What follows belongs to an exercise in optimizing a design on an open flow for small area; a production flow would make more cautious choices. RTL that was checked went through simulation tests only; none was proved equivalent to the original. Not every run is shown, and edits may drop behaviour that the tests do not exercise. For run 7, only the layout was checked, not whether the RTL still works.

Figure 1. Cells coloured by class (run 1).
Scale: 1.5 px per um.
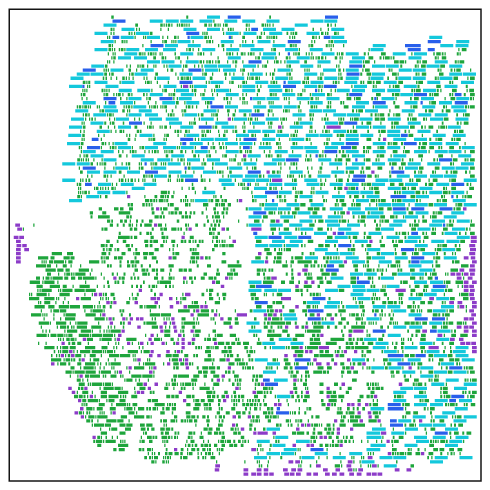
Figure 2. Clock network drawn from the DEF (run 1).
Scale: 2 px per um.
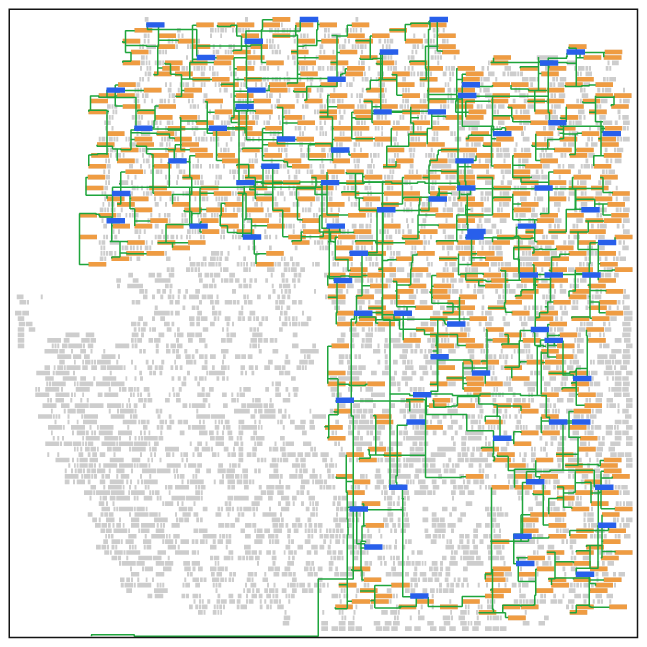
Figure 3. Clock nets (run 1).
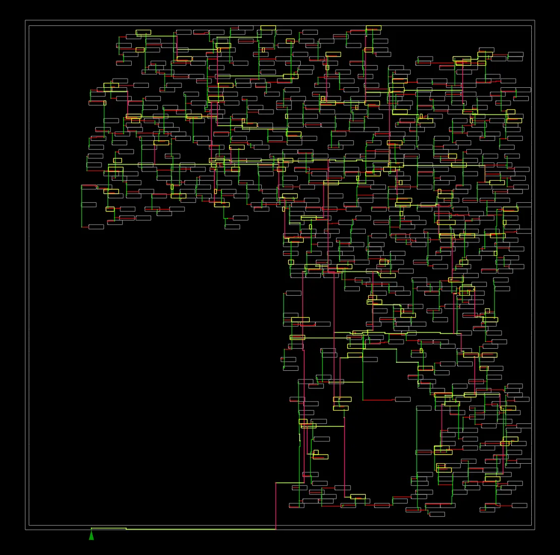
Figure 4. Signal metal coverage by tile (run 1).
Scale: 1 px per um. The die is cut into 31 by 31 equal tiles; dark blue is low, red is high, scaled to the fullest tile. Values are wire area over tile area, all layers added.
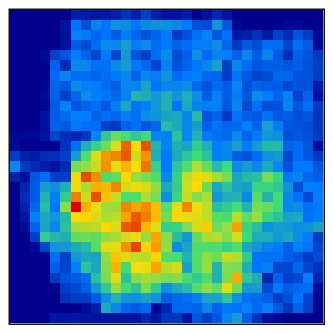
**design/flow/design.v**
```verilog
module alu#(
  parameter WIDTH = 16
) (
  input [WIDTH-1:0] a,
  input [WIDTH-1:0] b,
  input cond,
  input [5:0] sel,
  output [WIDTH-1:0] out
);
assign out = alu(a, b, cond, sel);
function [WIDTH-1:0] alu(
  input [WIDTH-1:0] a,
  input [WIDTH-1:0] b,
  input cond,
  input [5:0] sel);
begin
  logic [WIDTH-1:0] add;
  logic [WIDTH:0] sub;
  logic of;
  logic zf;
  logic sf;  
  logic lt;  
  logic cf;  
  logic signed [WIDTH-1:0] sb;
  add = b + a;
  sub = b - a;
  of = is_overflow(a[15], b[15], sub[15]);
  zf = sub == {WIDTH{1'b0}};
  sf = sub[15];
  lt = sf ^ of;
  cf = sub[16];
  sb = b;
  casex (sel)
    6'b0000xx: alu = a + sel[1:0];
    6'b000100: alu = ~a;
    6'b0001x1: alu = a ^ 16'h8000;
    6'b000110: alu = a | (a[7] ? 16'hff00 : 16'd0);
    6'b001xxx: alu = b;
    6'b010000: alu = b & a;
    6'b010001: alu = b | a;
    6'b01001x: alu = b ^ a;
    6'b010100: alu = b >> a;
    6'b010101: alu = sb >>> a;
    6'b010110: alu = b << a;
    6'b100000: alu = add;
    6'b100001: alu = sub;
    6'b100010: alu = b * a;
    6'b101000: alu = {{WIDTH-1{1'b0}}, zf};
    6'b101001: alu = {{WIDTH-1{1'b0}}, ~zf};
    6'b101010: alu = lt;
    6'b101011: alu = lt | zf;
    6'b101100: alu = cf;
    6'b101101: alu = cf | zf;
    6'b11xxx0: alu = cond ? a : add;
    6'b11xxx1: alu = cond ? add : a;
    default:   alu = {WIDTH{1'b0}};
  endcase
end
endfunction
function is_overflow(input a, input b, input b_sub_a);
begin
  is_overflow = (b & ~a & ~b_sub_a) | (~b & a & b_sub_a);
end
endfunction
endmodule
module stack#(
  parameter WIDTH = 16,
  parameter DEPTH = 16
) (
  input rst,
  input clk,
  input pop,
  input push,
  input load,
  input [WIDTH-1:0] data_in,
  output [WIDTH-1:0] data0,
  output [WIDTH-1:0] data1
);
logic [WIDTH-1:0] data[0:DEPTH-1];
assign data0 = data[0];
assign data1 = data[1];
integer i;
always @(posedge clk, posedge rst) begin
  if (rst)
    for (i = 0; i < DEPTH; i = i+1) data[i] <= {WIDTH{1'b0}};
  else begin
    if (load)
      data[0] <= data_in;
    else if (pop)
      data[0] <= data[1];
    else if (push)
      data[0] <= {WIDTH{1'b0}};
    if (pop) begin
      for (i = 1; i < DEPTH-1; i = i+1) data[i] <= data[i + 1];
      data[DEPTH-1] <= {WIDTH{1'b0}};
    end
    else if (push) begin
      for (i = 1; i < DEPTH; i = i+1) data[i] <= data[i - 1];
    end
  end
end
endmodule
module signalizer(
  input rst,
  input clk,
  output phase_decode,
  output phase_exec,
  output phase_rdmem,
  output phase_fetch
);
logic reg1, reg2;
assign phase_decode = ~reg1 & ~reg2;
assign phase_exec   =  reg1 & ~reg2;
assign phase_rdmem  =  reg1 &  reg2;
assign phase_fetch  = ~reg1 &  reg2;
always @(posedge clk, posedge rst) begin
  if (rst) begin
    reg1 <= 1'b1;
    reg2 <= 1'b1;
  end else begin
    reg1 <= ~reg2;
    reg2 <= reg1;
  end
end
endmodule
module decoder(
  input [17:0] insn,
  output sign,
  output [15:0] imm_mask,
  output [2:0] src_a,
  output [1:0] src_b,
  output [5:0] alu_sel,
  output wr_stk1,
  output pop,
  output push,
  output load_stk,
  output load_fp,
  output load_gp,
  output load_ip,
  output load_isr,
  output cpop,
  output cpush,
  output byt,
  output dmem_ren,
  output dmem_wen,
  output set_ien, clear_ien,
  output call,
  output pmem_wenh, pmem_wenl
);
assign imm_mask = calc_imm_mask(insn[17:14]);
assign {sign, src_a, src_b, alu_sel,
  load_stk, load_fp, load_gp, load_ip, load_isr,
  push, pop, cpush, cpop,
  wr_stk1, byt, dmem_ren, dmem_wen,
  set_ien, clear_ien, call, pmem_wenh, pmem_wenl} = decode(insn);
function [29:0] decode(input [17:0] insn);
  logic sign;
  logic [2:0] src_a;
  logic [1:0] pp;
  logic [4:0] load;
  sign = insn[11];
  src_a = {1'b0, insn[13:12]};
  pp = insn[7:6];
  load = src_a === 3'h3;
  decode = 30'd0;
  casex (insn)
    18'b11_xxxx_xxxx_xxxx_xxxx:  
      decode = {1'b0, 3'h0, 2'h1,  6'h0f,     18'b10000_1000_0000_00_000};
    18'b00_00xx_xxxx_xxxx_xxxx:  
      decode = {sign, 3'h3,   2'h1,  6'h20,   18'b00010_0010_0000_00_100};
    18'b00_0100_xxxx_xxxx_xxxx:  
      decode = {sign, 3'h3,   2'h1,  6'h20,   18'b00010_0000_0000_00_000};
    18'b00_0101_xxxx_xxxx_xxxx:  
      decode = {sign, src_a, 2'h1,  6'h20,   18'b01000_0000_0000_00_000};
    18'b00_0110_xxxx_xxxx_xxxx:  
      decode = {sign, 3'h3,   2'h1,  6'h30,  18'b00010_0100_0000_00_000};
    18'b00_1000_xxxx_xxxx_xxxx:  
      decode = {1'b0, src_a, 2'h1,  6'h0f,     18'b10000_1000_0110_00_000};
    18'b00_10xx_xxxx_xxxx_xxxx:  
      decode = {1'b0, src_a, 2'h1,  6'h20,   18'b10000_1000_0110_00_000};
    18'b00_1100_xxxx_xxxx_xxxx:  
      decode = {1'b0, src_a, 2'h1,  6'h0f,     18'b00000_0100_0101_00_000};
    18'b00_11xx_xxxx_xxxx_xxxx:  
      decode = {1'b0, src_a, 2'h1,  6'h20,   18'b00000_0100_0101_00_000};
    18'b01_0000_xxxx_xxxx_xxx0:  
      decode = {1'b0, src_a, 2'h1,  6'h0f,     18'b10000_1000_0010_00_000};
    18'b01_00xx_xxxx_xxxx_xxx0:  
      decode = {1'b0, src_a, 2'h1,  6'h20,   18'b10000_1000_0010_00_000};
    18'b01_0000_xxxx_xxxx_xxx1:  
      decode = {1'b0, src_a, 2'h1,  6'h0f,     18'b00000_0100_0001_00_000};
    18'b01_00xx_xxxx_xxxx_xxx1:  
      decode = {1'b0, src_a, 2'h1,  6'h20,   18'b00000_0100_0001_00_000};
    18'b01_01xx_xxxx_xxxx_xxxx:  
      decode = {1'b0, src_a, 2'h1,  6'h20,   18'b10000_1000_0000_00_000};
    18'b01_11xx_0xxx_xxxx_xxxx:  
      decode = {1'b0, 3'h0, 2'h0, insn[5:0],  18'b10000_0000_0000_00_000 | (pp << 11)};
    18'b01_11xx_1xxx_xx00_0x00:  
      decode = {1'b0, 3'h4, 2'h1,  6'h00,     18'b00010_0001_0000_00_000};
    18'b01_11xx_1xxx_xx00_0x01:  
      decode = {1'b0, 3'h0, 2'h1,  6'h00,     18'b00010_0110_0000_00_100};
    18'b01_11xx_1xxx_xx00_0x10:  
      decode = {1'b0, 3'h4, 2'h1,  6'h00,     18'b01000_0001_0000_00_000};
    18'b01_11xx_1xxx_xx00_0x11:  
      decode = {1'b0, 3'h1,   2'h1,  6'h00,     18'b00000_0010_0000_00_000};
    18'b01_11xx_1xxx_xx00_10x0:  
      decode = {1'b0, 3'h0, 2'h1,  6'h00,     18'b10000_0000_0010_00_000};
    18'b01_11xx_1xxx_xx00_1100:  
      decode = {1'b0, 3'h0, 2'h1,  6'h00,     18'b10000_0100_1001_00_000};
    18'b01_11xx_1xxx_xx00_1110:  
      decode = {1'b0, 3'h0, 2'h1,  6'h00,     18'b00000_0100_1001_00_000};
    18'b01_11xx_1xxx_xx00_10x1:  
      decode = {1'b0, 3'h0, 2'h1,  6'h00,     18'b10000_0000_0110_00_000};
    18'b01_11xx_1xxx_xx00_1101:  
      decode = {1'b0, 3'h0, 2'h1,  6'h00,     18'b10000_0100_1101_00_000};
    18'b01_11xx_1xxx_xx00_1111:  
      decode = {1'b0, 3'h0, 2'h1,  6'h00,     18'b00000_0100_1101_00_000};
    18'b01_11xx_1xxx_xxx1_xx0x:  
      decode = {1'b0, 3'h3,   2'h2,  6'h0f,     18'b00010_0010_0000_00_000};
    18'b01_11xx_1xxx_xxx1_xx1x:  
      decode = {1'b0, 3'h4, 2'h1,  6'h00,     18'b00010_0001_0000_10_000};
    18'b01_11xx_1xxx_xx1x_x000:  
      decode = {1'b0, 3'h0, 2'h1,  6'h00,     18'b01000_0100_0000_00_000};
    18'b01_11xx_1xxx_xx1x_x001:  
      decode = {1'b0, 3'h0, 2'h1,  6'h00,     18'b00100_0100_0000_00_000};
    18'b01_11xx_1xxx_xx1x_x010:  
      decode = {1'b0, 3'h0, 2'h1,  6'h00,     18'b00001_0100_0000_00_000};
    18'b01_11xx_1xxx_xx1x_x100:  
      decode = {1'b0, 3'h0, 2'h1,  6'h00,     18'b10000_0100_1000_00_010};
    18'b01_11xx_1xxx_xx1x_x101:  
      decode = {1'b0, 3'h0, 2'h1,  6'h00,     18'b10000_0100_1000_00_001};
  endcase
endfunction
function [15:0] calc_imm_mask(input [3:0] op);
begin
  casex (op)
    4'b11xx: calc_imm_mask = 16'hffff;  
    4'b0000: calc_imm_mask = 16'h3fff;  
    4'b0100: calc_imm_mask = 16'h0ffe;  
    default: calc_imm_mask = 16'h0fff;  
  endcase
end
endfunction
endmodule
module signals(
  input rst,
  input clk,
  input irq,
  input [17:0] insn,
  output sign,
  output [15:0] imm_mask,
  output [2:0] src_a_sel,
  output [1:0] src_b_sel,
  output [5:0] alu_sel,
  output wr_stk1,
  output pop,
  output push,
  output load_stk,
  output load_fp,
  output load_gp,
  output load_ip,
  output load_insn,
  output load_isr,
  output cpop,
  output cpush,
  output byt,
  output dmem_ren,
  output dmem_wen,
  output set_ien, clear_ien,
  output [1:0] phase,
  output pmem_wenh, pmem_wenl
);
logic src_a_fp, src_a_gp, src_a_ip, src_a_cstk;
assign src_a_sel = src_a_fp ? 3'h1
                   : src_a_gp ? 3'h2
                   : src_a_ip ? 3'h3
                   : src_a_cstk ? 3'h4
                   : 3'h0;
assign src_a_fp = phase_half & (insn_src_a === 3'h1) & ~irq_pend;
assign src_a_gp = phase_half & (insn_src_a === 3'h2) & ~irq_pend;
assign src_a_ip = ~phase_half | (insn_src_a === 3'h3) | irq_pend | (insn_call & phase_decode);
assign src_a_cstk = phase_half & (insn_src_a === 3'h4) & ~irq_pend;
assign src_b_sel = irq_pend ? 2'h2 : insn_src_b;
assign alu_sel = phase_exec ? (irq_pend ? 6'h0f : insn_alu_sel) : phase_fetch ? 6'h01 : 6'h00;
assign pop = (insn_pop & ~irq_pend) & phase_exec;
assign push = (insn_push & ~irq_pend) & (insn_dmem_ren ? phase_rdmem : phase_exec);
assign load_stk = (insn_stk & ~irq_pend) & (insn_dmem_ren ? phase_rdmem : phase_exec);
assign load_fp = (insn_fp & ~irq_pend) & phase_exec;
assign load_gp = (insn_gp & ~irq_pend) & phase_exec;
assign load_ip = reload_ip | (phase_fetch & ~irq  );
assign load_insn = phase_fetch;
assign load_isr = (insn_isr & ~irq_pend) & phase_exec;
assign cpop = (insn_cpop & ~irq_pend) & phase_exec;
assign cpush = (insn_cpush | irq_pend) & phase_decode;
assign byt = (insn_byt & ~irq_pend);
assign dmem_ren = phase_rdmem & insn_dmem_ren;
assign dmem_wen = (insn_dmem_wen & ~irq_pend) & phase_exec;
assign set_ien = (insn_set_ien & ~irq_pend) & phase_exec;
assign clear_ien = (insn_clear_ien | irq_pend) & phase_exec;
assign phase = phase_decode ? 2'd0
             : phase_exec ? 2'd1
             : phase_rdmem ? 2'd2 : 2'd3;
assign pmem_wenh = (insn_pmem_wenh & ~irq_pend) & phase_exec;
assign pmem_wenl = (insn_pmem_wenl & ~irq_pend) & phase_exec;
logic phase_decode, phase_exec, phase_rdmem, phase_fetch, irq_pend;
signalizer signalizer(.*);
logic [2:0] insn_src_a;
logic [1:0] insn_src_b;
logic [5:0] insn_alu_sel;
logic insn_pop, insn_push, insn_stk, insn_fp, insn_gp, insn_ip, insn_isr,
  insn_cpop, insn_cpush, insn_byt, insn_dmem_ren, insn_dmem_wen,
  insn_set_ien, insn_clear_ien, insn_call, insn_pmem_wenh, insn_pmem_wenl;
decoder decoder(
  .insn(insn),
  .sign(sign),
  .imm_mask(imm_mask),
  .src_a(insn_src_a),
  .src_b(insn_src_b),
  .alu_sel(insn_alu_sel),
  .wr_stk1(wr_stk1),
  .pop(insn_pop),
  .push(insn_push),
  .load_stk(insn_stk),
  .load_fp(insn_fp),
  .load_gp(insn_gp),
  .load_ip(insn_ip),
  .load_isr(insn_isr),
  .cpop(insn_cpop),
  .cpush(insn_cpush),
  .byt(insn_byt),
  .dmem_ren(insn_dmem_ren),
  .dmem_wen(insn_dmem_wen),
  .set_ien(insn_set_ien),
  .clear_ien(insn_clear_ien),
  .call(insn_call),
  .pmem_wenh(insn_pmem_wenh),
  .pmem_wenl(insn_pmem_wenl)
);
logic reload_ip;
assign reload_ip = (insn_ip | irq_pend) & phase_exec;
logic phase_half;
assign phase_half = phase_decode | phase_exec;
always @(posedge rst, posedge clk) begin
  if (rst)
    irq_pend <= 1'b0;
  else if (phase_fetch)
    irq_pend <= irq;
end
endmodule
module cpu#(
  parameter CLOCK_HZ = 27_000_000
) (
  input  rst,
  input  clk,
  input  irq,
  output dmem_ren,  
  output dmem_wen,  
  output dmem_byt,  
  output [14-1:0] dmem_addr,
  input  [15:0] dmem_rdata,  
  output [15:0] dmem_wdata,  
  output pmem_wenh, pmem_wenl,
  output [14-1:0] pmem_addr,
  input  [17:0] pmem_rdata,  
  output [17:0] pmem_wdata   
);
logic sign, wr_stk1, pop, push,
  load_stk, load_fp, load_gp, load_ip, load_isr, cpop, cpush,
  irq_masked, ien, set_ien, clear_ien, load_insn;
logic [2:0] src_a_sel;
logic [1:0] src_b_sel;
logic [1:0] phase;
logic [5:0] alu_sel;
logic [15:0] stack0, stack1, stack_in, cstack0,
             alu_out, src_a, src_b, imm_mask, dmem_wdata_raw;
logic [15:0] fp, gp, ip, isr;
logic [14-1:0] dmem_addr_d;
logic [17:0] insn;
assign src_a = src_a_sel === 3'h1   ? fp
             : src_a_sel === 3'h2   ? gp
             : src_a_sel === 3'h3   ? ip
             : src_a_sel === 3'h4 ? cstack0
             : stack0;
assign src_b = src_b_sel === 2'd0 ? stack1
               : src_b_sel === 2'd1 ? mask_imm(insn[15:0], imm_mask, sign)
               : isr;
assign stack_in = dmem_ren ? byte_format(dmem_rdata, dmem_byt, dmem_addr_d[0]) : alu_out;
assign dmem_addr = alu_out[14-1:0];
assign dmem_wdata_raw = wr_stk1 ? stack1 : stack0;
assign dmem_wdata = dmem_addr[0] ? {dmem_wdata_raw[7:0], 8'd0} : dmem_wdata_raw;
assign pmem_addr = alu_out[14-1:0];
assign pmem_wdata = {dmem_wdata_raw[1:0], dmem_wdata_raw};
assign irq_masked = ien & irq;
alu alu(
  .a(src_a),
  .b(src_b),
  .cond(stack0[0]),
  .sel(alu_sel),
  .out(alu_out)
);
stack stack(
  .rst(rst),
  .clk(clk),
  .pop(pop),
  .push(push),
  .load(load_stk),
  .data_in(stack_in),
  .data0(stack0),
  .data1(stack1)
);
stack cstack(
  .rst(rst),
  .clk(clk),
  .pop(cpop),
  .push(cpush),
  .load(cpush),
  .data_in(alu_out),
  .data0(cstack0)
);
signals signals(
  .rst(rst),
  .clk(clk),
  .irq(irq_masked),
  .insn(insn),
  .sign(sign),
  .imm_mask(imm_mask),
  .src_a_sel(src_a_sel),
  .src_b_sel(src_b_sel),
  .alu_sel(alu_sel),
  .wr_stk1(wr_stk1),
  .pop(pop),
  .push(push),
  .load_stk(load_stk),
  .load_fp(load_fp),
  .load_gp(load_gp),
  .load_ip(load_ip),
  .load_insn(load_insn),
  .load_isr(load_isr),
  .cpop(cpop),
  .cpush(cpush),
  .byt(dmem_byt),
  .dmem_ren(dmem_ren),
  .dmem_wen(dmem_wen),
  .set_ien(set_ien),
  .clear_ien(clear_ien),
  .phase(phase),
  .pmem_wenh(pmem_wenh),
  .pmem_wenl(pmem_wenl)
);
always @(posedge clk, posedge rst) begin
  if (rst)
    fp <= 16'h4000;
  else if (load_fp)
    fp <= alu_out;
end
always @(posedge clk, posedge rst) begin
  if (rst)
    gp <= 16'h0100;
  else if (load_gp)
    gp <= alu_out;
end
always @(posedge clk, posedge rst) begin
  if (rst)
    ip <= 16'h0;
  else if (load_ip)
    ip <= alu_out;
end
always @(posedge clk, posedge rst) begin
  if (rst)
    isr <= 16'd0;
  else if (load_isr)
    isr <= alu_out;
end
always @(posedge clk, posedge rst) begin
  if (rst)
    insn <= 18'd0;
  else if (load_insn)
    insn <= pmem_rdata;
end
always @(posedge clk, posedge rst) begin
  if (rst)
    dmem_addr_d <= 14'd0;
  else
    dmem_addr_d <= dmem_addr;
end
always @(posedge clk, posedge rst) begin
  if (rst)
    ien <= 1'b1;
  else if (set_ien)
    ien <= 1'b1;
  else if (clear_ien)
    ien <= 1'b0;
end
function [15:0] byte_format(input [15:0] val16, input dmem_byt, input addr1);
begin
  if (~dmem_byt)
    byte_format = val16;
  else begin
    if (addr1)
      byte_format = val16 >> 8;
    else
      byte_format = val16 & 16'h00ff;
  end
end
endfunction
function [15:0] mask_imm(input [15:0] imm16, input [15:0] imm_mask, input sign);
begin
  logic [5:0] sign_bits;
  logic [15:0] masked;
  sign_bits = 6'b111111 ^ imm_mask[15:10];
  masked = imm16 & imm_mask;
  mask_imm = sign ? (masked | (sign_bits << 10)) : masked;
end
endfunction
endmodule
```
**design/flow/run.sh**
```bash
#!/bin/bash
# synth_recipe.tcl (not shown) runs the flow's synth.tcl, then flattens the netlist and writes it again
# the make line also repeats each setting of config.mk as NAME=value (left out here)
make -C /OpenROAD-flow-scripts/flow DESIGN_CONFIG=/design/flow/config.mk WORK_HOME=/design/flow/orfs CLKGATE_MAP_FILE= SYNTH_SCRIPT=/design/flow/synth_recipe.tcl finish
```
**design/flow/config.mk**
```make
export PLATFORM = sky130hd
export DESIGN_NAME = cpu
export DESIGN_NICKNAME = cpu
export VERILOG_FILES = /design/flow/design.v
export SDC_FILE = /design/flow/constraint.sdc
export NUM_CORES = 4
export LEC_CHECK = 0
export CAP_MARGIN = 20
export CORE_MARGIN = 2
export CORE_UTILIZATION = 40
export SLEW_MARGIN = 20
```
**design/flow/constraint.sdc**
```tcl
create_clock -name core_clock -period 11.5 [get_ports {clk}]
set_input_delay 2.3000 -clock core_clock [delete_from_list [all_inputs] [get_ports {clk}]]
set_output_delay 2.3000 -clock core_clock [all_outputs]
set_load 0.01 [all_outputs]
```
==> run summary, run 1 <==
mux cell area share after synthesis 0.0930; port buffer count 103; final worst setup slack between 0.3 and 0.4 ns; relative slew slack 0.252; vias per std cell 5.72; Post-synth EDFFs 0; synthesized instance count roughly 4.5k; CP endpoint kind primary output; crit-path max cell delay 0.54 ns; initial antenna violation count 0; WP data arrival just under 9 ns; CTS tree done; Main synth FF type dfrtp_1; Num CTS Buffers 71; final period utilization 0.969; kind of cell adding the most delay to the critical path adder cells; area leader, netlist dfrtp_1; I/O Pins 104; YS warnings 7; Post-Route WL 125000 um; outcome timing/DRC/antenna clean; worst min path class reg -> reg; most common cell in the netlist nand2_1; CP max FO 8; Post-synth top cells nand2_1, dfrtp_1, nor2_1; dpl ws about 0.53 ns; clock buffer depth 3; drt pass-1 iters 6; CTS HTree Levels 3; layout cell share with drive strength beyond 1 0.113; CTS Root Cell clkbuf_16; Max Freq 0.0898 GHz; Slew Limit Fails 0; first-pass GRT wire length approximately 190000 um; nets about 4.8k; antenna violation net count after detailed routing 0; global route overflow 0; Compound-Gate Fraction of Synth Area 0.179; final hold violations 0; post-synthesis async set-or-reset flop share 1.00; synthesis-to-finish area growth 14.8%; Finished Layout Cells around 5.9k; Distinct cells, synth roughly 120; worst slew pin tran approximately 1.1 ns; total placed cells including tap cells roughly 5.7k; hpwl dp 89700 um; Adder-Cell Fraction of Synth Area 0.0708; crit path buf inv count 14; initial DRC count 3405; Fillers ~9.2k; sequential area share after synthesis 0.392; Post-Synth XOR/XNOR Area 0.0151; top cells by area, synth dfrtp_1, nand2_1, mux2i_1; #FFs+latches synth 599; largest net degree at the start of global routing between 200 and 300; die height roughly 310 um; Initial Util 0.403; final setup fails 0; post-synth top area share 0.388; die width between 300 and 400 um; syn avg cell area about 8.5 um2; critical path type reg -> out; CP Data Required Time between 9 and 10 ns; startpoint types flop; largest family of logic cells by synthesized area simple AND/OR/NAND/NOR gates; clock-pin transition on the worst setup and hold timing paths ~0.06 ns; synthesized area ~0.038 mm2; DRC violations left 0; die area approximately 0.098 mm2; Synth Area in Simple Gates 0.191; Final min period ~11 ns; Slowest-stage cell, CP dfrtp_4; CTS Hold Bufs 0; core area around 0.095 mm2; vias in the first global route 32.3k; max_cap viols 0; Final GP Congestion 1.00; Crit path top cell by count inv_1
About Figure 1:
class	colour	cells	share of their area
other buffers and delay cells	purple	330	6.9%
clock drivers and dummy loads	blue	126	5.8%
flops	cyan	599	35%
combinational and other logic	green	3574	52%
final core occ: 0.463
std cell rows: 113
fraction of area in registers: 0.341
fin area: 0.0440 mm2

About Figure 2:
[clock wires] green | length: 8270 um
[flip-flops] orange | count: 599
[clock drivers] blue | count: 71
flops lie	all over the die
skew final: 0.0463 ns
Skew-Pair Late Insertion Delay: 0.63 ns

About Figure 3:
FF+latch count: 599
Clock Sink Count: 599

About Figure 4:
mean over tiles	0.21
emptiest ninth of the die	upper left
fullest tile	0.71
tiles over half the peak	20%
GRT Overall Usage: 0.251
routed vias: 33.7k
drt wl/cell: 21.2 um

[run 1: kinds of logic (layout without fill, tap and decap cells)]
kind of cell    count (synthesis)  in the layout
mux                           342            342
flops                         599            599
simple gates                 1743           1743
other cells                     0              3
xor+xnor                       58             58
fa+ha+maj                     167            167
buf+inv                       549            647
compound gates               1073           1073
[run 1: repair_timing]
| item | 4_1_cts | 5_1_grt |
|---|---|---|
| cloned | 0 | 0 |
| endpoints found under the hold margin | 0 | 0 |
| gates resized for setup | 8 | 60 |
| endpoints found under the setup margin | 8 | 12 |
| pin swaps | 3 | 11 |
| buffers inserted | 3 | 26 |
[run 1: stage by stage]
| stage | area (um2) | hold slack (ns) | util | setup TNS, ns |
|---|---|---|---|---|
| 2_1_floorplan | 38300 | 0.353 | - | 0 |
| 6_report | 44000 | 0.420 | 0.463 | 0 |
| 3_3_place_gp | 41000 | 0.411 | 0.431 | 0 |
| 5_1_grt | 44000 | 0.433 | 0.463 | -0.0709 |
| 4_1_cts | 43500 | 0.419 | 0.458 | 0 |
| 3_5_place_dp | 41000 | 0.412 | 0.432 | 0 |
[run 1: area by class of cell]
type / instances / area (um2) / share of cell area
sequential: 599 / 15000 / 0.341
clock inverter: 23 / 344 / 0.00783
multi-input combinational: 3383 / 21300 / 0.484
timing repair buffer: 330 / 2910 / 0.0662
clock buffer: 103 / 2100 / 0.0477
tap: 1265 / 1580 / 0.0360
antenna: 3 / 7.51 / 0.000171
inverter: 191 / 721 / 0.0164
[run 1: layout by cell type (no fill, tap or decap), drive strengths merged, types with 24 or more instances in the layout]
| cell | Yosys | final |
|---|---|---|
| inv | 182 | 186 |
| fa | 83 | 83 |
| a21o | 26 | 26 |
| clkdlybuf4s50 | 0 | 97 |
| buf | 111 | 227 |
| a21oi | 153 | 153 |
| nand2 | 1007 | 1007 |
| dfrtp | 594 | 594 |
| clkbuf | 247 | 103 |
| nor3 | 60 | 60 |
| a31oi | 256 | 256 |
| o21ai | 371 | 371 |
| a211oi | 33 | 33 |
| o211ai | 24 | 24 |
| nand4 | 24 | 24 |
| nand3 | 61 | 61 |
| ha | 84 | 84 |
| xnor2 | 45 | 45 |
| mux2 | 56 | 56 |
| nor2 | 448 | 448 |
| mux2i | 282 | 282 |
[run 1: path summary, 6_finish.rpt]
path,end,slack (ns),from,cells past startpoint
min reg2reg,signals.signalizer.reg2$_DFF_PP1_,0.42,signals.signalizer.reg1$_DFF_PP1_,0
min in group asynchronous,stack.data[3][9]$_DFFE_PP0P_,2.01,rst,2
max,pmem_addr[9],0.36,insn[15]$_DFFE_PP0P_,36
max in group asynchronous,cstack.data[11][0]$_DFFE_PP0P_,7.52,rst,4
min,signals.signalizer.reg2$_DFF_PP1_,0.42,signals.signalizer.reg1$_DFF_PP1_,0
max reg2reg,stack.data[0][15]$_DFFE_PP0P_,2.55,insn[15]$_DFFE_PP0P_,30
[run 1: worst register-to-register path: cells and delay by family (launching register included)]
kind	cells	cell delay, ns
flip-flops	1	0.54
buffers and inverters	7	1.06
XOR/XNOR	7	1.55
AO/OA/AOI/OAI	7	2.02
adder cells (fa/ha/maj)	6	3.03
AND/OR/NAND/NOR	3	0.72
[run 1: per-layer routing]
metal,GRT usage,wire length (um),part of all wire,up-vias
met5,0,0,0,-
met4,0.104,5140,0.041,0
met3,0.0388,8230,0.066,263
met2,0.385,55700,0.45,1073
met1,0.354,56000,0.45,16600
li1,-,-,-,15800
[run 1: state kept, by name (all words and copies together) (netlist names), 16 cells and up]
| name | flops |
|---|---|
| cstack.data | 256 |
| fp | 16 |
| stack.data | 256 |
| isr | 16 |
| insn | 18 |
| gp | 16 |
| ip | 16 |
Figure 5. A small window of the routed layout (run 1).
Window x 215 to 255, y 215 to 255 um. Cells in grey, sequential cells in the stronger grey; small squares are vias.
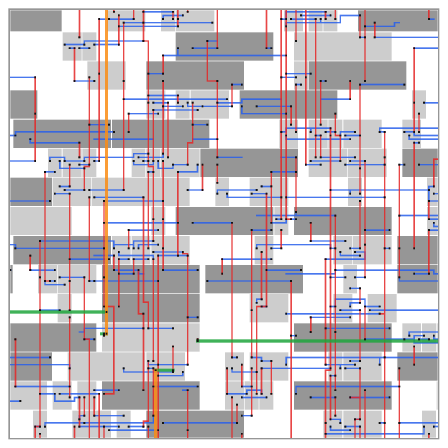

--- run 2 (changed files replaced; the others as in run 1) ---
==> design/flow/design.v <==
module alu(
  input [15:0] a,
  input [15:0] b,
  input [15:0] s0,
  input [15:0] s1,
  input [5:0] sel,
  output [15:0] out
);
assign out = alu_f(a, b, s0, s1, sel);
function [15:0] alu_f(input [15:0] a, input [15:0] b, input [15:0] s0, input [15:0] s1, input [5:0] sel);
  logic is_inc, is_sub, co, of, zf, lt, cf, left, fill;
  logic [15:0] p, q, sum, sh_in, sh;
  begin
    is_inc = sel[5:2] == 4'b0000;
    is_sub = sel[5] & ~sel[4] & (sel[3] | sel[0]);
    p = is_inc ? {14'd0, sel[1:0]} : b;
    q = a ^ {16{is_sub}};
    {co, sum} = {1'b0, p} + {1'b0, q} + {16'd0, is_sub};
    cf = ~co;
    zf = sum == 16'd0;
    of = (b[15] & ~a[15] & ~sum[15]) | (~b[15] & a[15] & sum[15]);
    lt = sum[15] ^ of;
    left = sel[1];
    fill = sel[0] & s1[15];
    sh_in = left ? rev16(s1) : s1;
    sh = (s0[15:4] != 12'd0) ? {16{fill}} : shr_fill(sh_in, s0[3:0], fill);
    casex (sel)
      6'b0000xx: alu_f = sum;
      6'b000100: alu_f = ~a;
      6'b0001x1: alu_f = a ^ 16'h8000;
      6'b000110: alu_f = a | (a[7] ? 16'hff00 : 16'd0);
      6'b001xxx: alu_f = b;
      6'b010000: alu_f = b & a;
      6'b010001: alu_f = b | a;
      6'b01001x: alu_f = b ^ a;
      6'b010100: alu_f = sh;
      6'b010101: alu_f = sh;
      6'b010110: alu_f = rev16(sh);
      6'b100000: alu_f = sum;
      6'b100001: alu_f = sum;
      6'b100010: alu_f = s1 * s0;
      6'b101000: alu_f = {15'd0, zf};
      6'b101001: alu_f = {15'd0, ~zf};
      6'b101010: alu_f = {15'd0, lt};
      6'b101011: alu_f = {15'd0, lt | zf};
      6'b101100: alu_f = {15'd0, cf};
      6'b101101: alu_f = {15'd0, cf | zf};
      6'b11xxx0: alu_f = s0[0] ? a : sum;
      6'b11xxx1: alu_f = s0[0] ? sum : a;
      default:   alu_f = 16'd0;
    endcase
  end
endfunction
function [15:0] rev16(input [15:0] x);
  integer k;
  begin
    for (k = 0; k < 16; k = k + 1)
      rev16[k] = x[15-k];
  end
endfunction
function [15:0] shr_fill(input [15:0] x, input [3:0] n, input fill);
  logic [15:0] t;
  begin
    t = x;
    if (n[0]) t = {fill, t[15:1]};
    if (n[1]) t = {{2{fill}}, t[15:2]};
    if (n[2]) t = {{4{fill}}, t[15:4]};
    if (n[3]) t = {{8{fill}}, t[15:8]};
    shr_fill = t;
  end
endfunction
endmodule
module sel3#(
  parameter W = 16
) (
  input u, d, h,
  input [W-1:0] a, b, c,
  output [W-1:0] y
);
assign y = ({W{u}} & a) | ({W{d}} & b) | ({W{h}} & c);
endmodule
module decoder(
  input [17:0] insn,
  output sign,
  output [15:0] imm_mask,
  output [2:0] src_a,
  output [1:0] src_b,
  output [5:0] alu_sel,
  output wr_stk1,
  output pop,
  output push,
  output load_stk,
  output load_fp,
  output load_gp,
  output load_ip,
  output load_isr,
  output cpop,
  output cpush,
  output byt,
  output dmem_ren,
  output dmem_wen,
  output set_ien, clear_ien,
  output call,
  output pmem_wenh, pmem_wenl
);
assign imm_mask = calc_imm_mask(insn[17:14]);
assign {sign, src_a, src_b, alu_sel,
  load_stk, load_fp, load_gp, load_ip, load_isr,
  push, pop, cpush, cpop,
  wr_stk1, byt, dmem_ren, dmem_wen,
  set_ien, clear_ien, call, pmem_wenh, pmem_wenl} = decode(insn);
function [29:0] decode(input [17:0] insn);
  logic sign;
  logic [2:0] src_a;
  logic [1:0] pp;
  logic [4:0] load;
  sign = insn[11];
  src_a = {1'b0, insn[13:12]};
  pp = insn[7:6];
  load = src_a === 3'h3;
  decode = 30'd0;
  casex (insn)
    18'b11_xxxx_xxxx_xxxx_xxxx:  
      decode = {1'b0, 3'h0, 2'h1,  6'h0f,     18'b10000_1000_0000_00_000};
    18'b00_00xx_xxxx_xxxx_xxxx:  
      decode = {sign, 3'h3,   2'h1,  6'h20,   18'b00010_0010_0000_00_100};
    18'b00_0100_xxxx_xxxx_xxxx:  
      decode = {sign, 3'h3,   2'h1,  6'h20,   18'b00010_0000_0000_00_000};
    18'b00_0101_xxxx_xxxx_xxxx:  
      decode = {sign, src_a, 2'h1,  6'h20,   18'b01000_0000_0000_00_000};
    18'b00_0110_xxxx_xxxx_xxxx:  
      decode = {sign, 3'h3,   2'h1,  6'h30,  18'b00010_0100_0000_00_000};
    18'b00_1000_xxxx_xxxx_xxxx:  
      decode = {1'b0, src_a, 2'h1,  6'h0f,     18'b10000_1000_0110_00_000};
    18'b00_10xx_xxxx_xxxx_xxxx:  
      decode = {1'b0, src_a, 2'h1,  6'h20,   18'b10000_1000_0110_00_000};
    18'b00_1100_xxxx_xxxx_xxxx:  
      decode = {1'b0, src_a, 2'h1,  6'h0f,     18'b00000_0100_0101_00_000};
    18'b00_11xx_xxxx_xxxx_xxxx:  
      decode = {1'b0, src_a, 2'h1,  6'h20,   18'b00000_0100_0101_00_000};
    18'b01_0000_xxxx_xxxx_xxx0:  
      decode = {1'b0, src_a, 2'h1,  6'h0f,     18'b10000_1000_0010_00_000};
    18'b01_00xx_xxxx_xxxx_xxx0:  
      decode = {1'b0, src_a, 2'h1,  6'h20,   18'b10000_1000_0010_00_000};
    18'b01_0000_xxxx_xxxx_xxx1:  
      decode = {1'b0, src_a, 2'h1,  6'h0f,     18'b00000_0100_0001_00_000};
    18'b01_00xx_xxxx_xxxx_xxx1:  
      decode = {1'b0, src_a, 2'h1,  6'h20,   18'b00000_0100_0001_00_000};
    18'b01_01xx_xxxx_xxxx_xxxx:  
      decode = {1'b0, src_a, 2'h1,  6'h20,   18'b10000_1000_0000_00_000};
    18'b01_11xx_0xxx_xxxx_xxxx:  
      decode = {1'b0, 3'h0, 2'h0, insn[5:0],  18'b10000_0000_0000_00_000 | (pp << 11)};
    18'b01_11xx_1xxx_xx00_0x00:  
      decode = {1'b0, 3'h4, 2'h1,  6'h00,     18'b00010_0001_0000_00_000};
    18'b01_11xx_1xxx_xx00_0x01:  
      decode = {1'b0, 3'h0, 2'h1,  6'h00,     18'b00010_0110_0000_00_100};
    18'b01_11xx_1xxx_xx00_0x10:  
      decode = {1'b0, 3'h4, 2'h1,  6'h00,     18'b01000_0001_0000_00_000};
    18'b01_11xx_1xxx_xx00_0x11:  
      decode = {1'b0, 3'h1,   2'h1,  6'h00,     18'b00000_0010_0000_00_000};
    18'b01_11xx_1xxx_xx00_10x0:  
      decode = {1'b0, 3'h0, 2'h1,  6'h00,     18'b10000_0000_0010_00_000};
    18'b01_11xx_1xxx_xx00_1100:  
      decode = {1'b0, 3'h0, 2'h1,  6'h00,     18'b10000_0100_1001_00_000};
    18'b01_11xx_1xxx_xx00_1110:  
      decode = {1'b0, 3'h0, 2'h1,  6'h00,     18'b00000_0100_1001_00_000};
    18'b01_11xx_1xxx_xx00_10x1:  
      decode = {1'b0, 3'h0, 2'h1,  6'h00,     18'b10000_0000_0110_00_000};
    18'b01_11xx_1xxx_xx00_1101:  
      decode = {1'b0, 3'h0, 2'h1,  6'h00,     18'b10000_0100_1101_00_000};
    18'b01_11xx_1xxx_xx00_1111:  
      decode = {1'b0, 3'h0, 2'h1,  6'h00,     18'b00000_0100_1101_00_000};
    18'b01_11xx_1xxx_xxx1_xx0x:  
      decode = {1'b0, 3'h3,   2'h2,  6'h0f,     18'b00010_0010_0000_00_000};
    18'b01_11xx_1xxx_xxx1_xx1x:  
      decode = {1'b0, 3'h4, 2'h1,  6'h00,     18'b00010_0001_0000_10_000};
    18'b01_11xx_1xxx_xx1x_x000:  
      decode = {1'b0, 3'h0, 2'h1,  6'h00,     18'b01000_0100_0000_00_000};
    18'b01_11xx_1xxx_xx1x_x001:  
      decode = {1'b0, 3'h0, 2'h1,  6'h00,     18'b00100_0100_0000_00_000};
    18'b01_11xx_1xxx_xx1x_x010:  
      decode = {1'b0, 3'h0, 2'h1,  6'h00,     18'b00001_0100_0000_00_000};
    18'b01_11xx_1xxx_xx1x_x100:  
      decode = {1'b0, 3'h0, 2'h1,  6'h00,     18'b10000_0100_1000_00_010};
    18'b01_11xx_1xxx_xx1x_x101:  
      decode = {1'b0, 3'h0, 2'h1,  6'h00,     18'b10000_0100_1000_00_001};
  endcase
endfunction
function [15:0] calc_imm_mask(input [3:0] op);
begin
  casex (op)
    4'b11xx: calc_imm_mask = 16'hffff;  
    4'b0000: calc_imm_mask = 16'h3fff;  
    4'b0100: calc_imm_mask = 16'h0ffe;  
    default: calc_imm_mask = 16'h0fff;  
  endcase
end
endfunction
endmodule
module cpu#(
  parameter CLOCK_HZ = 27_000_000
) (
  input  rst,
  input  clk,
  input  irq,
  output dmem_ren,
  output dmem_wen,
  output dmem_byt,
  output [14-1:0] dmem_addr,
  input  [15:0] dmem_rdata,
  output [15:0] dmem_wdata,
  output pmem_wenh, pmem_wenl,
  output [14-1:0] pmem_addr,
  input  [17:0] pmem_rdata,
  output [17:0] pmem_wdata
);
logic reg1, reg2;            
logic irq_pend, ien;
logic [17:0] insn;
logic [15:0] fp, gp, ip, isr;
logic addr_d0;               
wire ph_dec   = ~reg1 & ~reg2;
wire ph_exec  =  reg1 & ~reg2;
wire ph_rdmem =  reg1 &  reg2;
wire ph_fetch = ~reg1 &  reg2;
wire ph_half  = ~reg2;       
always @(posedge clk, posedge rst) begin
  if (rst) begin
    reg1 <= 1'b1;
    reg2 <= 1'b1;
  end else begin
    reg1 <= ~reg2;
    reg2 <= reg1;
  end
end
logic sign, wr_stk1;
logic [15:0] imm_mask;
logic [2:0] d_src_a;
logic [1:0] d_src_b;
logic [5:0] d_alu;
logic d_pop, d_push, d_stk, d_fp, d_gp, d_ip, d_isr, d_cpop, d_cpush, d_byt,
  d_ren, d_wen, d_set_ien, d_clear_ien, d_call, d_wenh, d_wenl;
decoder decoder(
  .insn(insn),
  .sign(sign),
  .imm_mask(imm_mask),
  .src_a(d_src_a),
  .src_b(d_src_b),
  .alu_sel(d_alu),
  .wr_stk1(wr_stk1),
  .pop(d_pop),
  .push(d_push),
  .load_stk(d_stk),
  .load_fp(d_fp),
  .load_gp(d_gp),
  .load_ip(d_ip),
  .load_isr(d_isr),
  .cpop(d_cpop),
  .cpush(d_cpush),
  .byt(d_byt),
  .dmem_ren(d_ren),
  .dmem_wen(d_wen),
  .set_ien(d_set_ien),
  .clear_ien(d_clear_ien),
  .call(d_call),
  .pmem_wenh(d_wenh),
  .pmem_wenl(d_wenl)
);
wire irq_masked = ien & irq;
wire np = ~irq_pend;
wire xp = np & ph_exec;      
wire stk_phase = d_ren ? ph_rdmem : ph_exec;
wire pop      = d_pop & xp;
wire push     = d_push & np & stk_phase;
wire load_stk = d_stk & np & stk_phase;
wire load_fp  = d_fp & xp;
wire load_gp  = d_gp & xp;
wire load_isr = d_isr & xp;
wire load_ip  = ((d_ip | irq_pend) & ph_exec) | (ph_fetch & ~irq_masked);
wire cpop     = d_cpop & xp;
wire cpush    = (d_cpush | irq_pend) & ph_dec;
wire set_ien  = d_set_ien & xp;
wire clear_ien = (d_clear_ien | irq_pend) & ph_exec;
assign dmem_ren  = ph_rdmem & d_ren;
assign dmem_wen  = d_wen & xp;
assign dmem_byt  = d_byt & np;
assign pmem_wenh = d_wenh & xp;
assign pmem_wenl = d_wenl & xp;
logic [15:0] stack0, stack1, cstack0, alu_out, stack_in;
logic [15:0] sr [1:15];
logic [3:0] sd;              
assign stack1 = (sd != 4'd0) ? sr[1] : 16'd0;
always @(posedge clk, posedge rst) begin
  if (rst)
    stack0 <= 16'd0;
  else if (load_stk)
    stack0 <= stack_in;
  else if (pop)
    stack0 <= stack1;
  else if (push)
    stack0 <= 16'd0;
end
always @(posedge clk, posedge rst) begin
  if (rst)
    sd <= 4'd0;
  else if (pop)
    sd <= (sd == 4'd0) ? 4'd0 : sd - 4'd1;
  else if (push)
    sd <= (sd == 4'd15) ? 4'd15 : sd + 4'd1;
end
wire s_up   = pop;
wire s_down = push & ~pop;
wire s_hold = ~pop & ~push;
logic [15:0] sr_next [1:14];
sel3 #(16) sr_sel1 (.u(s_up), .d(s_down), .h(s_hold), .a(sr[2]), .b(stack0), .c(sr[1]), .y(sr_next[1]));
genvar g;
generate
  for (g = 2; g < 15; g = g + 1) begin : sr_row
    sel3 #(16) sel (.u(s_up), .d(s_down), .h(s_hold), .a(sr[g+1]), .b(sr[g-1]), .c(sr[g]), .y(sr_next[g]));
  end
endgenerate
integer i;
always @(posedge clk) begin
  for (i = 1; i < 15; i = i + 1)
    sr[i] <= sr_next[i];
  sr[15] <= s_down ? sr[14] : sr[15];
end
logic [15:0] cr [1:15];
logic [3:0] cd;
wire [15:0] cstack1 = (cd != 4'd0) ? cr[1] : 16'd0;
always @(posedge clk, posedge rst) begin
  if (rst)
    cstack0 <= 16'd0;
  else if (cpush)
    cstack0 <= alu_out;
  else if (cpop)
    cstack0 <= cstack1;
end
always @(posedge clk, posedge rst) begin
  if (rst)
    cd <= 4'd0;
  else if (cpop)
    cd <= (cd == 4'd0) ? 4'd0 : cd - 4'd1;
  else if (cpush)
    cd <= (cd == 4'd15) ? 4'd15 : cd + 4'd1;
end
wire c_up   = cpop;
wire c_down = cpush & ~cpop;
wire c_hold = ~cpop & ~cpush;
logic [15:0] cr_next [1:14];
sel3 #(16) cr_sel1 (.u(c_up), .d(c_down), .h(c_hold), .a(cr[2]), .b(cstack0), .c(cr[1]), .y(cr_next[1]));
generate
  for (g = 2; g < 15; g = g + 1) begin : cr_row
    sel3 #(16) sel (.u(c_up), .d(c_down), .h(c_hold), .a(cr[g+1]), .b(cr[g-1]), .c(cr[g]), .y(cr_next[g]));
  end
endgenerate
always @(posedge clk) begin
  for (i = 1; i < 15; i = i + 1)
    cr[i] <= cr_next[i];
  cr[15] <= c_down ? cr[14] : cr[15];
end
logic [15:0] src_a, src_b, imm;
wire a_fp   = ph_half & np & (d_src_a == 3'h1);
wire a_gp   = ph_half & np & (d_src_a == 3'h2);
wire a_ip   = ~ph_half | (d_src_a == 3'h3) | irq_pend | (d_call & ph_dec);
wire a_cstk = ph_half & np & (d_src_a == 3'h4);
assign src_a = a_fp ? fp
             : a_gp ? gp
             : a_ip ? ip
             : a_cstk ? cstack0
             : stack0;
assign imm = (insn[15:0] & imm_mask) | (sign ? {~imm_mask[15:10], 10'd0} : 16'd0);
assign src_b = irq_pend ? isr
             : d_src_b == 2'h0 ? stack1
             : d_src_b == 2'h1 ? imm
             : isr;
wire [5:0] alu_sel = ph_exec ? (irq_pend ? 6'h0f : d_alu)
                   : ph_fetch ? 6'h01 : 6'h00;
alu alu(
  .a(src_a),
  .b(src_b),
  .s0(stack0),
  .s1(stack1),
  .sel(alu_sel),
  .out(alu_out)
);
assign stack_in = dmem_ren ? (dmem_byt ? (addr_d0 ? {8'd0, dmem_rdata[15:8]}
                                                  : {8'd0, dmem_rdata[7:0]})
                                       : dmem_rdata)
                           : alu_out;
assign dmem_addr = alu_out[14-1:0];
assign pmem_addr = alu_out[14-1:0];
wire [15:0] wdata_raw = wr_stk1 ? stack1 : stack0;
assign dmem_wdata = alu_out[0] ? {wdata_raw[7:0], 8'd0} : wdata_raw;
assign pmem_wdata = {wdata_raw[1:0], wdata_raw};
always @(posedge clk, posedge rst) begin
  if (rst)
    fp <= 16'h4000;
  else if (load_fp)
    fp <= alu_out;
end
always @(posedge clk, posedge rst) begin
  if (rst)
    gp <= 16'h0100;
  else if (load_gp)
    gp <= alu_out;
end
always @(posedge clk, posedge rst) begin
  if (rst)
    ip <= 16'h0;
  else if (load_ip)
    ip <= alu_out;
end
always @(posedge clk, posedge rst) begin
  if (rst)
    isr <= 16'd0;
  else if (load_isr)
    isr <= alu_out;
end
always @(posedge clk, posedge rst) begin
  if (rst)
    insn <= 18'd0;
  else if (ph_fetch)
    insn <= pmem_rdata;
end
always @(posedge clk, posedge rst) begin
  if (rst)
    addr_d0 <= 1'b0;
  else
    addr_d0 <= alu_out[0];
end
always @(posedge clk, posedge rst) begin
  if (rst)
    ien <= 1'b1;
  else if (set_ien)
    ien <= 1'b1;
  else if (clear_ien)
    ien <= 1'b0;
end
always @(posedge clk, posedge rst) begin
  if (rst)
    irq_pend <= 1'b0;
  else if (ph_fetch)
    irq_pend <= irq_masked;
end
endmodule
==> design/flow/config.mk <==
export PLATFORM = sky130hd
export DESIGN_NAME = cpu
export DESIGN_NICKNAME = cpu
export VERILOG_FILES = /design/flow/design.v
export SDC_FILE = /design/flow/constraint.sdc
export NUM_CORES = 4
export LEC_CHECK = 0
export CAP_MARGIN = 20
export CORE_MARGIN = 2
export CORE_UTILIZATION = 65
export SLEW_MARGIN = 20
export SYNTH_HIERARCHICAL = 1
Figure 6. A small window of the routed layout (run 2).
Window x 151 to 191, y 151 to 191 um. Cells in grey, sequential cells in the stronger grey; small squares are vias.
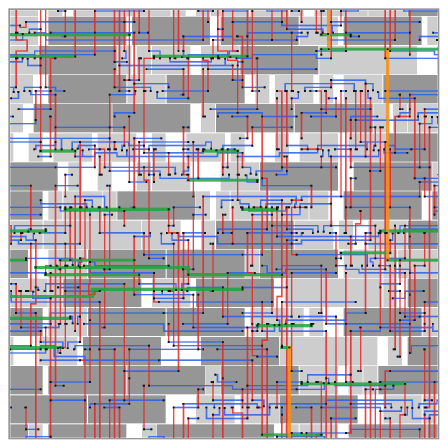
layer	colour
metal 4	orange
metal 3	green
metal 2	red
metal 1	blue
netlist names of flops here include	sr (36)
sequential cells in the window	36
cells with their middle in the window	109
most frequent	dfxtp_1 (36), a222oi_1 (35), inv_1 (31)

Figure 7. Clock network drawn from the DEF (run 2).
Scale: 2 px per um.
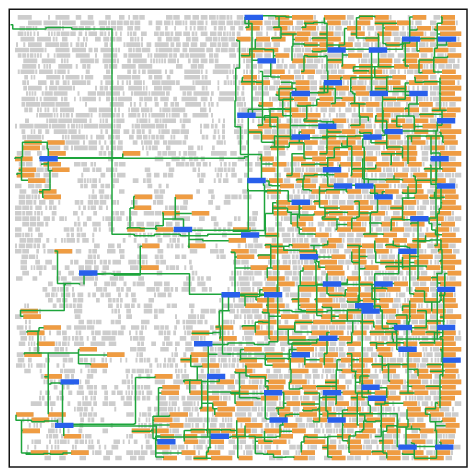
[flip-flops] orange | count: 607
[clock wires] green | length: 6680 um
[clock drivers] blue | count: 58
routed clock nets	59
Skew-Pair Late Insertion Delay: 0.64 ns
skew final: 0.0398 ns

Figure 8. Clock nets (run 2).
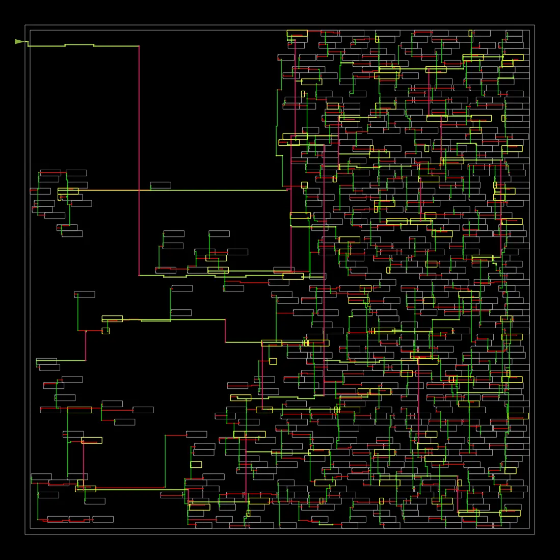
Clock Sink Count: 607
Num CTS Buffers: 58
FF+latch count: 607

Figure 9. Cells coloured by class (run 2).
Scale: 2 px per um.
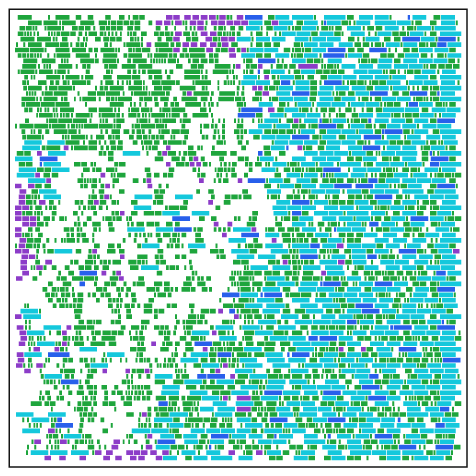
class	colour	cells	share of their area
clock drivers and dummy loads	blue	107	5.7%
flops	cyan	607	38%
combinational and other logic	green	2491	52%
other buffers and delay cells	purple	168	4.5%
final core occ: 0.712
core area: 0.0499 mm2
fin area: 0.0355 mm2
std cell rows: 82

==> run 2 against run 1 <==
Still clean. Critical path depth is 10 lower. Final area is 19% lower. Sequential share of layout area is 2.8 points higher. Global-route usage is 10 points higher. Die area is 47% lower. Non-clock buffer count is 162 lower. First-iteration DRC count is 33% higher. Critical endpoint is now dmem_wdata[14]. Highest routed layer unchanged.
==> run summary, run 2 <==
YS warnings 15; die width approximately 230 um; I/O Pins ~100; setup bufs post-CTS 0; synthesized instance count roughly 3.3k; dpl ws about 1.5 ns; vias per std cell between 6 and 7; Critical Path Start insn[15]$_DFFE_PP0P_; Post-synth top cells inv_1, a222oi_1, dfxtp_1; Post-synth EDFFs 32; #FFs+latches synth approximately 610; worst min-delay path startpoint cr[14][2]$_DFF_P_; reg2reg start insn[15]$_DFFE_PP0P_; leading cell type in the layout, fill and taps excluded inv_1; worst slew pin tran 1.30 ns; FF+latch area 0.0131 mm2; CTS HTree Levels 2; final setup fails 0; die height around 230 um; Initial Util 0.655; first-pass GRT wire length 147000 um; Slew Limit Fails 0; DRC violations left 0; kind of cell adding the most delay to the critical path compound AO/OA/AOI/OAI gates; CP max FO 25; Slowest-stage cell, CP dfrtp_1; crit-path max cell delay 0.72 ns; Fillers 3588; sequential area share after synthesis 0.402; Min-Delay Path Depth 0; clock-pin transition on the worst setup and hold timing paths roughly 0.070 ns; outcome timing/DRC/antenna clean; drt wl/cell about 23 um; Main synth FF type dfxtp_1; die area approximately 0.052 mm2; CTS tree done; area leader, netlist dfxtp_1; post-route setup TNS 0 ns; WP depth 26
run 2: metal layers:
metal / track usage / vias up
met2: 0.555 / 1372
li1: - / 12300
met4: 0.158 / 0
met3: 0.0575 / 243
met1: 0.485 / 13500
met5: 0 / -
run 2: cell families (layout without fill, tap and decap cells):
family | count (synthesis) | count (layout) | share of synthesized area
AOI/OAI and AO/OA | 871 | 871 | 0.231
xor gates and xnor gates | 66 | 66 | 0.0179
adders and majority gates | 169 | 169 | 0.0834
and+or+nand+nor | 643 | 643 | 0.0981
buffers and inverters | 854 | 891 | 0.121
muxes | 114 | 114 | 0.0467
DFF | 607 | 607 | 0.402
other | 2 | 12 | 0.000230
run 2: final cells by class:
type                       count  area share
clock buffer                  95      0.0514
multi-input combinational   1875       0.442
tap                          672      0.0237
clock inverter                12     0.00458
sequential                   607       0.369
timing repair buffer         168      0.0440
inverter                     616      0.0657
run 2: modules after synthesis (local to each module, per instance), a selection:
module,cell area [um2],flops+latches,times used
cpu,17400,607,1
alu,7420,0,1
decoder,833,0,1
run 2: worst reg2reg max path, stage by stage (launching register included):
cell,delay [ns]
dfrtp_1,0.72
and4b_4,0.37
nand4_1,0.14
o211ai_1,0.63
o21bai_1,0.26
a221oi_4,0.33
buf_4,0.25
nor2_1,0.07
a311oi_1,0.46
buf_4,0.24
inv_1,0.07
a211o_4,0.29
and2_1,0.18
fa_1,0.49
a21o_1,0.20
and4_1,0.21
or4_1,0.50
a211oi_1,0.29
o2111ai_1,0.19
a2111oi_2,0.24
nand4b_1,0.18
mux2i_1,0.19
nand4_1,0.37
buf_4,0.38
buf_4,0.22
a222oi_1,0.31
inv_1,0.07
run 2: worst max-delay path by stage:
stage	endpoint	slack [ns]
global placement	pmem_addr[13]	1.47
global route	dmem_wdata[11]	0.26
finish	dmem_wdata[14]	0.48
CTS	dmem_wdata[14]	0.75
detailed placement	dmem_wdata[14]	1.48
floorplan	dmem_wdata[13]	3.01
Figure 10. Signal metal coverage by tile (run 2).
Scale: 1.5 px per um. The die is cut into 23 by 23 equal tiles; dark blue is low, red is high, scaled to the fullest tile. Values are wire area over tile area, all layers added.
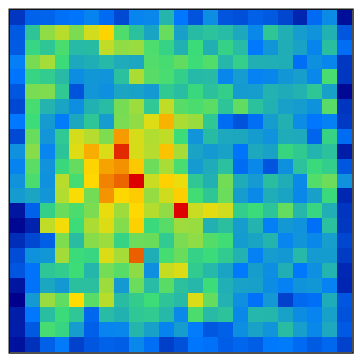

==> run 3, diff against run 2 <==
--- a/design/flow/config.mk
+++ b/design/flow/config.mk
@@ -7,6 +7,6 @@
 export LEC_CHECK = 0
 export CAP_MARGIN = 20
 export CORE_MARGIN = 2
-export CORE_UTILIZATION = 65
+export CORE_UTILIZATION = 40
 export SLEW_MARGIN = 20
 export SYNTH_HIERARCHICAL = 1
Figure 11. Signal metal coverage by tile (run 3).
Scale: 1 px per um. The die is cut into 29 by 29 equal tiles; dark blue is low, red is high, scaled to the fullest tile. Values are wire area over tile area, all layers added.
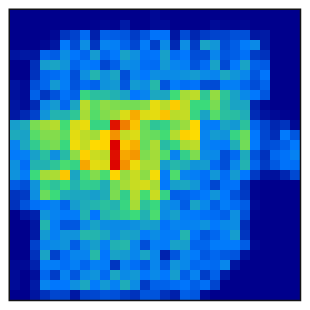
tiles over half the peak	14%
mean over tiles	0.18
fullest tile	0.68
emptiest ninth of the die	lower right
Post-Route WL: 88800 um
routed vias: 26.4k
GRT Overall Usage: 0.206
drt wl/cell: 19.9 um

Figure 12. Cells coloured by class (run 3).
Scale: 1.5 px per um.
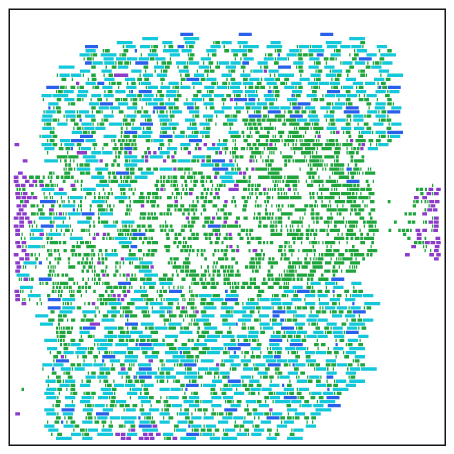
class	colour	cells	share of their area
other buffers and delay cells	purple	173	4.6%
clock drivers and dummy loads	blue	124	6.4%
combinational and other logic	green	2491	52%
flops	cyan	607	37%
final core occ: 0.450
fin area: 0.0363 mm2
std cell rows: 104
fraction of area in registers: 0.361

Figure 13. A small window of the routed layout (run 3).
Window x 197 to 237, y 197 to 237 um. Cells in grey, sequential cells in the stronger grey; small squares are vias.
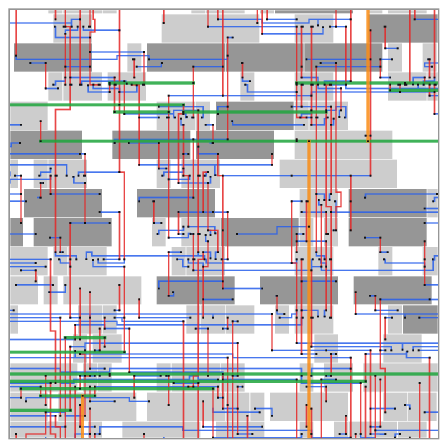
layer	colour
metal 2	red
metal 3	green
metal 4	orange
metal 1	blue
sequential cells in the window	18
cells with their middle in the window	93
most frequent	inv_1 (24), dfxtp_1 (18), a222oi_1 (17)
netlist names of flops here include	sr (18)

Figure 14. Clock network drawn from the DEF (run 3).
Scale: 2 px per um.
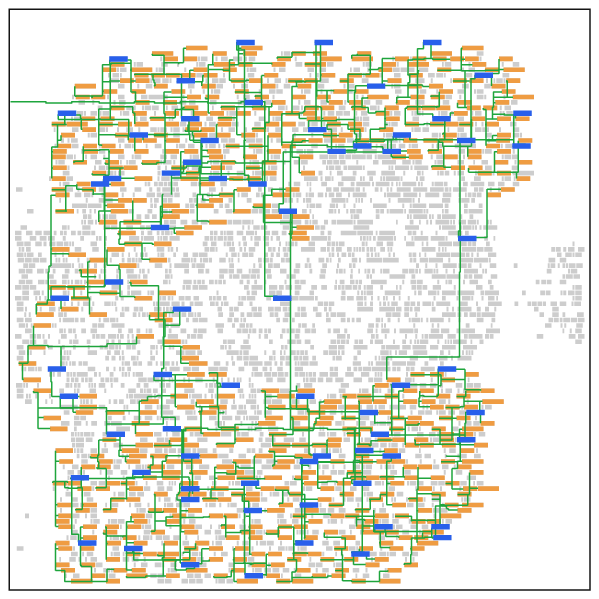
[clock wires] green | length: 7890 um
[flip-flops] orange | count: 607
[clock drivers] blue | count: 69
routed clock nets	70
flops lie	all over the die
skew final: 0.0225 ns
Skew-Pair Late Insertion Delay: 0.61 ns

==> run 3 against run 2 <==
Count of clock-buffer cells in the layout rose by 8. Fmax rose by 1.4%. Wire length fell by 6.4%. Synthesized cell count did not move. Largest cell class unchanged.
==> run summary, run 3 <==
synthesized area approximately 0.033 mm2; Final GP Congestion 0.962; worst min path class reg -> reg; hpwl dp 58300 um; Post-synth EDFFs 32; initial DRC count about 4k; most frequent cells in the layout inv_1, a222oi_1, dfxtp_1, nand2_1, dfrtp_1; Fillers roughly 7.7k; CTS Root Cell clkbuf_16; synthesized instance count roughly 3.3k; dpl ws around 1.4 ns; Num CTS Buffers slightly below 70; post-route setup TNS 0 ns; synthesis-to-finish area growth 11.3%; Compound-Gate Fraction of Synth Area 0.231; top cells by area, synth dfxtp_1, a222oi_1, dfrtp_1; Distinct cells, synth between 90 and 100; layout cell share with drive strength beyond 1 0.0922; vias in the first global route 24.0k; WP data arrival between 8 and 9 ns; Slew Limit Fails 0; drt pass-1 iters 13; clock-pin transition on the worst setup and hold timing paths around 0.060 ns; I/O Pins around 100; Post-synth top cells inv_1, a222oi_1, dfxtp_1; global route overflow 0; post_cts resized 0; final setup fails 0; CTS tree done; largest net degree at the start of global routing about 240; CP max FO 22; CP Data Required Time just over 9 ns; nets between 3k and 4k; Post-Synth XOR/XNOR Area 0.0179; mux cell area share after synthesis 0.0467; Largest regs cr: 240 flops, sr: 240 flops, insn: 18 flops; largest family of logic cells by synthesized area compound AO/OA/AOI/OAI gates; Initial Util 0.405; Max Freq 0.0920 GHz; outcome timing/DRC/antenna clean; die height ~290 um; critical path type reg -> out; DRC violations left 0; port buffer count between 100 and 150; post-synth top area share 0.275; setup bufs post-CTS 0; relative slew slack 0.0923; Clock Sink Count around 610; Synth Area in Simple Gates 0.0981; Final min period between 10 and 15 ns; antenna violation net count after detailed routing 0; initial antenna violation count 1; final hold violations 0; worst slew pin tran ~1.4 ns; YS warnings 15; leading cell type in the layout, fill and taps excluded inv_1; die width about 290 um
-- run 3: cell counts after synthesis --
No cell type changed its count.
-- run 3: path summary, 6_finish.rpt --
| kind | to | cells past startpoint | startpoint | slack [ns] |
|---|---|---|---|---|
| max in group asynchronous | cstack0[14]$_DFFE_PP0N_ | 3 | rst | 7.88 |
| setup / recovery | dmem_wdata[12] | 25 | insn[15]$_DFFE_PP0P_ | 0.63 |
| hold reg to reg | cr[15][8]$_DFFE_PP_ | 0 | cr[14][8]$_DFF_P_ | 0.45 |
| setup reg to reg | stack0[15]$_DFFE_PP0P_ | 26 | sd[0]$_DFFE_PP0N_ | 3.72 |
| hold / removal | cr[15][8]$_DFFE_PP_ | 0 | cr[14][8]$_DFF_P_ | 0.45 |
| min in group asynchronous | cd[0]$_DFFE_PP0N_ | 2 | rst | 2.18 |
-- run 3: kinds of logic (layout without fill, tap and decap cells) --
kind of cell	count (synthesis)	after routing
other	2	13
adders and majority gates	169	169
DFF	607	607
buffers and inverters	854	913
and+or+nand+nor	643	643
AOI/OAI and AO/OA	871	871
muxes	114	114
xor gates and xnor gates	66	66
-- run 3: critical path, cell delays in order, from the launching register on --
cell	delay (ns)
dfrtp_1	0.71
and4b_4	0.36
nand4_1	0.14
o211ai_1	0.52
o21bai_1	0.21
a221oi_4	0.31
buf_4	0.25
nor2_1	0.06
a311oi_1	0.62
inv_1	0.15
a211o_4	0.33
and2_1	0.18
fa_1	0.49
a21o_1	0.20
and4_1	0.21
or4_1	0.50
a211oi_1	0.27
o2111ai_1	0.18
a2111oi_2	0.24
nand4b_1	0.17
mux2i_1	0.18
nand4_1	0.53
buf_12	0.39
a211oi_1	0.20
a21oi_1	0.06
clkdlybuf4s50_1	0.49
-- run 3: stage by stage --
stage	instance area [um2]
6_report	36300
5_1_grt	36300
4_1_cts	36300
3_5_place_dp	34100
3_3_place_gp	34100
2_1_floorplan	32700
-- run 3: per-module statistics from Yosys, one instance, submodules excluded, excerpt --
module / copies in the design / cell area (um2)
alu: 1 / 7420
cpu: 1 / 17400
decoder: 1 / 833
-- run 3: layer usage --
| metal | share of wire | GRT usage |
|---|---|---|
| met1 | 0.47 | 0.304 |
| met2 | 0.42 | 0.299 |
| met3 | 0.084 | 0.0435 |
| met4 | 0.029 | 0.0672 |
| met5 | 0 | 0 |
-- run 3: cell type report --
| cell class | count | area [um2] | area share |
|---|---|---|---|
| antenna | 1 | 2.50 | 0.0000689 |
| clock buffer | 103 | 1990 | 0.0547 |
| clock inverter | 21 | 248 | 0.00682 |
| inverter | 616 | 2330 | 0.0642 |
| multi-input combinational | 1875 | 15700 | 0.432 |
| sequential | 607 | 13100 | 0.361 |
| tap | 1060 | 1330 | 0.0365 |
| timing repair buffer | 173 | 1610 | 0.0444 |
==> run 4: too many edits to list; what changed since run 3 <==
design/flow/design.v: 446 -> 898 lines; modules unchanged: 3
  alu: edited, 72 -> 96 lines
  add16: new, 31 lines
  ha: new, 4 lines
  mul16: new, 379 lines
  fa: new, 4 lines
  han: new, 4 lines
  xnor_g: new, 3 lines
  or_g: new, 3 lines
==> module or_g as of run 4 <==
module or_g(input a, input b, output y);
assign y = a | b;
endmodule
==> module add16 as of run 4 <==
module add16(
  input [15:0] x,
  input [15:0] y,
  input ci,
  output [15:0] s,
  output co
);
wire [8:0] c;
assign c[0] = ci;
genvar i;
generate
  for (i = 0; i < 8; i = i + 1) begin : lo
    fa fa(.a(x[i]), .b(y[i]), .c(c[i]), .s(s[i]), .co(c[i+1]));
  end
endgenerate
wire [8:0] c0;
wire [7:0] s0;
ha ha0(.a(x[8]), .b(y[8]), .s(s0[0]), .co(c0[1]));
wire [8:0] c1;
wire [7:0] s1;
xnor_g xs1(.a(x[8]), .b(y[8]), .y(s1[0]));
or_g oc1(.a(x[8]), .b(y[8]), .y(c1[1]));
generate
  for (i = 1; i < 8; i = i + 1) begin : hi
    fa fa0(.a(x[8+i]), .b(y[8+i]), .c(c0[i]), .s(s0[i]), .co(c0[i+1]));
    fa fa1(.a(x[8+i]), .b(y[8+i]), .c(c1[i]), .s(s1[i]), .co(c1[i+1]));
  end
endgenerate
assign s[15:8] = c[8] ? s1 : s0;
assign co = c[8] ? c1[8] : c0[8];
endmodule
==> module alu as of run 4 <==
module alu(
  input [15:0] a,
  input [15:0] b,
  input [15:0] s0,
  input [15:0] s1,
  input [5:0] sel,
  output [15:0] out
);
wire is_inc = sel[5:2] == 4'b0000;
wire is_sub = sel[5] & ~sel[4] & (sel[3] | sel[0]);
wire [15:0] p = is_inc ? {14'd0, sel[1:0]} : b;
wire [15:0] q = a ^ {16{is_sub}};
wire [15:0] sum;
wire co;
add16 add(.x(p), .y(q), .ci(is_sub), .s(sum), .co(co));
wire cf = ~co;
wire zf = a == b;           
wire of = (b[15] & ~a[15] & ~sum[15]) | (~b[15] & a[15] & sum[15]);
wire lt = sum[15] ^ of;
wire left = sel[1];
wire fill = sel[0] & s1[15];
wire [15:0] sh_in = left ? rev16(s1) : s1;
wire [15:0] sh = (s0[15:4] != 12'd0) ? {16{fill}} : shr_fill(sh_in, s0[3:0], fill);
wire [15:0] prod;
mul16 mul(.a(s1), .b(s0), .y(prod));
wire f_inc   = sel[5:2] == 4'b0000;
wire f_not   = sel == 6'b000100;
wire f_sign  = {sel[5:2], sel[0]} == 5'b00011;
wire f_exts  = sel == 6'b000110;
wire f_b     = sel[5:3] == 3'b001;
wire f_and   = sel == 6'b010000;
wire f_or    = sel == 6'b010001;
wire f_xor   = sel[5:1] == 5'b01001;
wire f_shr   = sel[5:1] == 5'b01010;
wire f_shl   = sel == 6'b010110;
wire f_add   = sel[5:1] == 5'b10000;
wire f_mul   = sel == 6'b100010;
wire f_cmp   = sel[5:3] == 3'b101;
wire f_addz  = sel[5:4] == 2'b11;
wire addz_a  = f_addz & (s0[0] ^ sel[0]);      
wire en_sum  = f_inc | f_add | (f_addz & ~addz_a);
wire [3:0] t = ({4{f_not}}  & 4'b0011)
             | ({4{f_sign | f_exts | addz_a}} & 4'b1100)
             | ({4{f_b}}    & 4'b1010)
             | ({4{f_and}}  & 4'b1000)
             | ({4{f_or}}   & 4'b1110)
             | ({4{f_xor}}  & 4'b0110);
wire [3:0] t15 = f_sign ? 4'b0011 : t;
wire [15:0] ax = {a[15:8] | {8{f_exts & a[7]}}, a[7:0]};
logic flag;
always @* begin
  case (sel[2:0])
    3'd0: flag = zf;
    3'd1: flag = ~zf;
    3'd2: flag = lt;
    3'd3: flag = lt | zf;
    3'd4: flag = cf;
    3'd5: flag = cf | zf;
    default: flag = 1'b0;
  endcase
end
wire [15:0] shl = rev16(sh);
logic [15:0] r;
integer k;
always @* begin
  for (k = 0; k < 16; k = k + 1)
    r[k] = (en_sum & sum[k])
         | lut2(k == 15 ? t15 : t, ax[k], b[k])
         | (f_shr & sh[k])
         | (f_shl & shl[k])
         | (f_mul & prod[k]);
  r[0] = r[0] | (f_cmp & flag);
end
assign out = r;
function lut2(input [3:0] tt, input x, input y);
  lut2 = (tt[3] & x & y) | (tt[2] & x & ~y) | (tt[1] & ~x & y) | (tt[0] & ~x & ~y);
endfunction
function [15:0] rev16(input [15:0] x);
  integer k;
  begin
    for (k = 0; k < 16; k = k + 1)
      rev16[k] = x[15-k];
  end
endfunction
function [15:0] shr_fill(input [15:0] x, input [3:0] n, input fill);
  logic [15:0] t;
  begin
    t = x;
    if (n[0]) t = {fill, t[15:1]};
    if (n[1]) t = {{2{fill}}, t[15:2]};
    if (n[2]) t = {{4{fill}}, t[15:4]};
    if (n[3]) t = {{8{fill}}, t[15:8]};
    shr_fill = t;
  end
endfunction
endmodule
==> module ha as of run 4 <==
module ha(input a, input b, output s, output co);
assign s = a ^ b;
assign co = a & b;
endmodule
==> module han as of run 4 <==
module han(input a, input b, output s, output co);
xnor_g xs(.a(a), .b(b), .y(s));
or_g oc(.a(a), .b(b), .y(co));
endmodule
==> module xnor_g as of run 4 <==
module xnor_g(input a, input b, output y);
assign y = ~(a ^ b);
endmodule
==> module fa as of run 4 <==
module fa(input a, input b, input c, output s, output co);
assign s = a ^ b ^ c;
assign co = (a & b) | (a & c) | (b & c);
endmodule
--- a/design/flow/config.mk
+++ b/design/flow/config.mk
@@ -8,5 +8,8 @@
 export CAP_MARGIN = 20
 export CORE_MARGIN = 2
-export CORE_UTILIZATION = 40
+export CORE_UTILIZATION = 60
+export CTS_BUF_LIST = sky130_fd_sc_hd__clkbuf_8
+export CTS_CLUSTER_DIAMETER = 60
+export CTS_CLUSTER_SIZE = 20
 export SLEW_MARGIN = 20
 export SYNTH_HIERARCHICAL = 1
Figure 15. Clock network drawn from the DEF (run 4).
Scale: 2 px per um.
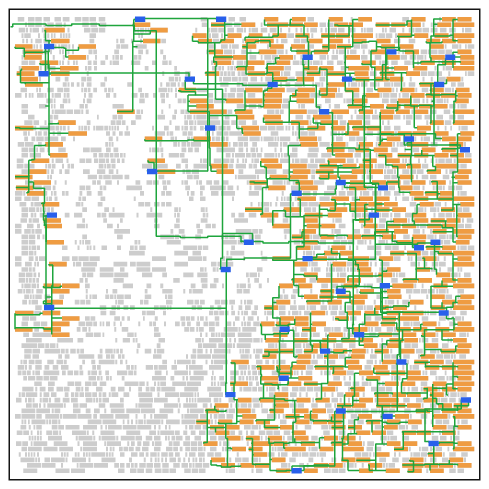
[clock wires] green | length: 6300 um
[flip-flops] orange | count: 607
[clock drivers] blue | count: 41
routed clock nets	42
skew final: 0.0431 ns

Figure 16. Clock nets (run 4).
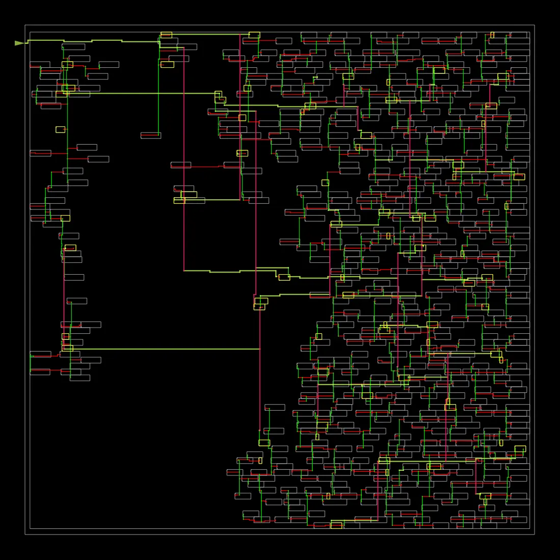
Num CTS Buffers: 41
# clk buffers: 41
Skew-Pair Late Insertion Delay: 0.68 ns

Figure 17. Cells coloured by class (run 4).
Scale: 2 px per um.
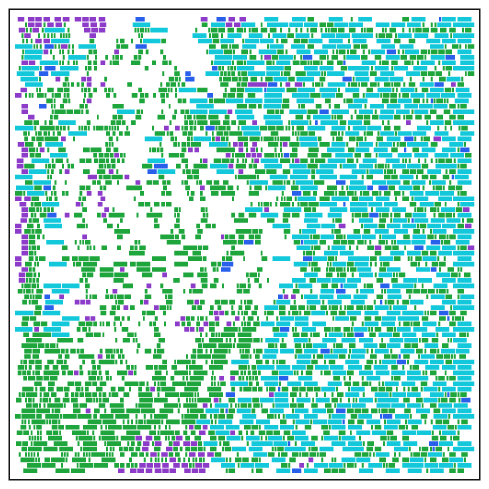
class	colour	cells	share of their area
flops	cyan	607	40%
other buffers and delay cells	purple	204	5.5%
combinational and other logic	green	2310	52%
clock drivers and dummy loads	blue	76	2.4%
std cell rows: 84
final core occ: 0.645
core area: 0.0526 mm2

Figure 18. A small window of the routed layout (run 4).
Window x 156 to 196, y 156 to 196 um. Cells in grey, sequential cells in the stronger grey; small squares are vias.
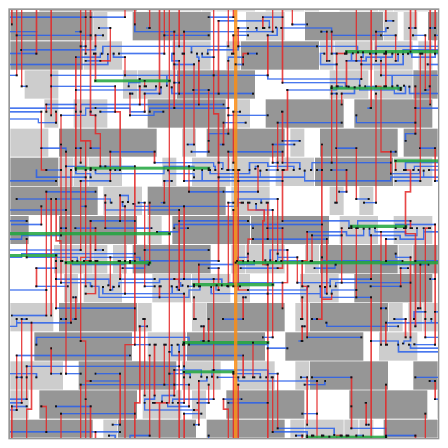
layer	colour
metal 2	red
metal 4	orange
metal 1	blue
metal 3	green
sequential cells in the window	36
cells with their middle in the window	105
most frequent	inv_1 (32), dfxtp_1 (29), a222oi_1 (28)
netlist names of flops here include	cr (29), cstack0 (3), fp (2)

==> run 4 against run 3 <==
Worst setup slack got worse by 0.34 ns. First-iteration DRC count rose by 3.5%. Synthesized area fell by 2.4%. Register-to-register slack got worse by 2.1 ns. Clock skew rose by 0.021 ns. Cell count fell by 13%. Wire length rose by 3.4%. Final area fell by 6.6%. Worst hold slack improved by 0.015 ns. Synthesized cell count fell by 5.7%. Sequential cell count did not move. Critical endpoint is now dmem_addr[0]. Highest routed layer is now met5.
==> run summary, run 4 <==
syn avg cell area roughly 10 um2; CTS tree done; startpoint types flop; post-route setup TNS 0 ns; area leader, netlist dfxtp_1; post-synthesis async set-or-reset flop share 0.209; largest net degree at the start of global routing 142; vias per std cell 6.69; die height 234 um; Post-Route WL between 90000 and 100000 um; crit-path max cell delay ~0.55 ns; R2R cell count 32; die width between 200 and 250 um; GRT Overall Usage 0.323; max_cap viols 0; final period utilization 0.974; clock-pin transition on the worst setup and hold timing paths about 0.11 ns; routed vias around 26k; top cells by area, synth dfxtp_1, a222oi_1, dfrtp_1; Slew Limit Fails 0; Slowest-stage cell, CP clkdlybuf4s50_1; #FFs+latches synth 607; relative slew slack 0.200; first-pass GRT wire length around 140000 um; YS warnings 15; port buffer count slightly above 100; clock buffer depth 3; CP Data Required Time ~9 ns; vias in the first global route about 24k; I/O Pins approximately 100; critical path type reg -> out; hpwl dp about 62000 um; crit path buf inv count 5; Post-synth top cells inv_1, a222oi_1, dfxtp_1; worst min path class reg -> reg; RSZ-0062 raised after global routing false; die area 0.0550 mm2; leading cell type in the layout, fill and taps excluded inv_1; CTS Root Cell clkbuf_8; WP data arrival just under 9 ns; most common cell in the netlist inv_1; synthesis-to-finish area growth 6.39%; Initial Util 0.606; CP endpoint kind primary output; CP max FO 15; layout cell share with drive strength beyond 1 0.107; Distinct cells, synth a little under 100; synthesized instance count 3138; kind of cell adding the most delay to the critical path adder cells; Final GP Congestion 0.996; drt wl/cell about 24 um; nets between 3k and 4k; Max Freq 0.0892 GHz; Final min period around 11 ns; WP depth 27; drt pass-1 iters 17; final setup fails 0; Crit path top cell by count fa_1; final hold violations 0; Post-synth EDFFs 32; CTS HTree Levels 2; Main synth FF type dfxtp_1; Min-Delay Path Depth 0; Largest regs cr: 240 flops, sr: 240 flops, insn: 18 flops; initial antenna violation count 3; sequential area share after synthesis 0.411; Clock Sink Count about 600; DRC violations left 0; worst slew pin tran roughly 1.2 ns; initial DRC count 4162; outcome timing/DRC/antenna clean
## run 4: cell count changes in the layout (fill, tap and decap cells not counted), sizes merged, moves of 32 or more
cell and change:
clkbuf -61, inv -80, and2 -64, fa +32
ha -79, nand2 +72
## run 4: cell type report
class	count	area [um2]
Antenna cell	1	2.50
Clock buffer	41	564
Clock inverter	35	240
Fill cell	4214	18600
Inverter	509	1930
Multi-Input combinational cell	1801	15400
Sequential cell	607	13100
Tap cell	688	861
Timing Repair Buffer	204	1820
## run 4: metal layers
layer / GRT usage / routed length, um / vias to the layer above
met5: 0 / 13 / -
met2: 0.504 / 41600 / 1155
li1: - / - / 11700
met4: 0.113 / 3630 / 2
met3: 0.0591 / 7290 / 219
met1: 0.453 / 39300 / 13000
## run 4: what timing repair did
item,4_1_cts,5_1_grt
gates cloned,0,1
hold buffers,0,0
gates resized for setup,3,20
endpoints found under the setup margin,22,22
buffers inserted,2,14
pin swaps,1,2
## run 4: worst paths after layout
check	startpoint	endpoint	slack [ns]
setup reg to reg	sd[0]$_DFFE_PP0N_	stack0[15]$_DFFE_PP0P_	1.59
setup / recovery	insn[17]$_DFFE_PP0P_	dmem_addr[0]	0.29
hold / removal	cr[14][2]$_DFF_P_	cr[15][2]$_DFFE_PP_	0.47
min in group asynchronous	rst	isr[9]$_DFFE_PP0P_	2.14
max in group asynchronous	rst	ip[3]$_DFFE_PP0P_	8.18
hold reg to reg	cr[14][2]$_DFF_P_	cr[15][2]$_DFFE_PP_	0.47
## run 4: metrics by stage
stage / cells / hold slack [ns] / area (um2) / worst slack (ns)
after floorplan: 3148 / 0.352 / 31900 / 1.41
after global placement: 3790 / 0.438 / 32800 / 0.692
after detailed placement: 3791 / 0.445 / 32900 / 0.475
after CTS: 3869 / 0.455 / 33700 / 0.00169
after global routing: 3886 / 0.475 / 33900 / 0.0429
final: 3886 / 0.467 / 33900 / 0.295
## run 4: per-module statistics from Yosys, one instance, submodules excluded, a selection
module   cells  area [um2]  times used
fa           1        20.0         113
add16       10         146           1
alu        420        3090           1
decoder    140         833           1
or_g         1        6.26          15
xnor_g       1        8.76          15
cpu       1248       17400           1
mul16      196         918           1
ha           1        12.5           1
## run 4: logic make-up (layout without fill, tap and decap cells)
family,Yosys count,after routing,synth area share
and+or+nand+nor,666,666,0.102
adders and majority gates,122,122,0.0745
DFF,607,607,0.411
buffers and inverters,740,789,0.111
other,2,13,0.000236
xor gates and xnor gates,76,76,0.0218
muxes,153,153,0.0617
AOI/OAI and AO/OA,772,772,0.217
## run 4: worst register-to-register path: cells and delay by family (launching register included)
kind,cells,cell delay (ns)
buffers and inverters,3,0.66
and+or+nand+nor,6,1.12
DFF,1,0.44
xor gates and xnor gates,5,1.17
adders and majority gates,14,5.45
AOI/OAI and AO/OA,4,1.00
Figure 19. Signal metal coverage by tile (run 4).
Scale: 1.5 px per um. The die is cut into 23 by 23 equal tiles; dark blue is low, red is high, scaled to the fullest tile. Values are wire area over tile area, all layers added.
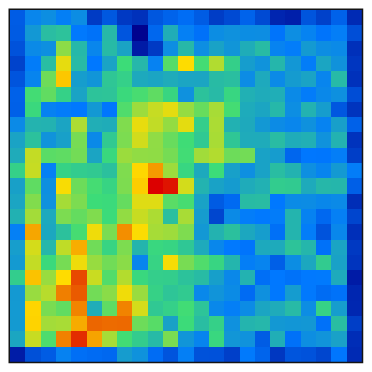

==> run 5, diff against run 4 <==
--- a/design/flow/config.mk
+++ b/design/flow/config.mk
@@ -7,9 +7,9 @@
 export LEC_CHECK = 0
 export CAP_MARGIN = 20
 export CORE_MARGIN = 2
-export CORE_UTILIZATION = 60
+export CORE_UTILIZATION = 45
 export CTS_BUF_LIST = sky130_fd_sc_hd__clkbuf_8
-export CTS_CLUSTER_DIAMETER = 60
-export CTS_CLUSTER_SIZE = 20
+export CTS_CLUSTER_DIAMETER = 50
+export CTS_CLUSTER_SIZE = 16
 export SLEW_MARGIN = 20
 export SYNTH_HIERARCHICAL = 1
Figure 20. Signal metal coverage by tile (run 5).
Scale: 1.5 px per um. The die is cut into 27 by 27 equal tiles; dark blue is low, red is high, scaled to the fullest tile. Values are wire area over tile area, all layers added.
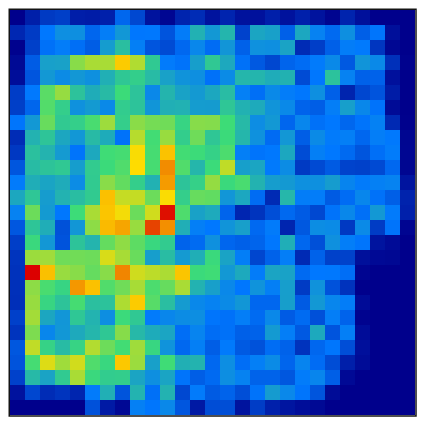
densest ninth of the die	middle left
mean over tiles	0.21
tiles over half the peak	16%
GRT Overall Usage: 0.248
drt wl/cell: 22.4 um

Figure 21. Clock nets (run 5).
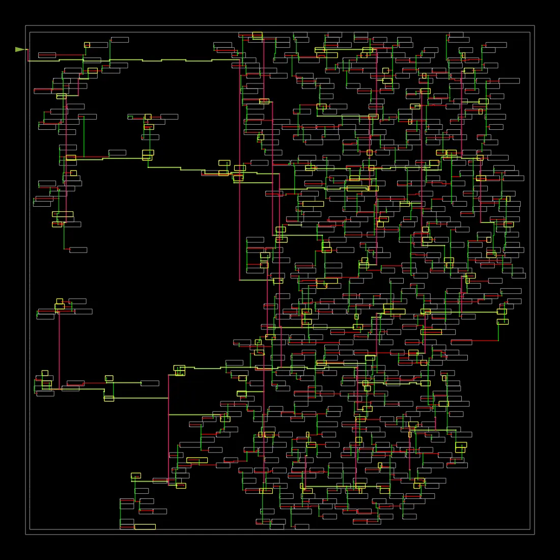
Skew-Pair Late Insertion Delay: 0.70 ns
# clk buffers: 71
Num CTS Buffers: 69

==> run 5 against run 4 <==
Still clean. Die area is 33% higher. Synthesized cell count stayed put. Critical endpoint is now dmem_addr[13]. Largest cell class unchanged. Highest routed layer is now met4.
==> run summary, run 5 <==
antenna violation net count after detailed routing 0; std cell rows 97; synthesis-to-finish area growth 9.77%; outcome timing/DRC/antenna clean; Initial Util 0.455; WP data arrival approximately 9 ns; CTS HTree Levels 3; Critical Path Start sd[0]$_DFFE_PP0N_; top cells by area, synth dfxtp_1, a222oi_1, dfrtp_1; synthesized area ~0.032 mm2; most frequent cells in the layout inv_1, a222oi_1, dfxtp_1, nand2_1, dfrtp_1; port buffer count about 100; post-synth top area share 0.281; die area approximately 0.073 mm2; crit path to dmem_addr[13]; final hold violations 0; post-route setup TNS 0 ns; final setup fails 0; layout cell share with drive strength beyond 1 0.122; nets about 3.3k; relative slew slack 0.161; vias in the first global route 24.3k; die height between 200 and 300 um; initial antenna violation count 3; CP max FO 10; total placed cells including tap cells between 4k and 5k; I/O Pins between 100 and 150; most common cell in the netlist inv_1; R2R cell count 30; Placed Instance Area around 0.033 mm2; Final GP Congestion 0.973; leading cell type in the layout, fill and taps excluded inv_1; syn avg cell area just over 10 um2; dpl ws around 0.68 ns; CTS Hold Bufs 0; largest net degree at the start of global routing between 200 and 250; Post-Route WL around 94000 um; CTS Root Cell clkbuf_8; first-pass GRT wire length roughly 140000 um; max_cap viols 0; Finished Layout Cells 4183; reg2reg end stack0[15]$_DFFE_PP0P_; hpwl dp approximately 62000 um; drt pass-1 iters 14; Slew Limit Fails 0; final core occ 0.500; Main synth FF type dfxtp_1; YS warnings 15; CP Data Required Time between 9 and 10 ns; reg2reg setup slack around 1.7 ns; Max Freq slightly below 0.09 GHz; die width about 270 um; clock buffer depth 3; CTS tree done; worst slew pin tran 1.25 ns; synthesized instance count between 3k and 4k; routed vias around 26k; critical path type reg -> out; worst min-delay path startpoint cr[14][7]$_DFF_P_; area leader, netlist dfxtp_1; startpoint types flop; Post-synth top cells inv_1, a222oi_1, dfxtp_1; post-synthesis async set-or-reset flop share 0.209; Clock Sink Count approximately 610; initial DRC count between 4k and 5k; sequential area share after synthesis 0.411; Final min period between 10 and 15 ns; DRC violations left 0; CP endpoint kind primary output; Largest regs cr: 240 flops, sr: 240 flops, insn: 18 flops; reg2reg start sd[0]$_DFFE_PP0N_; clock-pin transition on the worst setup and hold timing paths approximately 0.090 ns; worst min path class reg -> reg; final worst setup slack 0.193 ns; #FFs+latches synth about 610; Hold WS approximately 0.46 ns; fin area between 0.03 and 0.04 mm2; Distinct cells, synth slightly below 100; core area ~0.07 mm2; Fillers roughly 6.5k
Figure 22. Clock network drawn from the DEF (run 5).
Scale: 2 px per um.
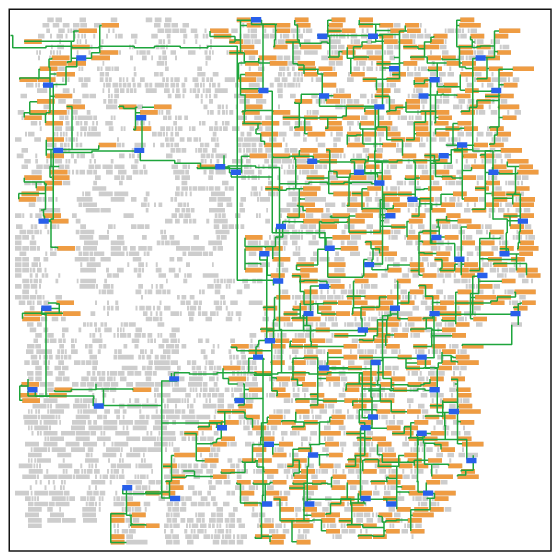
[flip-flops] orange | count: 607
[clock wires] green | length: 7540 um
[clock drivers] blue | count: 69
routed clock nets	70
skew final: 0.0500 ns

Figure 23. A small window of the routed layout (run 5).
Window x 183 to 223, y 183 to 223 um. Cells in grey, sequential cells in the stronger grey; small squares are vias.
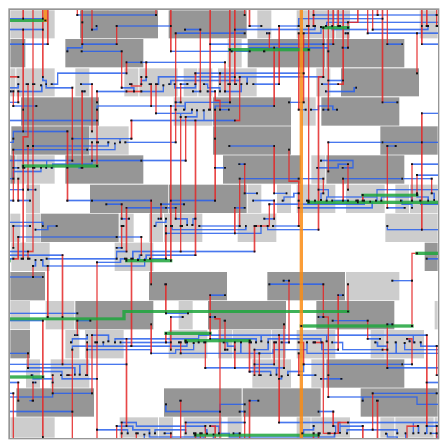
layer	colour
metal 3	green
metal 4	orange
metal 1	blue
metal 2	red
sequential cells in the window	28
cells with their middle in the window	87
most frequent	inv_1 (28), dfxtp_1 (28), a222oi_1 (25)
netlist names of flops here include	cr (28)

run 5: worst max-delay path, cell delays in order, from the launching register on:
cell	delay, ns
dfrtp_1	0.44
inv_1	0.11
ha_1	0.23
nor3b_4	0.18
nor2b_2	0.50
nand2_1	0.17
fa_1	0.49
fa_1	0.49
fa_1	0.44
fa_1	0.39
fa_1	0.38
fa_1	0.39
fa_1	0.39
fa_1	0.40
fa_1	0.39
fa_1	0.39
fa_1	0.39
fa_1	0.47
xnor2_1	0.35
inv_1	0.08
a22oi_1	0.19
o311a_1	0.19
o21ai_1	0.30
clkdlybuf4s50_1	0.60
run 5: worst min-delay path by stage:
stage / endpoint / slack [ns] / cells after the start
6_report: cr[15][7]$_DFFE_PP_ / 0.46 / 0
3_5_place_dp: sr[15][4]$_DFFE_PP_ / 0.44 / 0
5_1_grt: sr[15][4]$_DFFE_PP_ / 0.47 / 0
4_1_cts: cr[15][7]$_DFFE_PP_ / 0.45 / 0
3_3_place_gp: sr[15][2]$_DFFE_PP_ / 0.44 / 0
2_1_floorplan: reg2$_DFF_PP1_ / 0.35 / 0
run 5: layer usage:
| layer | wire length, um | up-vias | share of wire | GRT usage |
|---|---|---|---|---|
| met5 | 0 | - | 0 | 0 |
| met2 | 41100 | 1102 | 0.44 | 0.373 |
| met4 | 4700 | 0 | 0.050 | 0.119 |
| met3 | 7150 | 231 | 0.076 | 0.0465 |
| met1 | 40800 | 13000 | 0.43 | 0.343 |
| li1 | - | 11700 | - | - |
run 5: timing repair:
| item | in CTS | in global routing |
|---|---|---|
| setup buffers | 1 | 7 |
| hold endpoints to repair | 0 | 0 |
| setup endpoints to repair | 10 | 24 |
| pin swaps | 1 | 3 |
| resized for setup | 2 | 13 |
| cloned | 0 | 1 |
run 5: area by class of cell:
cell class | count | area [um2] | area share
Multi-Input combinational cell | 1801 | 15300 | 0.438
Sequential cell | 607 | 13100 | 0.375
Inverter | 509 | 1930 | 0.0552
Timing Repair Buffer | 195 | 1760 | 0.0503
Tap cell | 940 | 1180 | 0.0336
Clock buffer | 71 | 977 | 0.0279
Clock inverter | 57 | 682 | 0.0195
Antenna cell | 3 | 7.51 | 0.000215
run 5: kinds of logic (layout without fill, tap and decap cells):
| logic type | Yosys count | after routing | synth area share |
|---|---|---|---|
| AO/OA/AOI/OAI | 772 | 772 | 0.217 |
| buffers and inverters | 740 | 832 | 0.111 |
| XOR/XNOR | 76 | 76 | 0.0218 |
| AND/OR/NAND/NOR | 666 | 666 | 0.102 |
| other | 2 | 15 | 0.000236 |
| adder cells (fa/ha/maj) | 122 | 122 | 0.0745 |
| multiplexers | 153 | 153 | 0.0617 |
| flip-flops | 607 | 607 | 0.411 |
run 5: per-module statistics from Yosys, one instance, submodules excluded, a selection:
| module | times used | cell area [um2] | flip-flops and latches |
|---|---|---|---|
| cpu | 1 | 17400 | 607 |
| alu | 1 | 3090 | 0 |
| mul16 | 1 | 918 | 0 |
| decoder | 1 | 833 | 0 |
| add16 | 1 | 146 | 0 |
| fa | 113 | 20.0 | 0 |
| ha | 1 | 12.5 | 0 |
| xnor_g | 15 | 8.76 | 0 |
| or_g | 15 | 6.26 | 0 |
==> run 6, diff against run 5 <==
--- a/design/flow/design.v
+++ b/design/flow/design.v
@@ -19,8 +19,8 @@
 wire lt = sum[15] ^ of;
 wire left = sel[1];
 wire fill = sel[0] & s1[15];
-wire [15:0] sh_in = left ? rev16(s1) : s1;
-wire [15:0] sh = (s0[15:4] != 12'd0) ? {16{fill}} : shr_fill(sh_in, s0[3:0], fill);
+wire [15:0] sh;
+shr16 shr(.x(s1), .left(left), .fill(fill), .n(s0), .y(sh));
 wire [15:0] prod;
 mul16 mul(.a(s1), .b(s0), .y(prod));
 wire f_inc   = sel[5:2] == 4'b0000;
@@ -82,17 +82,6 @@
       rev16[k] = x[15-k];
   end
 endfunction
-function [15:0] shr_fill(input [15:0] x, input [3:0] n, input fill);
-  logic [15:0] t;
-  begin
-    t = x;
-    if (n[0]) t = {fill, t[15:1]};
-    if (n[1]) t = {{2{fill}}, t[15:2]};
-    if (n[2]) t = {{4{fill}}, t[15:4]};
-    if (n[3]) t = {{8{fill}}, t[15:8]};
-    shr_fill = t;
-  end
-endfunction
 endmodule
 module add16(
   input [15:0] x,
@@ -129,14 +118,28 @@
 assign s = a ^ b;
 assign co = a & b;
 endmodule
-module sel3#(
-  parameter W = 16
-) (
-  input u, d, h,
-  input [W-1:0] a, b, c,
-  output [W-1:0] y
+module shr16(
+  input [15:0] x,
+  input left,
+  input fill,
+  input [15:0] n,
+  output [15:0] y
 );
-assign y = ({W{u}} & a) | ({W{d}} & b) | ({W{h}} & c);
+wire [15:0] l0, l1, l2, l3, l4;    
+genvar i;
+generate
+  for (i = 0; i < 16; i = i + 1) begin : st
+    mux2i_g m0(.a(x[i]), .b(x[15-i]), .s(left), .y(l0[i]));
+    mux2i_g m1(.a(l0[i]), .b(i + 1 < 16 ? l0[i+1] : ~fill), .s(n[0]), .y(l1[i]));
+    mux2i_g m2(.a(l1[i]), .b(i + 2 < 16 ? l1[i+2] : fill), .s(n[1]), .y(l2[i]));
+    mux2i_g m3(.a(l2[i]), .b(i + 4 < 16 ? l2[i+4] : ~fill), .s(n[2]), .y(l3[i]));
+    mux2i_g m4(.a(l3[i]), .b(i + 8 < 16 ? l3[i+8] : fill), .s(n[3]), .y(l4[i]));
+  end
+endgenerate
+assign y = (n[15:4] != 12'd0) ? {16{fill}} : ~l4;
+endmodule
+module mux2i_g(input a, input b, input s, output y);
+assign y = ~(s ? b : a);
 endmodule
 module decoder(
   input [17:0] insn,
@@ -739,9 +742,12 @@
 assign pmem_wenh = d_wenh & xp;
 assign pmem_wenl = d_wenl & xp;
 logic [15:0] stack0, stack1, cstack0, alu_out, stack_in;
-logic [15:0] sr [1:15];
-logic [3:0] sd;              
-assign stack1 = (sd != 4'd0) ? sr[1] : 16'd0;
+logic [15:0] sp [0:15];
+logic sa;
+logic [3:0] sd;
+wire [15:0] se1 = sa ? sp[1] : ~sp[0];
+assign stack1 = (sd != 4'd0) ? se1 : 16'd0;
+wire s_down = ~pop & (push | ~sa);
 always @(posedge clk, posedge rst) begin
   if (rst)
     stack0 <= 16'd0;
@@ -760,26 +766,33 @@
   else if (push)
     sd <= (sd == 4'd15) ? 4'd15 : sd + 4'd1;
 end
-wire s_up   = pop;
-wire s_down = push & ~pop;
-wire s_hold = ~pop & ~push;
-logic [15:0] sr_next [1:14];
-sel3 #(16) sr_sel1 (.u(s_up), .d(s_down), .h(s_hold), .a(sr[2]), .b(stack0), .c(sr[1]), .y(sr_next[1]));
-genvar g;
+always @(posedge clk, posedge rst) begin
+  if (rst)
+    sa <= 1'b0;
+  else if (~push & ~pop)
+    sa <= ~sa;
+end
+wire [15:0] sp_next [0:14];
+genvar g, b;
 generate
-  for (g = 2; g < 15; g = g + 1) begin : sr_row
-    sel3 #(16) sel (.u(s_up), .d(s_down), .h(s_hold), .a(sr[g+1]), .b(sr[g-1]), .c(sr[g]), .y(sr_next[g]));
+  for (g = 0; g < 15; g = g + 1) begin : sp_pos
+    for (b = 0; b < 16; b = b + 1) begin : sp_bit
+      mux2i_g m(.a(sp[g+1][b]), .b(g == 0 ? stack0[b] : sp[g-1][b]), .s(s_down), .y(sp_next[g][b]));
+    end
   end
 endgenerate
 integer i;
 always @(posedge clk) begin
-  for (i = 1; i < 15; i = i + 1)
-    sr[i] <= sr_next[i];
-  sr[15] <= s_down ? sr[14] : sr[15];
+  for (i = 0; i < 15; i = i + 1)
+    sp[i] <= sp_next[i];
+  sp[15] <= ~sp[14];
 end
-logic [15:0] cr [1:15];
+logic [15:0] cp [0:15];
+logic ca;
 logic [3:0] cd;
-wire [15:0] cstack1 = (cd != 4'd0) ? cr[1] : 16'd0;
+wire [15:0] ce1 = ca ? cp[1] : ~cp[0];
+wire [15:0] cstack1 = (cd != 4'd0) ? ce1 : 16'd0;
+wire c_down = ~cpop & (cpush | ~ca);
 always @(posedge clk, posedge rst) begin
   if (rst)
     cstack0 <= 16'd0;
@@ -796,20 +809,24 @@
   else if (cpush)
     cd <= (cd == 4'd15) ? 4'd15 : cd + 4'd1;
 end
-wire c_up   = cpop;
-wire c_down = cpush & ~cpop;
-wire c_hold = ~cpop & ~cpush;
-logic [15:0] cr_next [1:14];
-sel3 #(16) cr_sel1 (.u(c_up), .d(c_down), .h(c_hold), .a(cr[2]), .b(cstack0), .c(cr[1]), .y(cr_next[1]));
+always @(posedge clk, posedge rst) begin
+  if (rst)
+    ca <= 1'b0;
+  else if (~cpush & ~cpop)
+    ca <= ~ca;
+end
+wire [15:0] cp_next [0:14];
 generate
-  for (g = 2; g < 15; g = g + 1) begin : cr_row
-    sel3 #(16) sel (.u(c_up), .d(c_down), .h(c_hold), .a(cr[g+1]), .b(cr[g-1]), .c(cr[g]), .y(cr_next[g]));
+  for (g = 0; g < 15; g = g + 1) begin : cp_pos
+    for (b = 0; b < 16; b = b + 1) begin : cp_bit
+      mux2i_g m(.a(cp[g+1][b]), .b(g == 0 ? cstack0[b] : cp[g-1][b]), .s(c_down), .y(cp_next[g][b]));
+    end
   end
 endgenerate
 always @(posedge clk) begin
-  for (i = 1; i < 15; i = i + 1)
-    cr[i] <= cr_next[i];
-  cr[15] <= c_down ? cr[14] : cr[15];
+  for (i = 0; i < 15; i = i + 1)
+    cp[i] <= cp_next[i];
+  cp[15] <= ~cp[14];
 end
 logic [15:0] src_a, src_b, imm;
 wire a_fp   = ph_half & np & (d_src_a == 3'h1);
==> run 6 against run 5 <==
Still clean on timing, DRC and antenna. Sequential share of layout area up 2.0 points. Wire length shrank 10%. Global-route usage down 0.56 points. Worst setup slack gained 0.084 ns. Critical path depth is 1 lower. Largest cell class unchanged.
==> run summary, run 6 <==
vias per std cell 5.55; post-synthesis async set-or-reset flop share 0.201; most common cell in the netlist mux2i_1; global route overflow 0; vias in the first global route about 22k; #FFs+latches synth about 640; reg2reg start sd[0]$_DFFE_PP0N_; skew final 0.0455 ns; Post-synth EDFFs 0; die width approximately 260 um; CP Data Required Time roughly 9.2 ns; first-pass GRT wire length roughly 130000 um; synthesized area about 0.030 mm2; Slew Limit Fails 0; I/O Pins between 100 and 150; leading cell type in the layout, fill and taps excluded mux2i_1; DRC violations left 0; outcome timing/DRC/antenna clean; post-synth top area share 0.339; Main synth FF type dfxtp_1; CP max FO 16; initial DRC count ~1.5k; Final GP Congestion slightly below 1; reg2reg end cstack0[15]$_DFFE_PP0N_; hpwl dp around 61000 um; Num CTS Buffers 68; synthesis-to-finish area growth 13.0%; worst min-delay path startpoint sp[14][6]$_DFF_P_; clock buffer depth 3; Post-synth top cells mux2i_1, dfxtp_1, nand2_1; die height around 260 um; CP endpoint kind primary output; top cells by area, synth dfxtp_1, mux2i_1, dfrtp_1; reg2reg setup slack between 1.5 and 2 ns; area leader, netlist dfxtp_1; final hold violations 0; final core occ 0.511; worst min path class reg -> reg; synthesized instance count about 2.8k; die area between 0.06 and 0.07 mm2; sequential area share after synthesis 0.446; initial antenna violation count 4; drt pass-1 iters 10; std cell rows 95; WP data arrival slightly below 9 ns; CTS HTree Levels 3; clock-pin transition on the worst setup and hold timing paths approximately 0.09 ns; Initial Util 0.453; most frequent cells in the layout mux2i_1, dfxtp_1, nand2_1, dfrtp_1, nor2_1; CTS tree done; port buffer count 103; relative slew slack 0.122
run 6: cell count changes after synthesis, moves of 19 or more:
cell      change
a21oi_1      +81
a221o_1      -19
a221oi_1     +28
a222oi_1    -459
buf_2        -38
buf_6        -61
clkbuf_1     +22
dfxtp_1      +64
edfxtp_1     -32
inv_1       -431
mux2_2       +35
mux2_4       -30
mux2i_1     +541
nor2b_1      -31
run 6: per-stage QoR:
step           setup TNS, ns  setup WS [ns]  instances  hold slack [ns]  cell area, um2
2_1_floorplan              0          0.219       2760            0.352           30300
3_5_place_dp               0          0.450       3689            0.361           32500
5_1_grt              -0.0547        -0.0190       3815            0.394           34200
6_report                   0          0.277       3815            0.365           34200
4_1_cts                    0         0.0443       3805            0.362           34000
3_3_place_gp               0          0.529       3689            0.359           32500
run 6: worst max path at each step:
stage	start	endpoint	slack, ns
after detailed placement	insn[14]$_DFFE_PP0P_	dmem_wdata[13]	0.45
after global placement	insn[14]$_DFFE_PP0P_	dmem_wdata[14]	0.53
final	sd[0]$_DFFE_PP0N_	pmem_addr[13]	0.28
after floorplan	ca$_DFFE_PP0P_	cp[0][0]$_DFF_P_	0.22
after global routing	insn[15]$_DFFE_PP0P_	dmem_wdata[13]	-0.02
after CTS	insn[13]$_DFFE_PP0P_	dmem_wdata[13]	0.04
run 6: final cells by class:
cell class | instances | area, um2 | share of cell area
Multi-Input combinational cell | 1895 | 15900 | 0.464
Sequential cell | 641 | 13500 | 0.395
Timing Repair Buffer | 213 | 1910 | 0.0558
Tap cell | 873 | 1090 | 0.0320
Clock buffer | 70 | 963 | 0.0282
Clock inverter | 46 | 559 | 0.0164
Inverter | 76 | 288 | 0.00842
Antenna cell | 1 | 2.50 | 0.0000733
run 6: modules after synthesis, one instance, submodules excluded, excerpt:
module / flip-flops and latches / cells / cell area [um2] / times used
mul16: 0 / 196 / 918 / 1
decoder: 0 / 146 / 873 / 1
shr16: 0 / 25 / 219 / 1
fa: 0 / 1 / 20.0 / 113
ha: 0 / 1 / 12.5 / 1
mux2i_g: 0 / 1 / 10.0 / 560
xnor_g: 0 / 1 / 8.76 / 15
or_g: 0 / 1 / 6.26 / 15
run 6: timing repair:
item | 4_1_cts | 5_1_grt
setup buffers | 0 | 7
setup endpoints to repair | 20 | 20
cloned | 0 | 2
hold buffers | 0 | 0
gates resized for setup | 6 | 28
pin swaps | 0 | 7
run 6: per-layer routing:
| layer | up-vias | GRT usage | wire [um] |
|---|---|---|---|
| li1 | 9902 | - | - |
| met1 | 10500 | 0.339 | 39100 |
| met2 | 642 | 0.375 | 37200 |
| met3 | 174 | 0.0446 | 5000 |
| met4 | 0 | 0.0886 | 2980 |
| met5 | - | 0 | 0 |
run 6: logic make-up (layout without fill, tap and decap cells):
logic type,Yosys count,after routing,synth area share
buffers and inverters,226,405,0.0363
AOI/OAI and AO/OA,362,362,0.0802
other,2,13,0.000248
adders and majority gates,122,122,0.0785
xor gates and xnor gates,78,78,0.0235
and+or+nand+nor,631,633,0.0990
DFF,641,641,0.446
muxes,688,688,0.236
run 6: critical path: stages (launching register included):
cell and delay (ns):
dfrtp_1 0.43, inv_1 0.10, ha_1 0.21, nor3b_2 0.20
buf_12 0.17, a21oi_1 0.56, nand2_1 0.16, fa_1 0.56
fa_1 0.45, fa_1 0.43, fa_1 0.39, fa_1 0.38
fa_1 0.38, fa_1 0.38, fa_1 0.39, fa_1 0.40
fa_1 0.40, fa_1 0.47, xnor2_1 0.23, inv_1 0.07
a222oi_1 0.42, nand3_2 0.38, clkdlybuf4s50_1 0.61
Figure 24. Cells coloured by class (run 6).
Scale: 2 px per um.
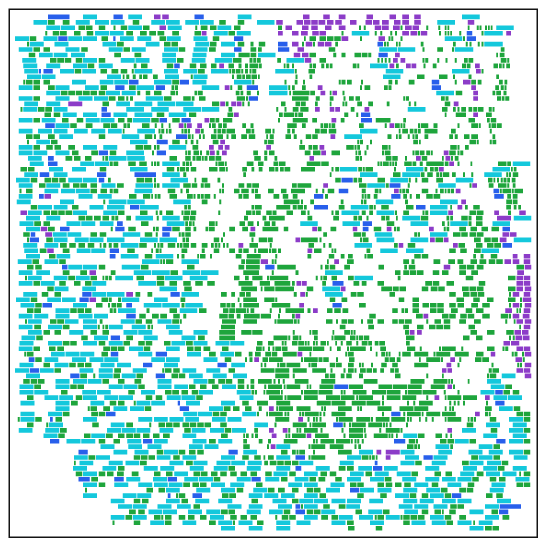
class	colour	cells	share of their area
clock drivers and dummy loads	blue	116	4.6%
combinational and other logic	green	1971	49%
other buffers and delay cells	purple	213	5.8%
flops	cyan	641	41%
fin area: 0.0342 mm2
core area: 0.0668 mm2

Figure 25. Signal metal coverage by tile (run 6).
Scale: 1.5 px per um. The die is cut into 26 by 26 equal tiles; dark blue is low, red is high, scaled to the fullest tile. Values are wire area over tile area, all layers added.
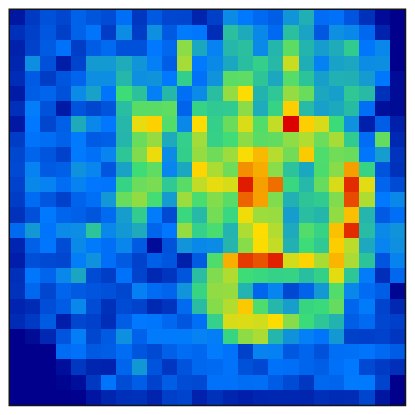
nearly empty tiles	3.4%
mean over tiles	0.20
tiles over half the peak	21%
fullest tile	0.61
drt wl/cell: 22.1 um
Post-Route WL: 84300 um
routed vias: 21.2k
GRT Overall Usage: 0.242

Figure 26. Clock nets (run 6).
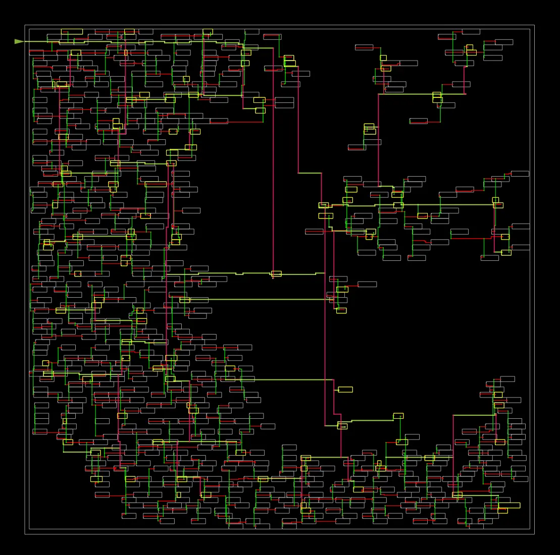
Skew-Pair Late Insertion Delay: 0.72 ns
FF+latch count: 641

Figure 27. A small window of the routed layout (run 6).
Window x 177 to 217, y 177 to 217 um. Cells in grey, sequential cells in the stronger grey; small squares are vias.
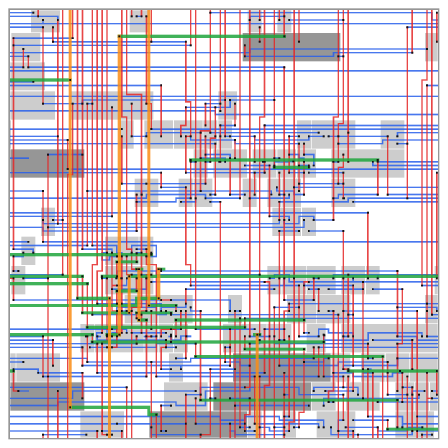
layer	colour
metal 1	blue
metal 4	orange
metal 3	green
metal 2	red
cells with their middle in the window	82
netlist names of flops here include	insn (3), isr (3)
most frequent	nand2_1 (18), nor2_1 (7), dfrtp_1 (6)
sequential cells in the window	6

==> run 7, diff against run 6 <==
--- a/design/flow/design.v
+++ b/design/flow/design.v
@@ -413,7 +413,7 @@
 wire s7, c7;
 fa fa7 (.a(p3_1), .b(p4_0), .c(c3), .s(s7), .co(c7));
 wire s8, c8;
-fa fa8 (.a(s6), .b(s7), .c(c4), .s(s8), .co(c8));
+fa fa8 (.a(s6), .b(c4), .c(s7), .s(s8), .co(c8));
 wire s9, c9;
 han ha9 (.a(c5), .b(s8), .s(s9), .co(c9));
 wire s10, c10;
@@ -433,9 +433,9 @@
 wire s17, c17;
 fa fa17 (.a(p6_0), .b(c10), .c(c11), .s(s17), .co(c17));
 wire s18, c18;
-fa fa18 (.a(s15), .b(s16), .c(s17), .s(s18), .co(c18));
+fa fa18 (.a(s15), .b(s16), .c(c12), .s(s18), .co(c18));
 wire s19, c19;
-fa fa19 (.a(c12), .b(s18), .c(c13), .s(s19), .co(c19));
+fa fa19 (.a(s17), .b(s18), .c(c13), .s(s19), .co(c19));
 wire s20, c20;
 han ha20 (.a(c14), .b(s19), .s(s20), .co(c20));
 wire s21, c21;
@@ -479,7 +479,7 @@
 wire s40, c40;
 fa fa40 (.a(c30), .b(s36), .c(s37), .s(s40), .co(c40));
 wire s41, c41;
-fa fa41 (.a(s38), .b(s39), .c(c31), .s(s41), .co(c41));
+fa fa41 (.a(s38), .b(c31), .c(s39), .s(s41), .co(c41));
 wire s42, c42;
 fa fa42 (.a(s40), .b(c32), .c(s41), .s(s42), .co(c42));
 wire s43, c43;
@@ -499,7 +499,7 @@
 wire s50, c50;
 fa fa50 (.a(s46), .b(s47), .c(c39), .s(s50), .co(c50));
 wire s51, c51;
-fa fa51 (.a(s48), .b(c40), .c(s49), .s(s51), .co(c51));
+fa fa51 (.a(c40), .b(s48), .c(s49), .s(s51), .co(c51));
 wire s52, c52;
 fa fa52 (.a(c41), .b(s50), .c(s51), .s(s52), .co(c52));
 wire s53, c53;
@@ -519,11 +519,11 @@
 wire s60, c60;
 fa fa60 (.a(s55), .b(s56), .c(s57), .s(s60), .co(c60));
 wire s61, c61;
-fa fa61 (.a(s58), .b(c48), .c(s59), .s(s61), .co(c61));
+fa fa61 (.a(s58), .b(c48), .c(c49), .s(s61), .co(c61));
 wire s62, c62;
-fa fa62 (.a(c49), .b(s60), .c(c50), .s(s62), .co(c62));
+fa fa62 (.a(s59), .b(s60), .c(c50), .s(s62), .co(c62));
 wire s63, c63;
-fa fa63 (.a(s61), .b(c51), .c(s62), .s(s63), .co(c63));
+fa fa63 (.a(c51), .b(s61), .c(s62), .s(s63), .co(c63));
 wire s64, c64;
 fa fa64 (.a(c52), .b(s63), .c(c53), .s(s64), .co(c64));
 wire s65, c65;
@@ -543,7 +543,7 @@
 wire s72, c72;
 fa fa72 (.a(s67), .b(s68), .c(s69), .s(s72), .co(c72));
 wire s73, c73;
-fa fa73 (.a(c59), .b(s70), .c(c60), .s(s73), .co(c73));
+fa fa73 (.a(c59), .b(c60), .c(s70), .s(s73), .co(c73));
 wire s74, c74;
 fa fa74 (.a(s71), .b(s72), .c(c61), .s(s74), .co(c74));
 wire s75, c75;
@@ -567,9 +567,9 @@
 wire s84, c84;
 fa fa84 (.a(s78), .b(s79), .c(s80), .s(s84), .co(c84));
 wire s85, c85;
-fa fa85 (.a(s81), .b(c70), .c(s82), .s(s85), .co(c85));
+fa fa85 (.a(s81), .b(c70), .c(c71), .s(s85), .co(c85));
 wire s86, c86;
-fa fa86 (.a(s83), .b(c71), .c(c72), .s(s86), .co(c86));
+fa fa86 (.a(c72), .b(s82), .c(s83), .s(s86), .co(c86));
 wire s87, c87;
 fa fa87 (.a(s84), .b(c73), .c(s85), .s(s87), .co(c87));
 wire s88, c88;
@@ -595,9 +595,9 @@
 wire s98, c98;
 fa fa98 (.a(s93), .b(s94), .c(s95), .s(s98), .co(c98));
 wire s99, c99;
-fa fa99 (.a(c82), .b(c83), .c(s96), .s(s99), .co(c99));
+fa fa99 (.a(c82), .b(c83), .c(c84), .s(s99), .co(c99));
 wire s100, c100;
-fa fa100 (.a(c84), .b(s97), .c(s98), .s(s100), .co(c100));
+fa fa100 (.a(s96), .b(s97), .c(s98), .s(s100), .co(c100));
 wire s101, c101;
 fa fa101 (.a(c85), .b(c86), .c(s99), .s(s101), .co(c101));
 wire s102, c102;
@@ -611,15 +611,15 @@
 wire x107 = p15_0 ^ p1_14 ^ p2_13;
 wire x108 = p3_12 ^ p4_11 ^ p5_10;
 wire x109 = p6_9 ^ p7_8 ^ p8_7;
-wire x110 = p9_6 ^ c91 ^ c92;
-wire x111 = c93 ^ c94 ^ c95;
-wire x112 = x105 ^ x106 ^ x107;
-wire x113 = x108 ^ x109 ^ c96;
-wire x114 = x110 ^ x111 ^ c97;
-wire x115 = c98 ^ x112 ^ x113;
-wire x116 = c99 ^ x114 ^ c100;
-wire x117 = x115 ^ c101 ^ x116;
-wire x118 = c102 ^ x117 ^ c103;
+wire x110 = p9_6 ^ x105 ^ x106;
+wire x111 = x107 ^ x108 ^ x109;
+wire x112 = c91 ^ c92 ^ c93;
+wire x113 = c94 ^ c95 ^ x110;
+wire x114 = x111 ^ x112 ^ c96;
+wire x115 = c97 ^ c98 ^ x113;
+wire x116 = x114 ^ c99 ^ c100;
+wire x117 = x115 ^ x116 ^ c101;
+wire x118 = x117 ^ c102 ^ c103;
 wire x119 = ~(c104 ^ x118);
 assign y[0] = ~p0_0;
 assign y[1] = ~s0;
@@ -745,8 +745,9 @@
 logic [15:0] sp [0:15];
 logic sa;
 logic [3:0] sd;
+logic snz;                   
 wire [15:0] se1 = sa ? sp[1] : ~sp[0];
-assign stack1 = (sd != 4'd0) ? se1 : 16'd0;
+assign stack1 = snz ? se1 : 16'd0;
 wire s_down = ~pop & (push | ~sa);
 always @(posedge clk, posedge rst) begin
   if (rst)
@@ -768,6 +769,14 @@
 end
 always @(posedge clk, posedge rst) begin
   if (rst)
+    snz <= 1'b0;
+  else if (pop)
+    snz <= sd[3:1] != 3'd0;
+  else if (push)
+    snz <= 1'b1;
+end
+always @(posedge clk, posedge rst) begin
+  if (rst)
     sa <= 1'b0;
   else if (~push & ~pop)
     sa <= ~sa;
@@ -790,8 +799,9 @@
 logic [15:0] cp [0:15];
 logic ca;
 logic [3:0] cd;
+logic cnz;                   
 wire [15:0] ce1 = ca ? cp[1] : ~cp[0];
-wire [15:0] cstack1 = (cd != 4'd0) ? ce1 : 16'd0;
+wire [15:0] cstack1 = cnz ? ce1 : 16'd0;
 wire c_down = ~cpop & (cpush | ~ca);
 always @(posedge clk, posedge rst) begin
   if (rst)
@@ -811,6 +821,14 @@
 end
 always @(posedge clk, posedge rst) begin
   if (rst)
+    cnz <= 1'b0;
+  else if (cpop)
+    cnz <= cd[3:1] != 3'd0;
+  else if (cpush)
+    cnz <= 1'b1;
+end
+always @(posedge clk, posedge rst) begin
+  if (rst)
     ca <= 1'b0;
   else if (~cpush & ~cpop)
     ca <= ~ca;
==> design/flow/flow/run.sh (new file) <==
#!/bin/bash
set -euo pipefail
bash standard.sh \
  "BUFFER_PORTS_ARGS=-buffer_cell sky130_fd_sc_hd__buf_2" \
  "CTS_ARGS=-sink_clustering_enable -repair_clock_nets -sink_clustering_size 16 -sink_clustering_max_diameter 50 -buf_list sky130_fd_sc_hd__clkbuf_8 -dont_use_dummy_load" \
  finish > flow.log 2>&1
==> design/flow/standard.sh (new file) <==
#!/bin/bash
# synth_recipe.tcl (not shown) runs the flow's synth.tcl, then flattens the netlist and writes it again
# the make line also repeats each setting of config.mk as NAME=value (left out here)
make -C /OpenROAD-flow-scripts/flow DESIGN_CONFIG=/design/flow/config.mk WORK_HOME=/design/flow/orfs CLKGATE_MAP_FILE= SYNTH_SCRIPT=/design/flow/synth_recipe.tcl "${@:-finish}"
removed: design/flow/run.sh
==> run 7 against run 6 <==
Count of clock-buffer cells in the layout shrank 9. First-iteration DRC count grew 11%. Clock skew grew 0.060 ns. Fmax grew 0.84%. Global-route usage shrank 1.6 points. Largest cell class unchanged. Critical path depth grew 3. Wire length shrank 6.3%.
==> run summary, run 7 <==
CP endpoint kind primary output; Max Freq around 0.090 GHz; Post-Route WL roughly 79000 um; vias in the first global route 21.1k; Final GP Congestion 0.929; initial DRC count roughly 1.7k; leading cell type in the layout, fill and taps excluded mux2i_1; WP depth 25; Post-synth top cells mux2i_1, dfxtp_1, nand2_1; port buffer count roughly 100; clock buffer depth 3; Largest regs cp: 256 flops, sp: 256 flops, insn: 18 flops; worst min path class reg -> reg; Hold EP sp[15][13]$_DFF_P_; Fillers 6161; CP Data Required Time 9.20 ns; outcome timing/DRC/antenna clean; Main synth FF type dfxtp_1; RSZ-0062 raised after global routing false; antenna violation net count after detailed routing 0; crit-path max cell delay around 0.55 ns; kind of cell adding the most delay to the critical path adder cells; clock-pin transition on the worst setup and hold timing paths roughly 0.070 ns; layout cell share with drive strength beyond 1 0.142; drt pass-1 iters 9; reg2reg end isr[15]$_DFFE_PP0P_; WP data arrival slightly below 9 ns; I/O Pins between 100 and 150; Slowest-stage cell, CP dfrtp_2; max_cap viols 0; nets around 3.1k; Slew Limit Fails 0; Critical Path Start insn[16]$_DFFE_PP0P_; most common cell in the netlist mux2i_1; global route overflow 0; routed vias ~21k; DRC violations left 0
==> run 7: cells by family after synthesis <==
logic type / after synthesis / share of synthesized area
multiplexers: 689 / 0.235
AND/OR/NAND/NOR: 683 / 0.106
flip-flops: 643 / 0.444
AO/OA/AOI/OAI: 348 / 0.0756
buffers and inverters: 239 / 0.0380
adder cells (fa/ha/maj): 122 / 0.0780
XOR/XNOR: 78 / 0.0229
other: 2 / 0.000247
==> run 7: layer usage <==
metal,vias to the layer above,GRT usage,routed length [um]
li1,9914,-,-
met1,10300,0.319,36700
met2,622,0.345,34400
met3,178,0.0345,4340
met4,0,0.0946,3530
met5,-,0,0
==> run 7: layout make-up <==
class	count	area, um2	area share
Tap cell	873	1090	0.0333
Multi-Input combinational cell	1932	15900	0.484
Timing Repair Buffer	184	1180	0.0360
Antenna cell	3	7.51	0.000229
Clock buffer	61	840	0.0256
Inverter	78	295	0.00899
Sequential cell	643	13500	0.412
==> run 7: repair_timing <==
| item | CTS | global route |
|---|---|---|
| resized for setup | 4 | 12 |
| hold buffers | 0 | 0 |
| pin swaps | 0 | 0 |
| endpoints found under the hold margin | 0 | 0 |
| endpoints found under the setup margin | 18 | 16 |
==> run 7: stage by stage <==
| stage | instances | hold WS (ns) | util |
|---|---|---|---|
| 6_report | 3774 | 0.346 | 0.490 |
| 3_5_place_dp | 3708 | 0.360 | 0.476 |
| 3_3_place_gp | 3708 | 0.358 | 0.476 |
| 2_1_floorplan | 2814 | 0.352 | - |
| 5_1_grt | 3774 | 0.358 | 0.490 |
| 4_1_cts | 3769 | 0.345 | 0.488 |
Figure 28. Clock nets (run 7).
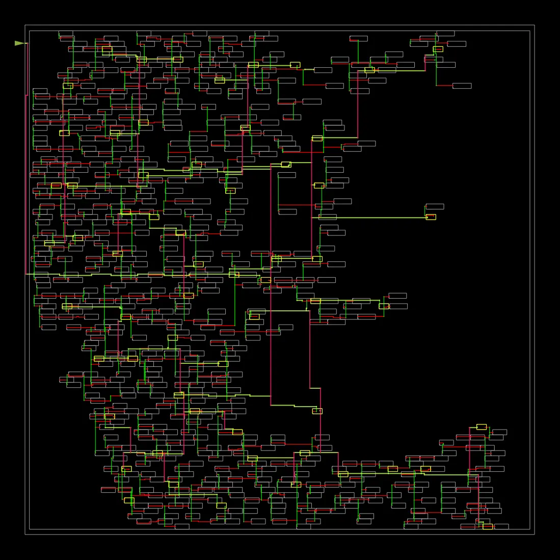
Skew-Pair Late Insertion Delay: 0.71 ns
# clk buffers: 61
Num CTS Buffers: 61
skew final: 0.105 ns
Clock Sink Count: 643

Figure 29. A small window of the routed layout (run 7).
Window x 178 to 218, y 178 to 218 um. Cells in grey, sequential cells in the stronger grey; small squares are vias.
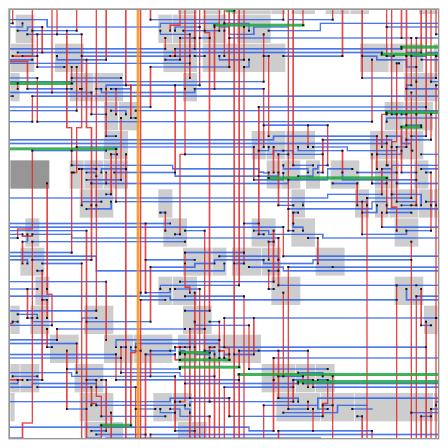
layer	colour
metal 3	green
metal 1	blue
metal 2	red
metal 4	orange
most frequent	nor2_1 (10), o21ai_0 (9), a21o_1 (9)
sequential cells in the window	0
cells with their middle in the window	83

Figure 30. Clock network drawn from the DEF (run 7).
Scale: 2 px per um.
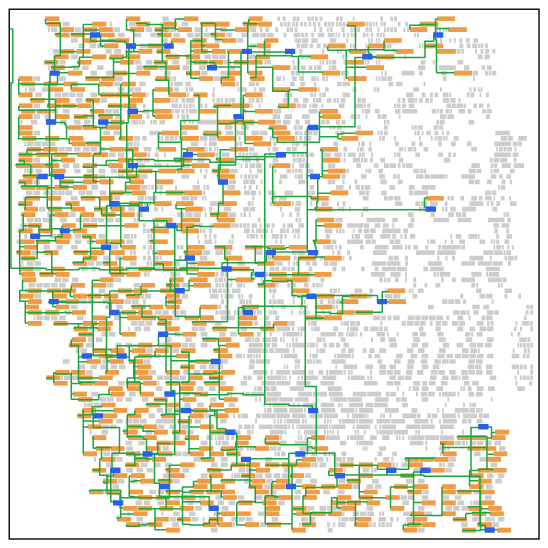
[flip-flops] orange | count: 643
[clock wires] green | length: 7200 um
[clock drivers] blue | count: 61
routed clock nets	62

Figure 31. Cells coloured by class (run 7).
Scale: 2 px per um.
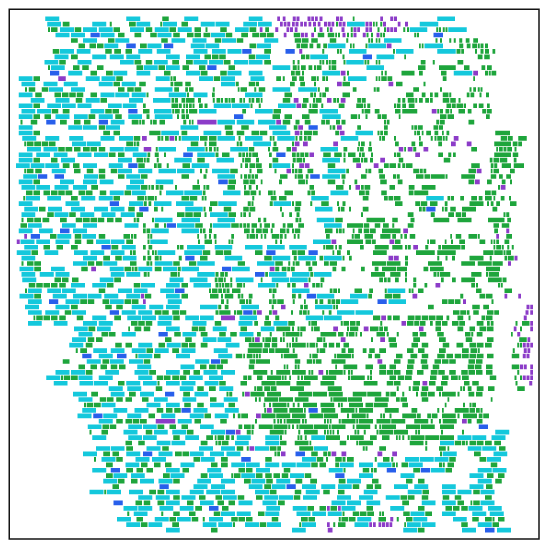
class	colour	cells	share of their area
clock drivers	blue	61	2.6%
combinational and other logic	green	2010	51%
other buffers and delay cells	purple	184	3.7%
flops	cyan	643	43%
fin area: 0.0329 mm2
std cell rows: 95
fraction of area in registers: 0.412
final core occ: 0.490

-- what the ideal ports hide --
No port has a modelled driver above. Below, the same layouts with a new extraction and two added sets of constraints. Step 1 assumes that a clkbuf_16 drives the clock port and a buf_2 every other input. Step 2 adds t to the input delays and takes it off the output delays; t is the mean of the earliest and latest rising clock arrival at the registers after step 1. Input paths then give back, and output paths get back, about the clock's delay inside the block. Slacks: ideal / step 1 / step 2; pairs: ideal / step 1.
| run | shift t [ns] | slack for setup (ns) | worst setup path after step 2 | clock arrival spread, ns | worst register clock-pin slew, ns |
|---|---|---|---|---|---|
| run 1 | 0.677 | 0.362 / 0.295 / 0.972 | register to output | 0.046 / 0.046 | 0.06 / 0.06 |
| run 2 | 0.685 | 0.484 / 0.418 / 1.103 | register to output | 0.040 / 0.040 | 0.07 / 0.07 |
| run 3 | 0.657 | 0.634 / 0.572 / 1.229 | register to output | 0.024 / 0.024 | 0.07 / 0.07 |
| run 4 | 0.718 | 0.295 / 0.233 / 0.950 | register to output | 0.043 / 0.043 | 0.12 / 0.12 |
| run 5 | 0.738 | 0.193 / 0.129 / 0.867 | register to output | 0.050 / 0.050 | 0.10 / 0.10 |
| run 6 | 0.756 | 0.277 / 0.214 / 0.970 | register to output | 0.049 / 0.049 | 0.10 / 0.10 |
| run 7 | 0.713 | 0.370 / 0.314 / 1.027 | register to output | 0.105 / 0.105 | 0.09 / 0.09 |
After both steps setup and hold are still met in every run listed.
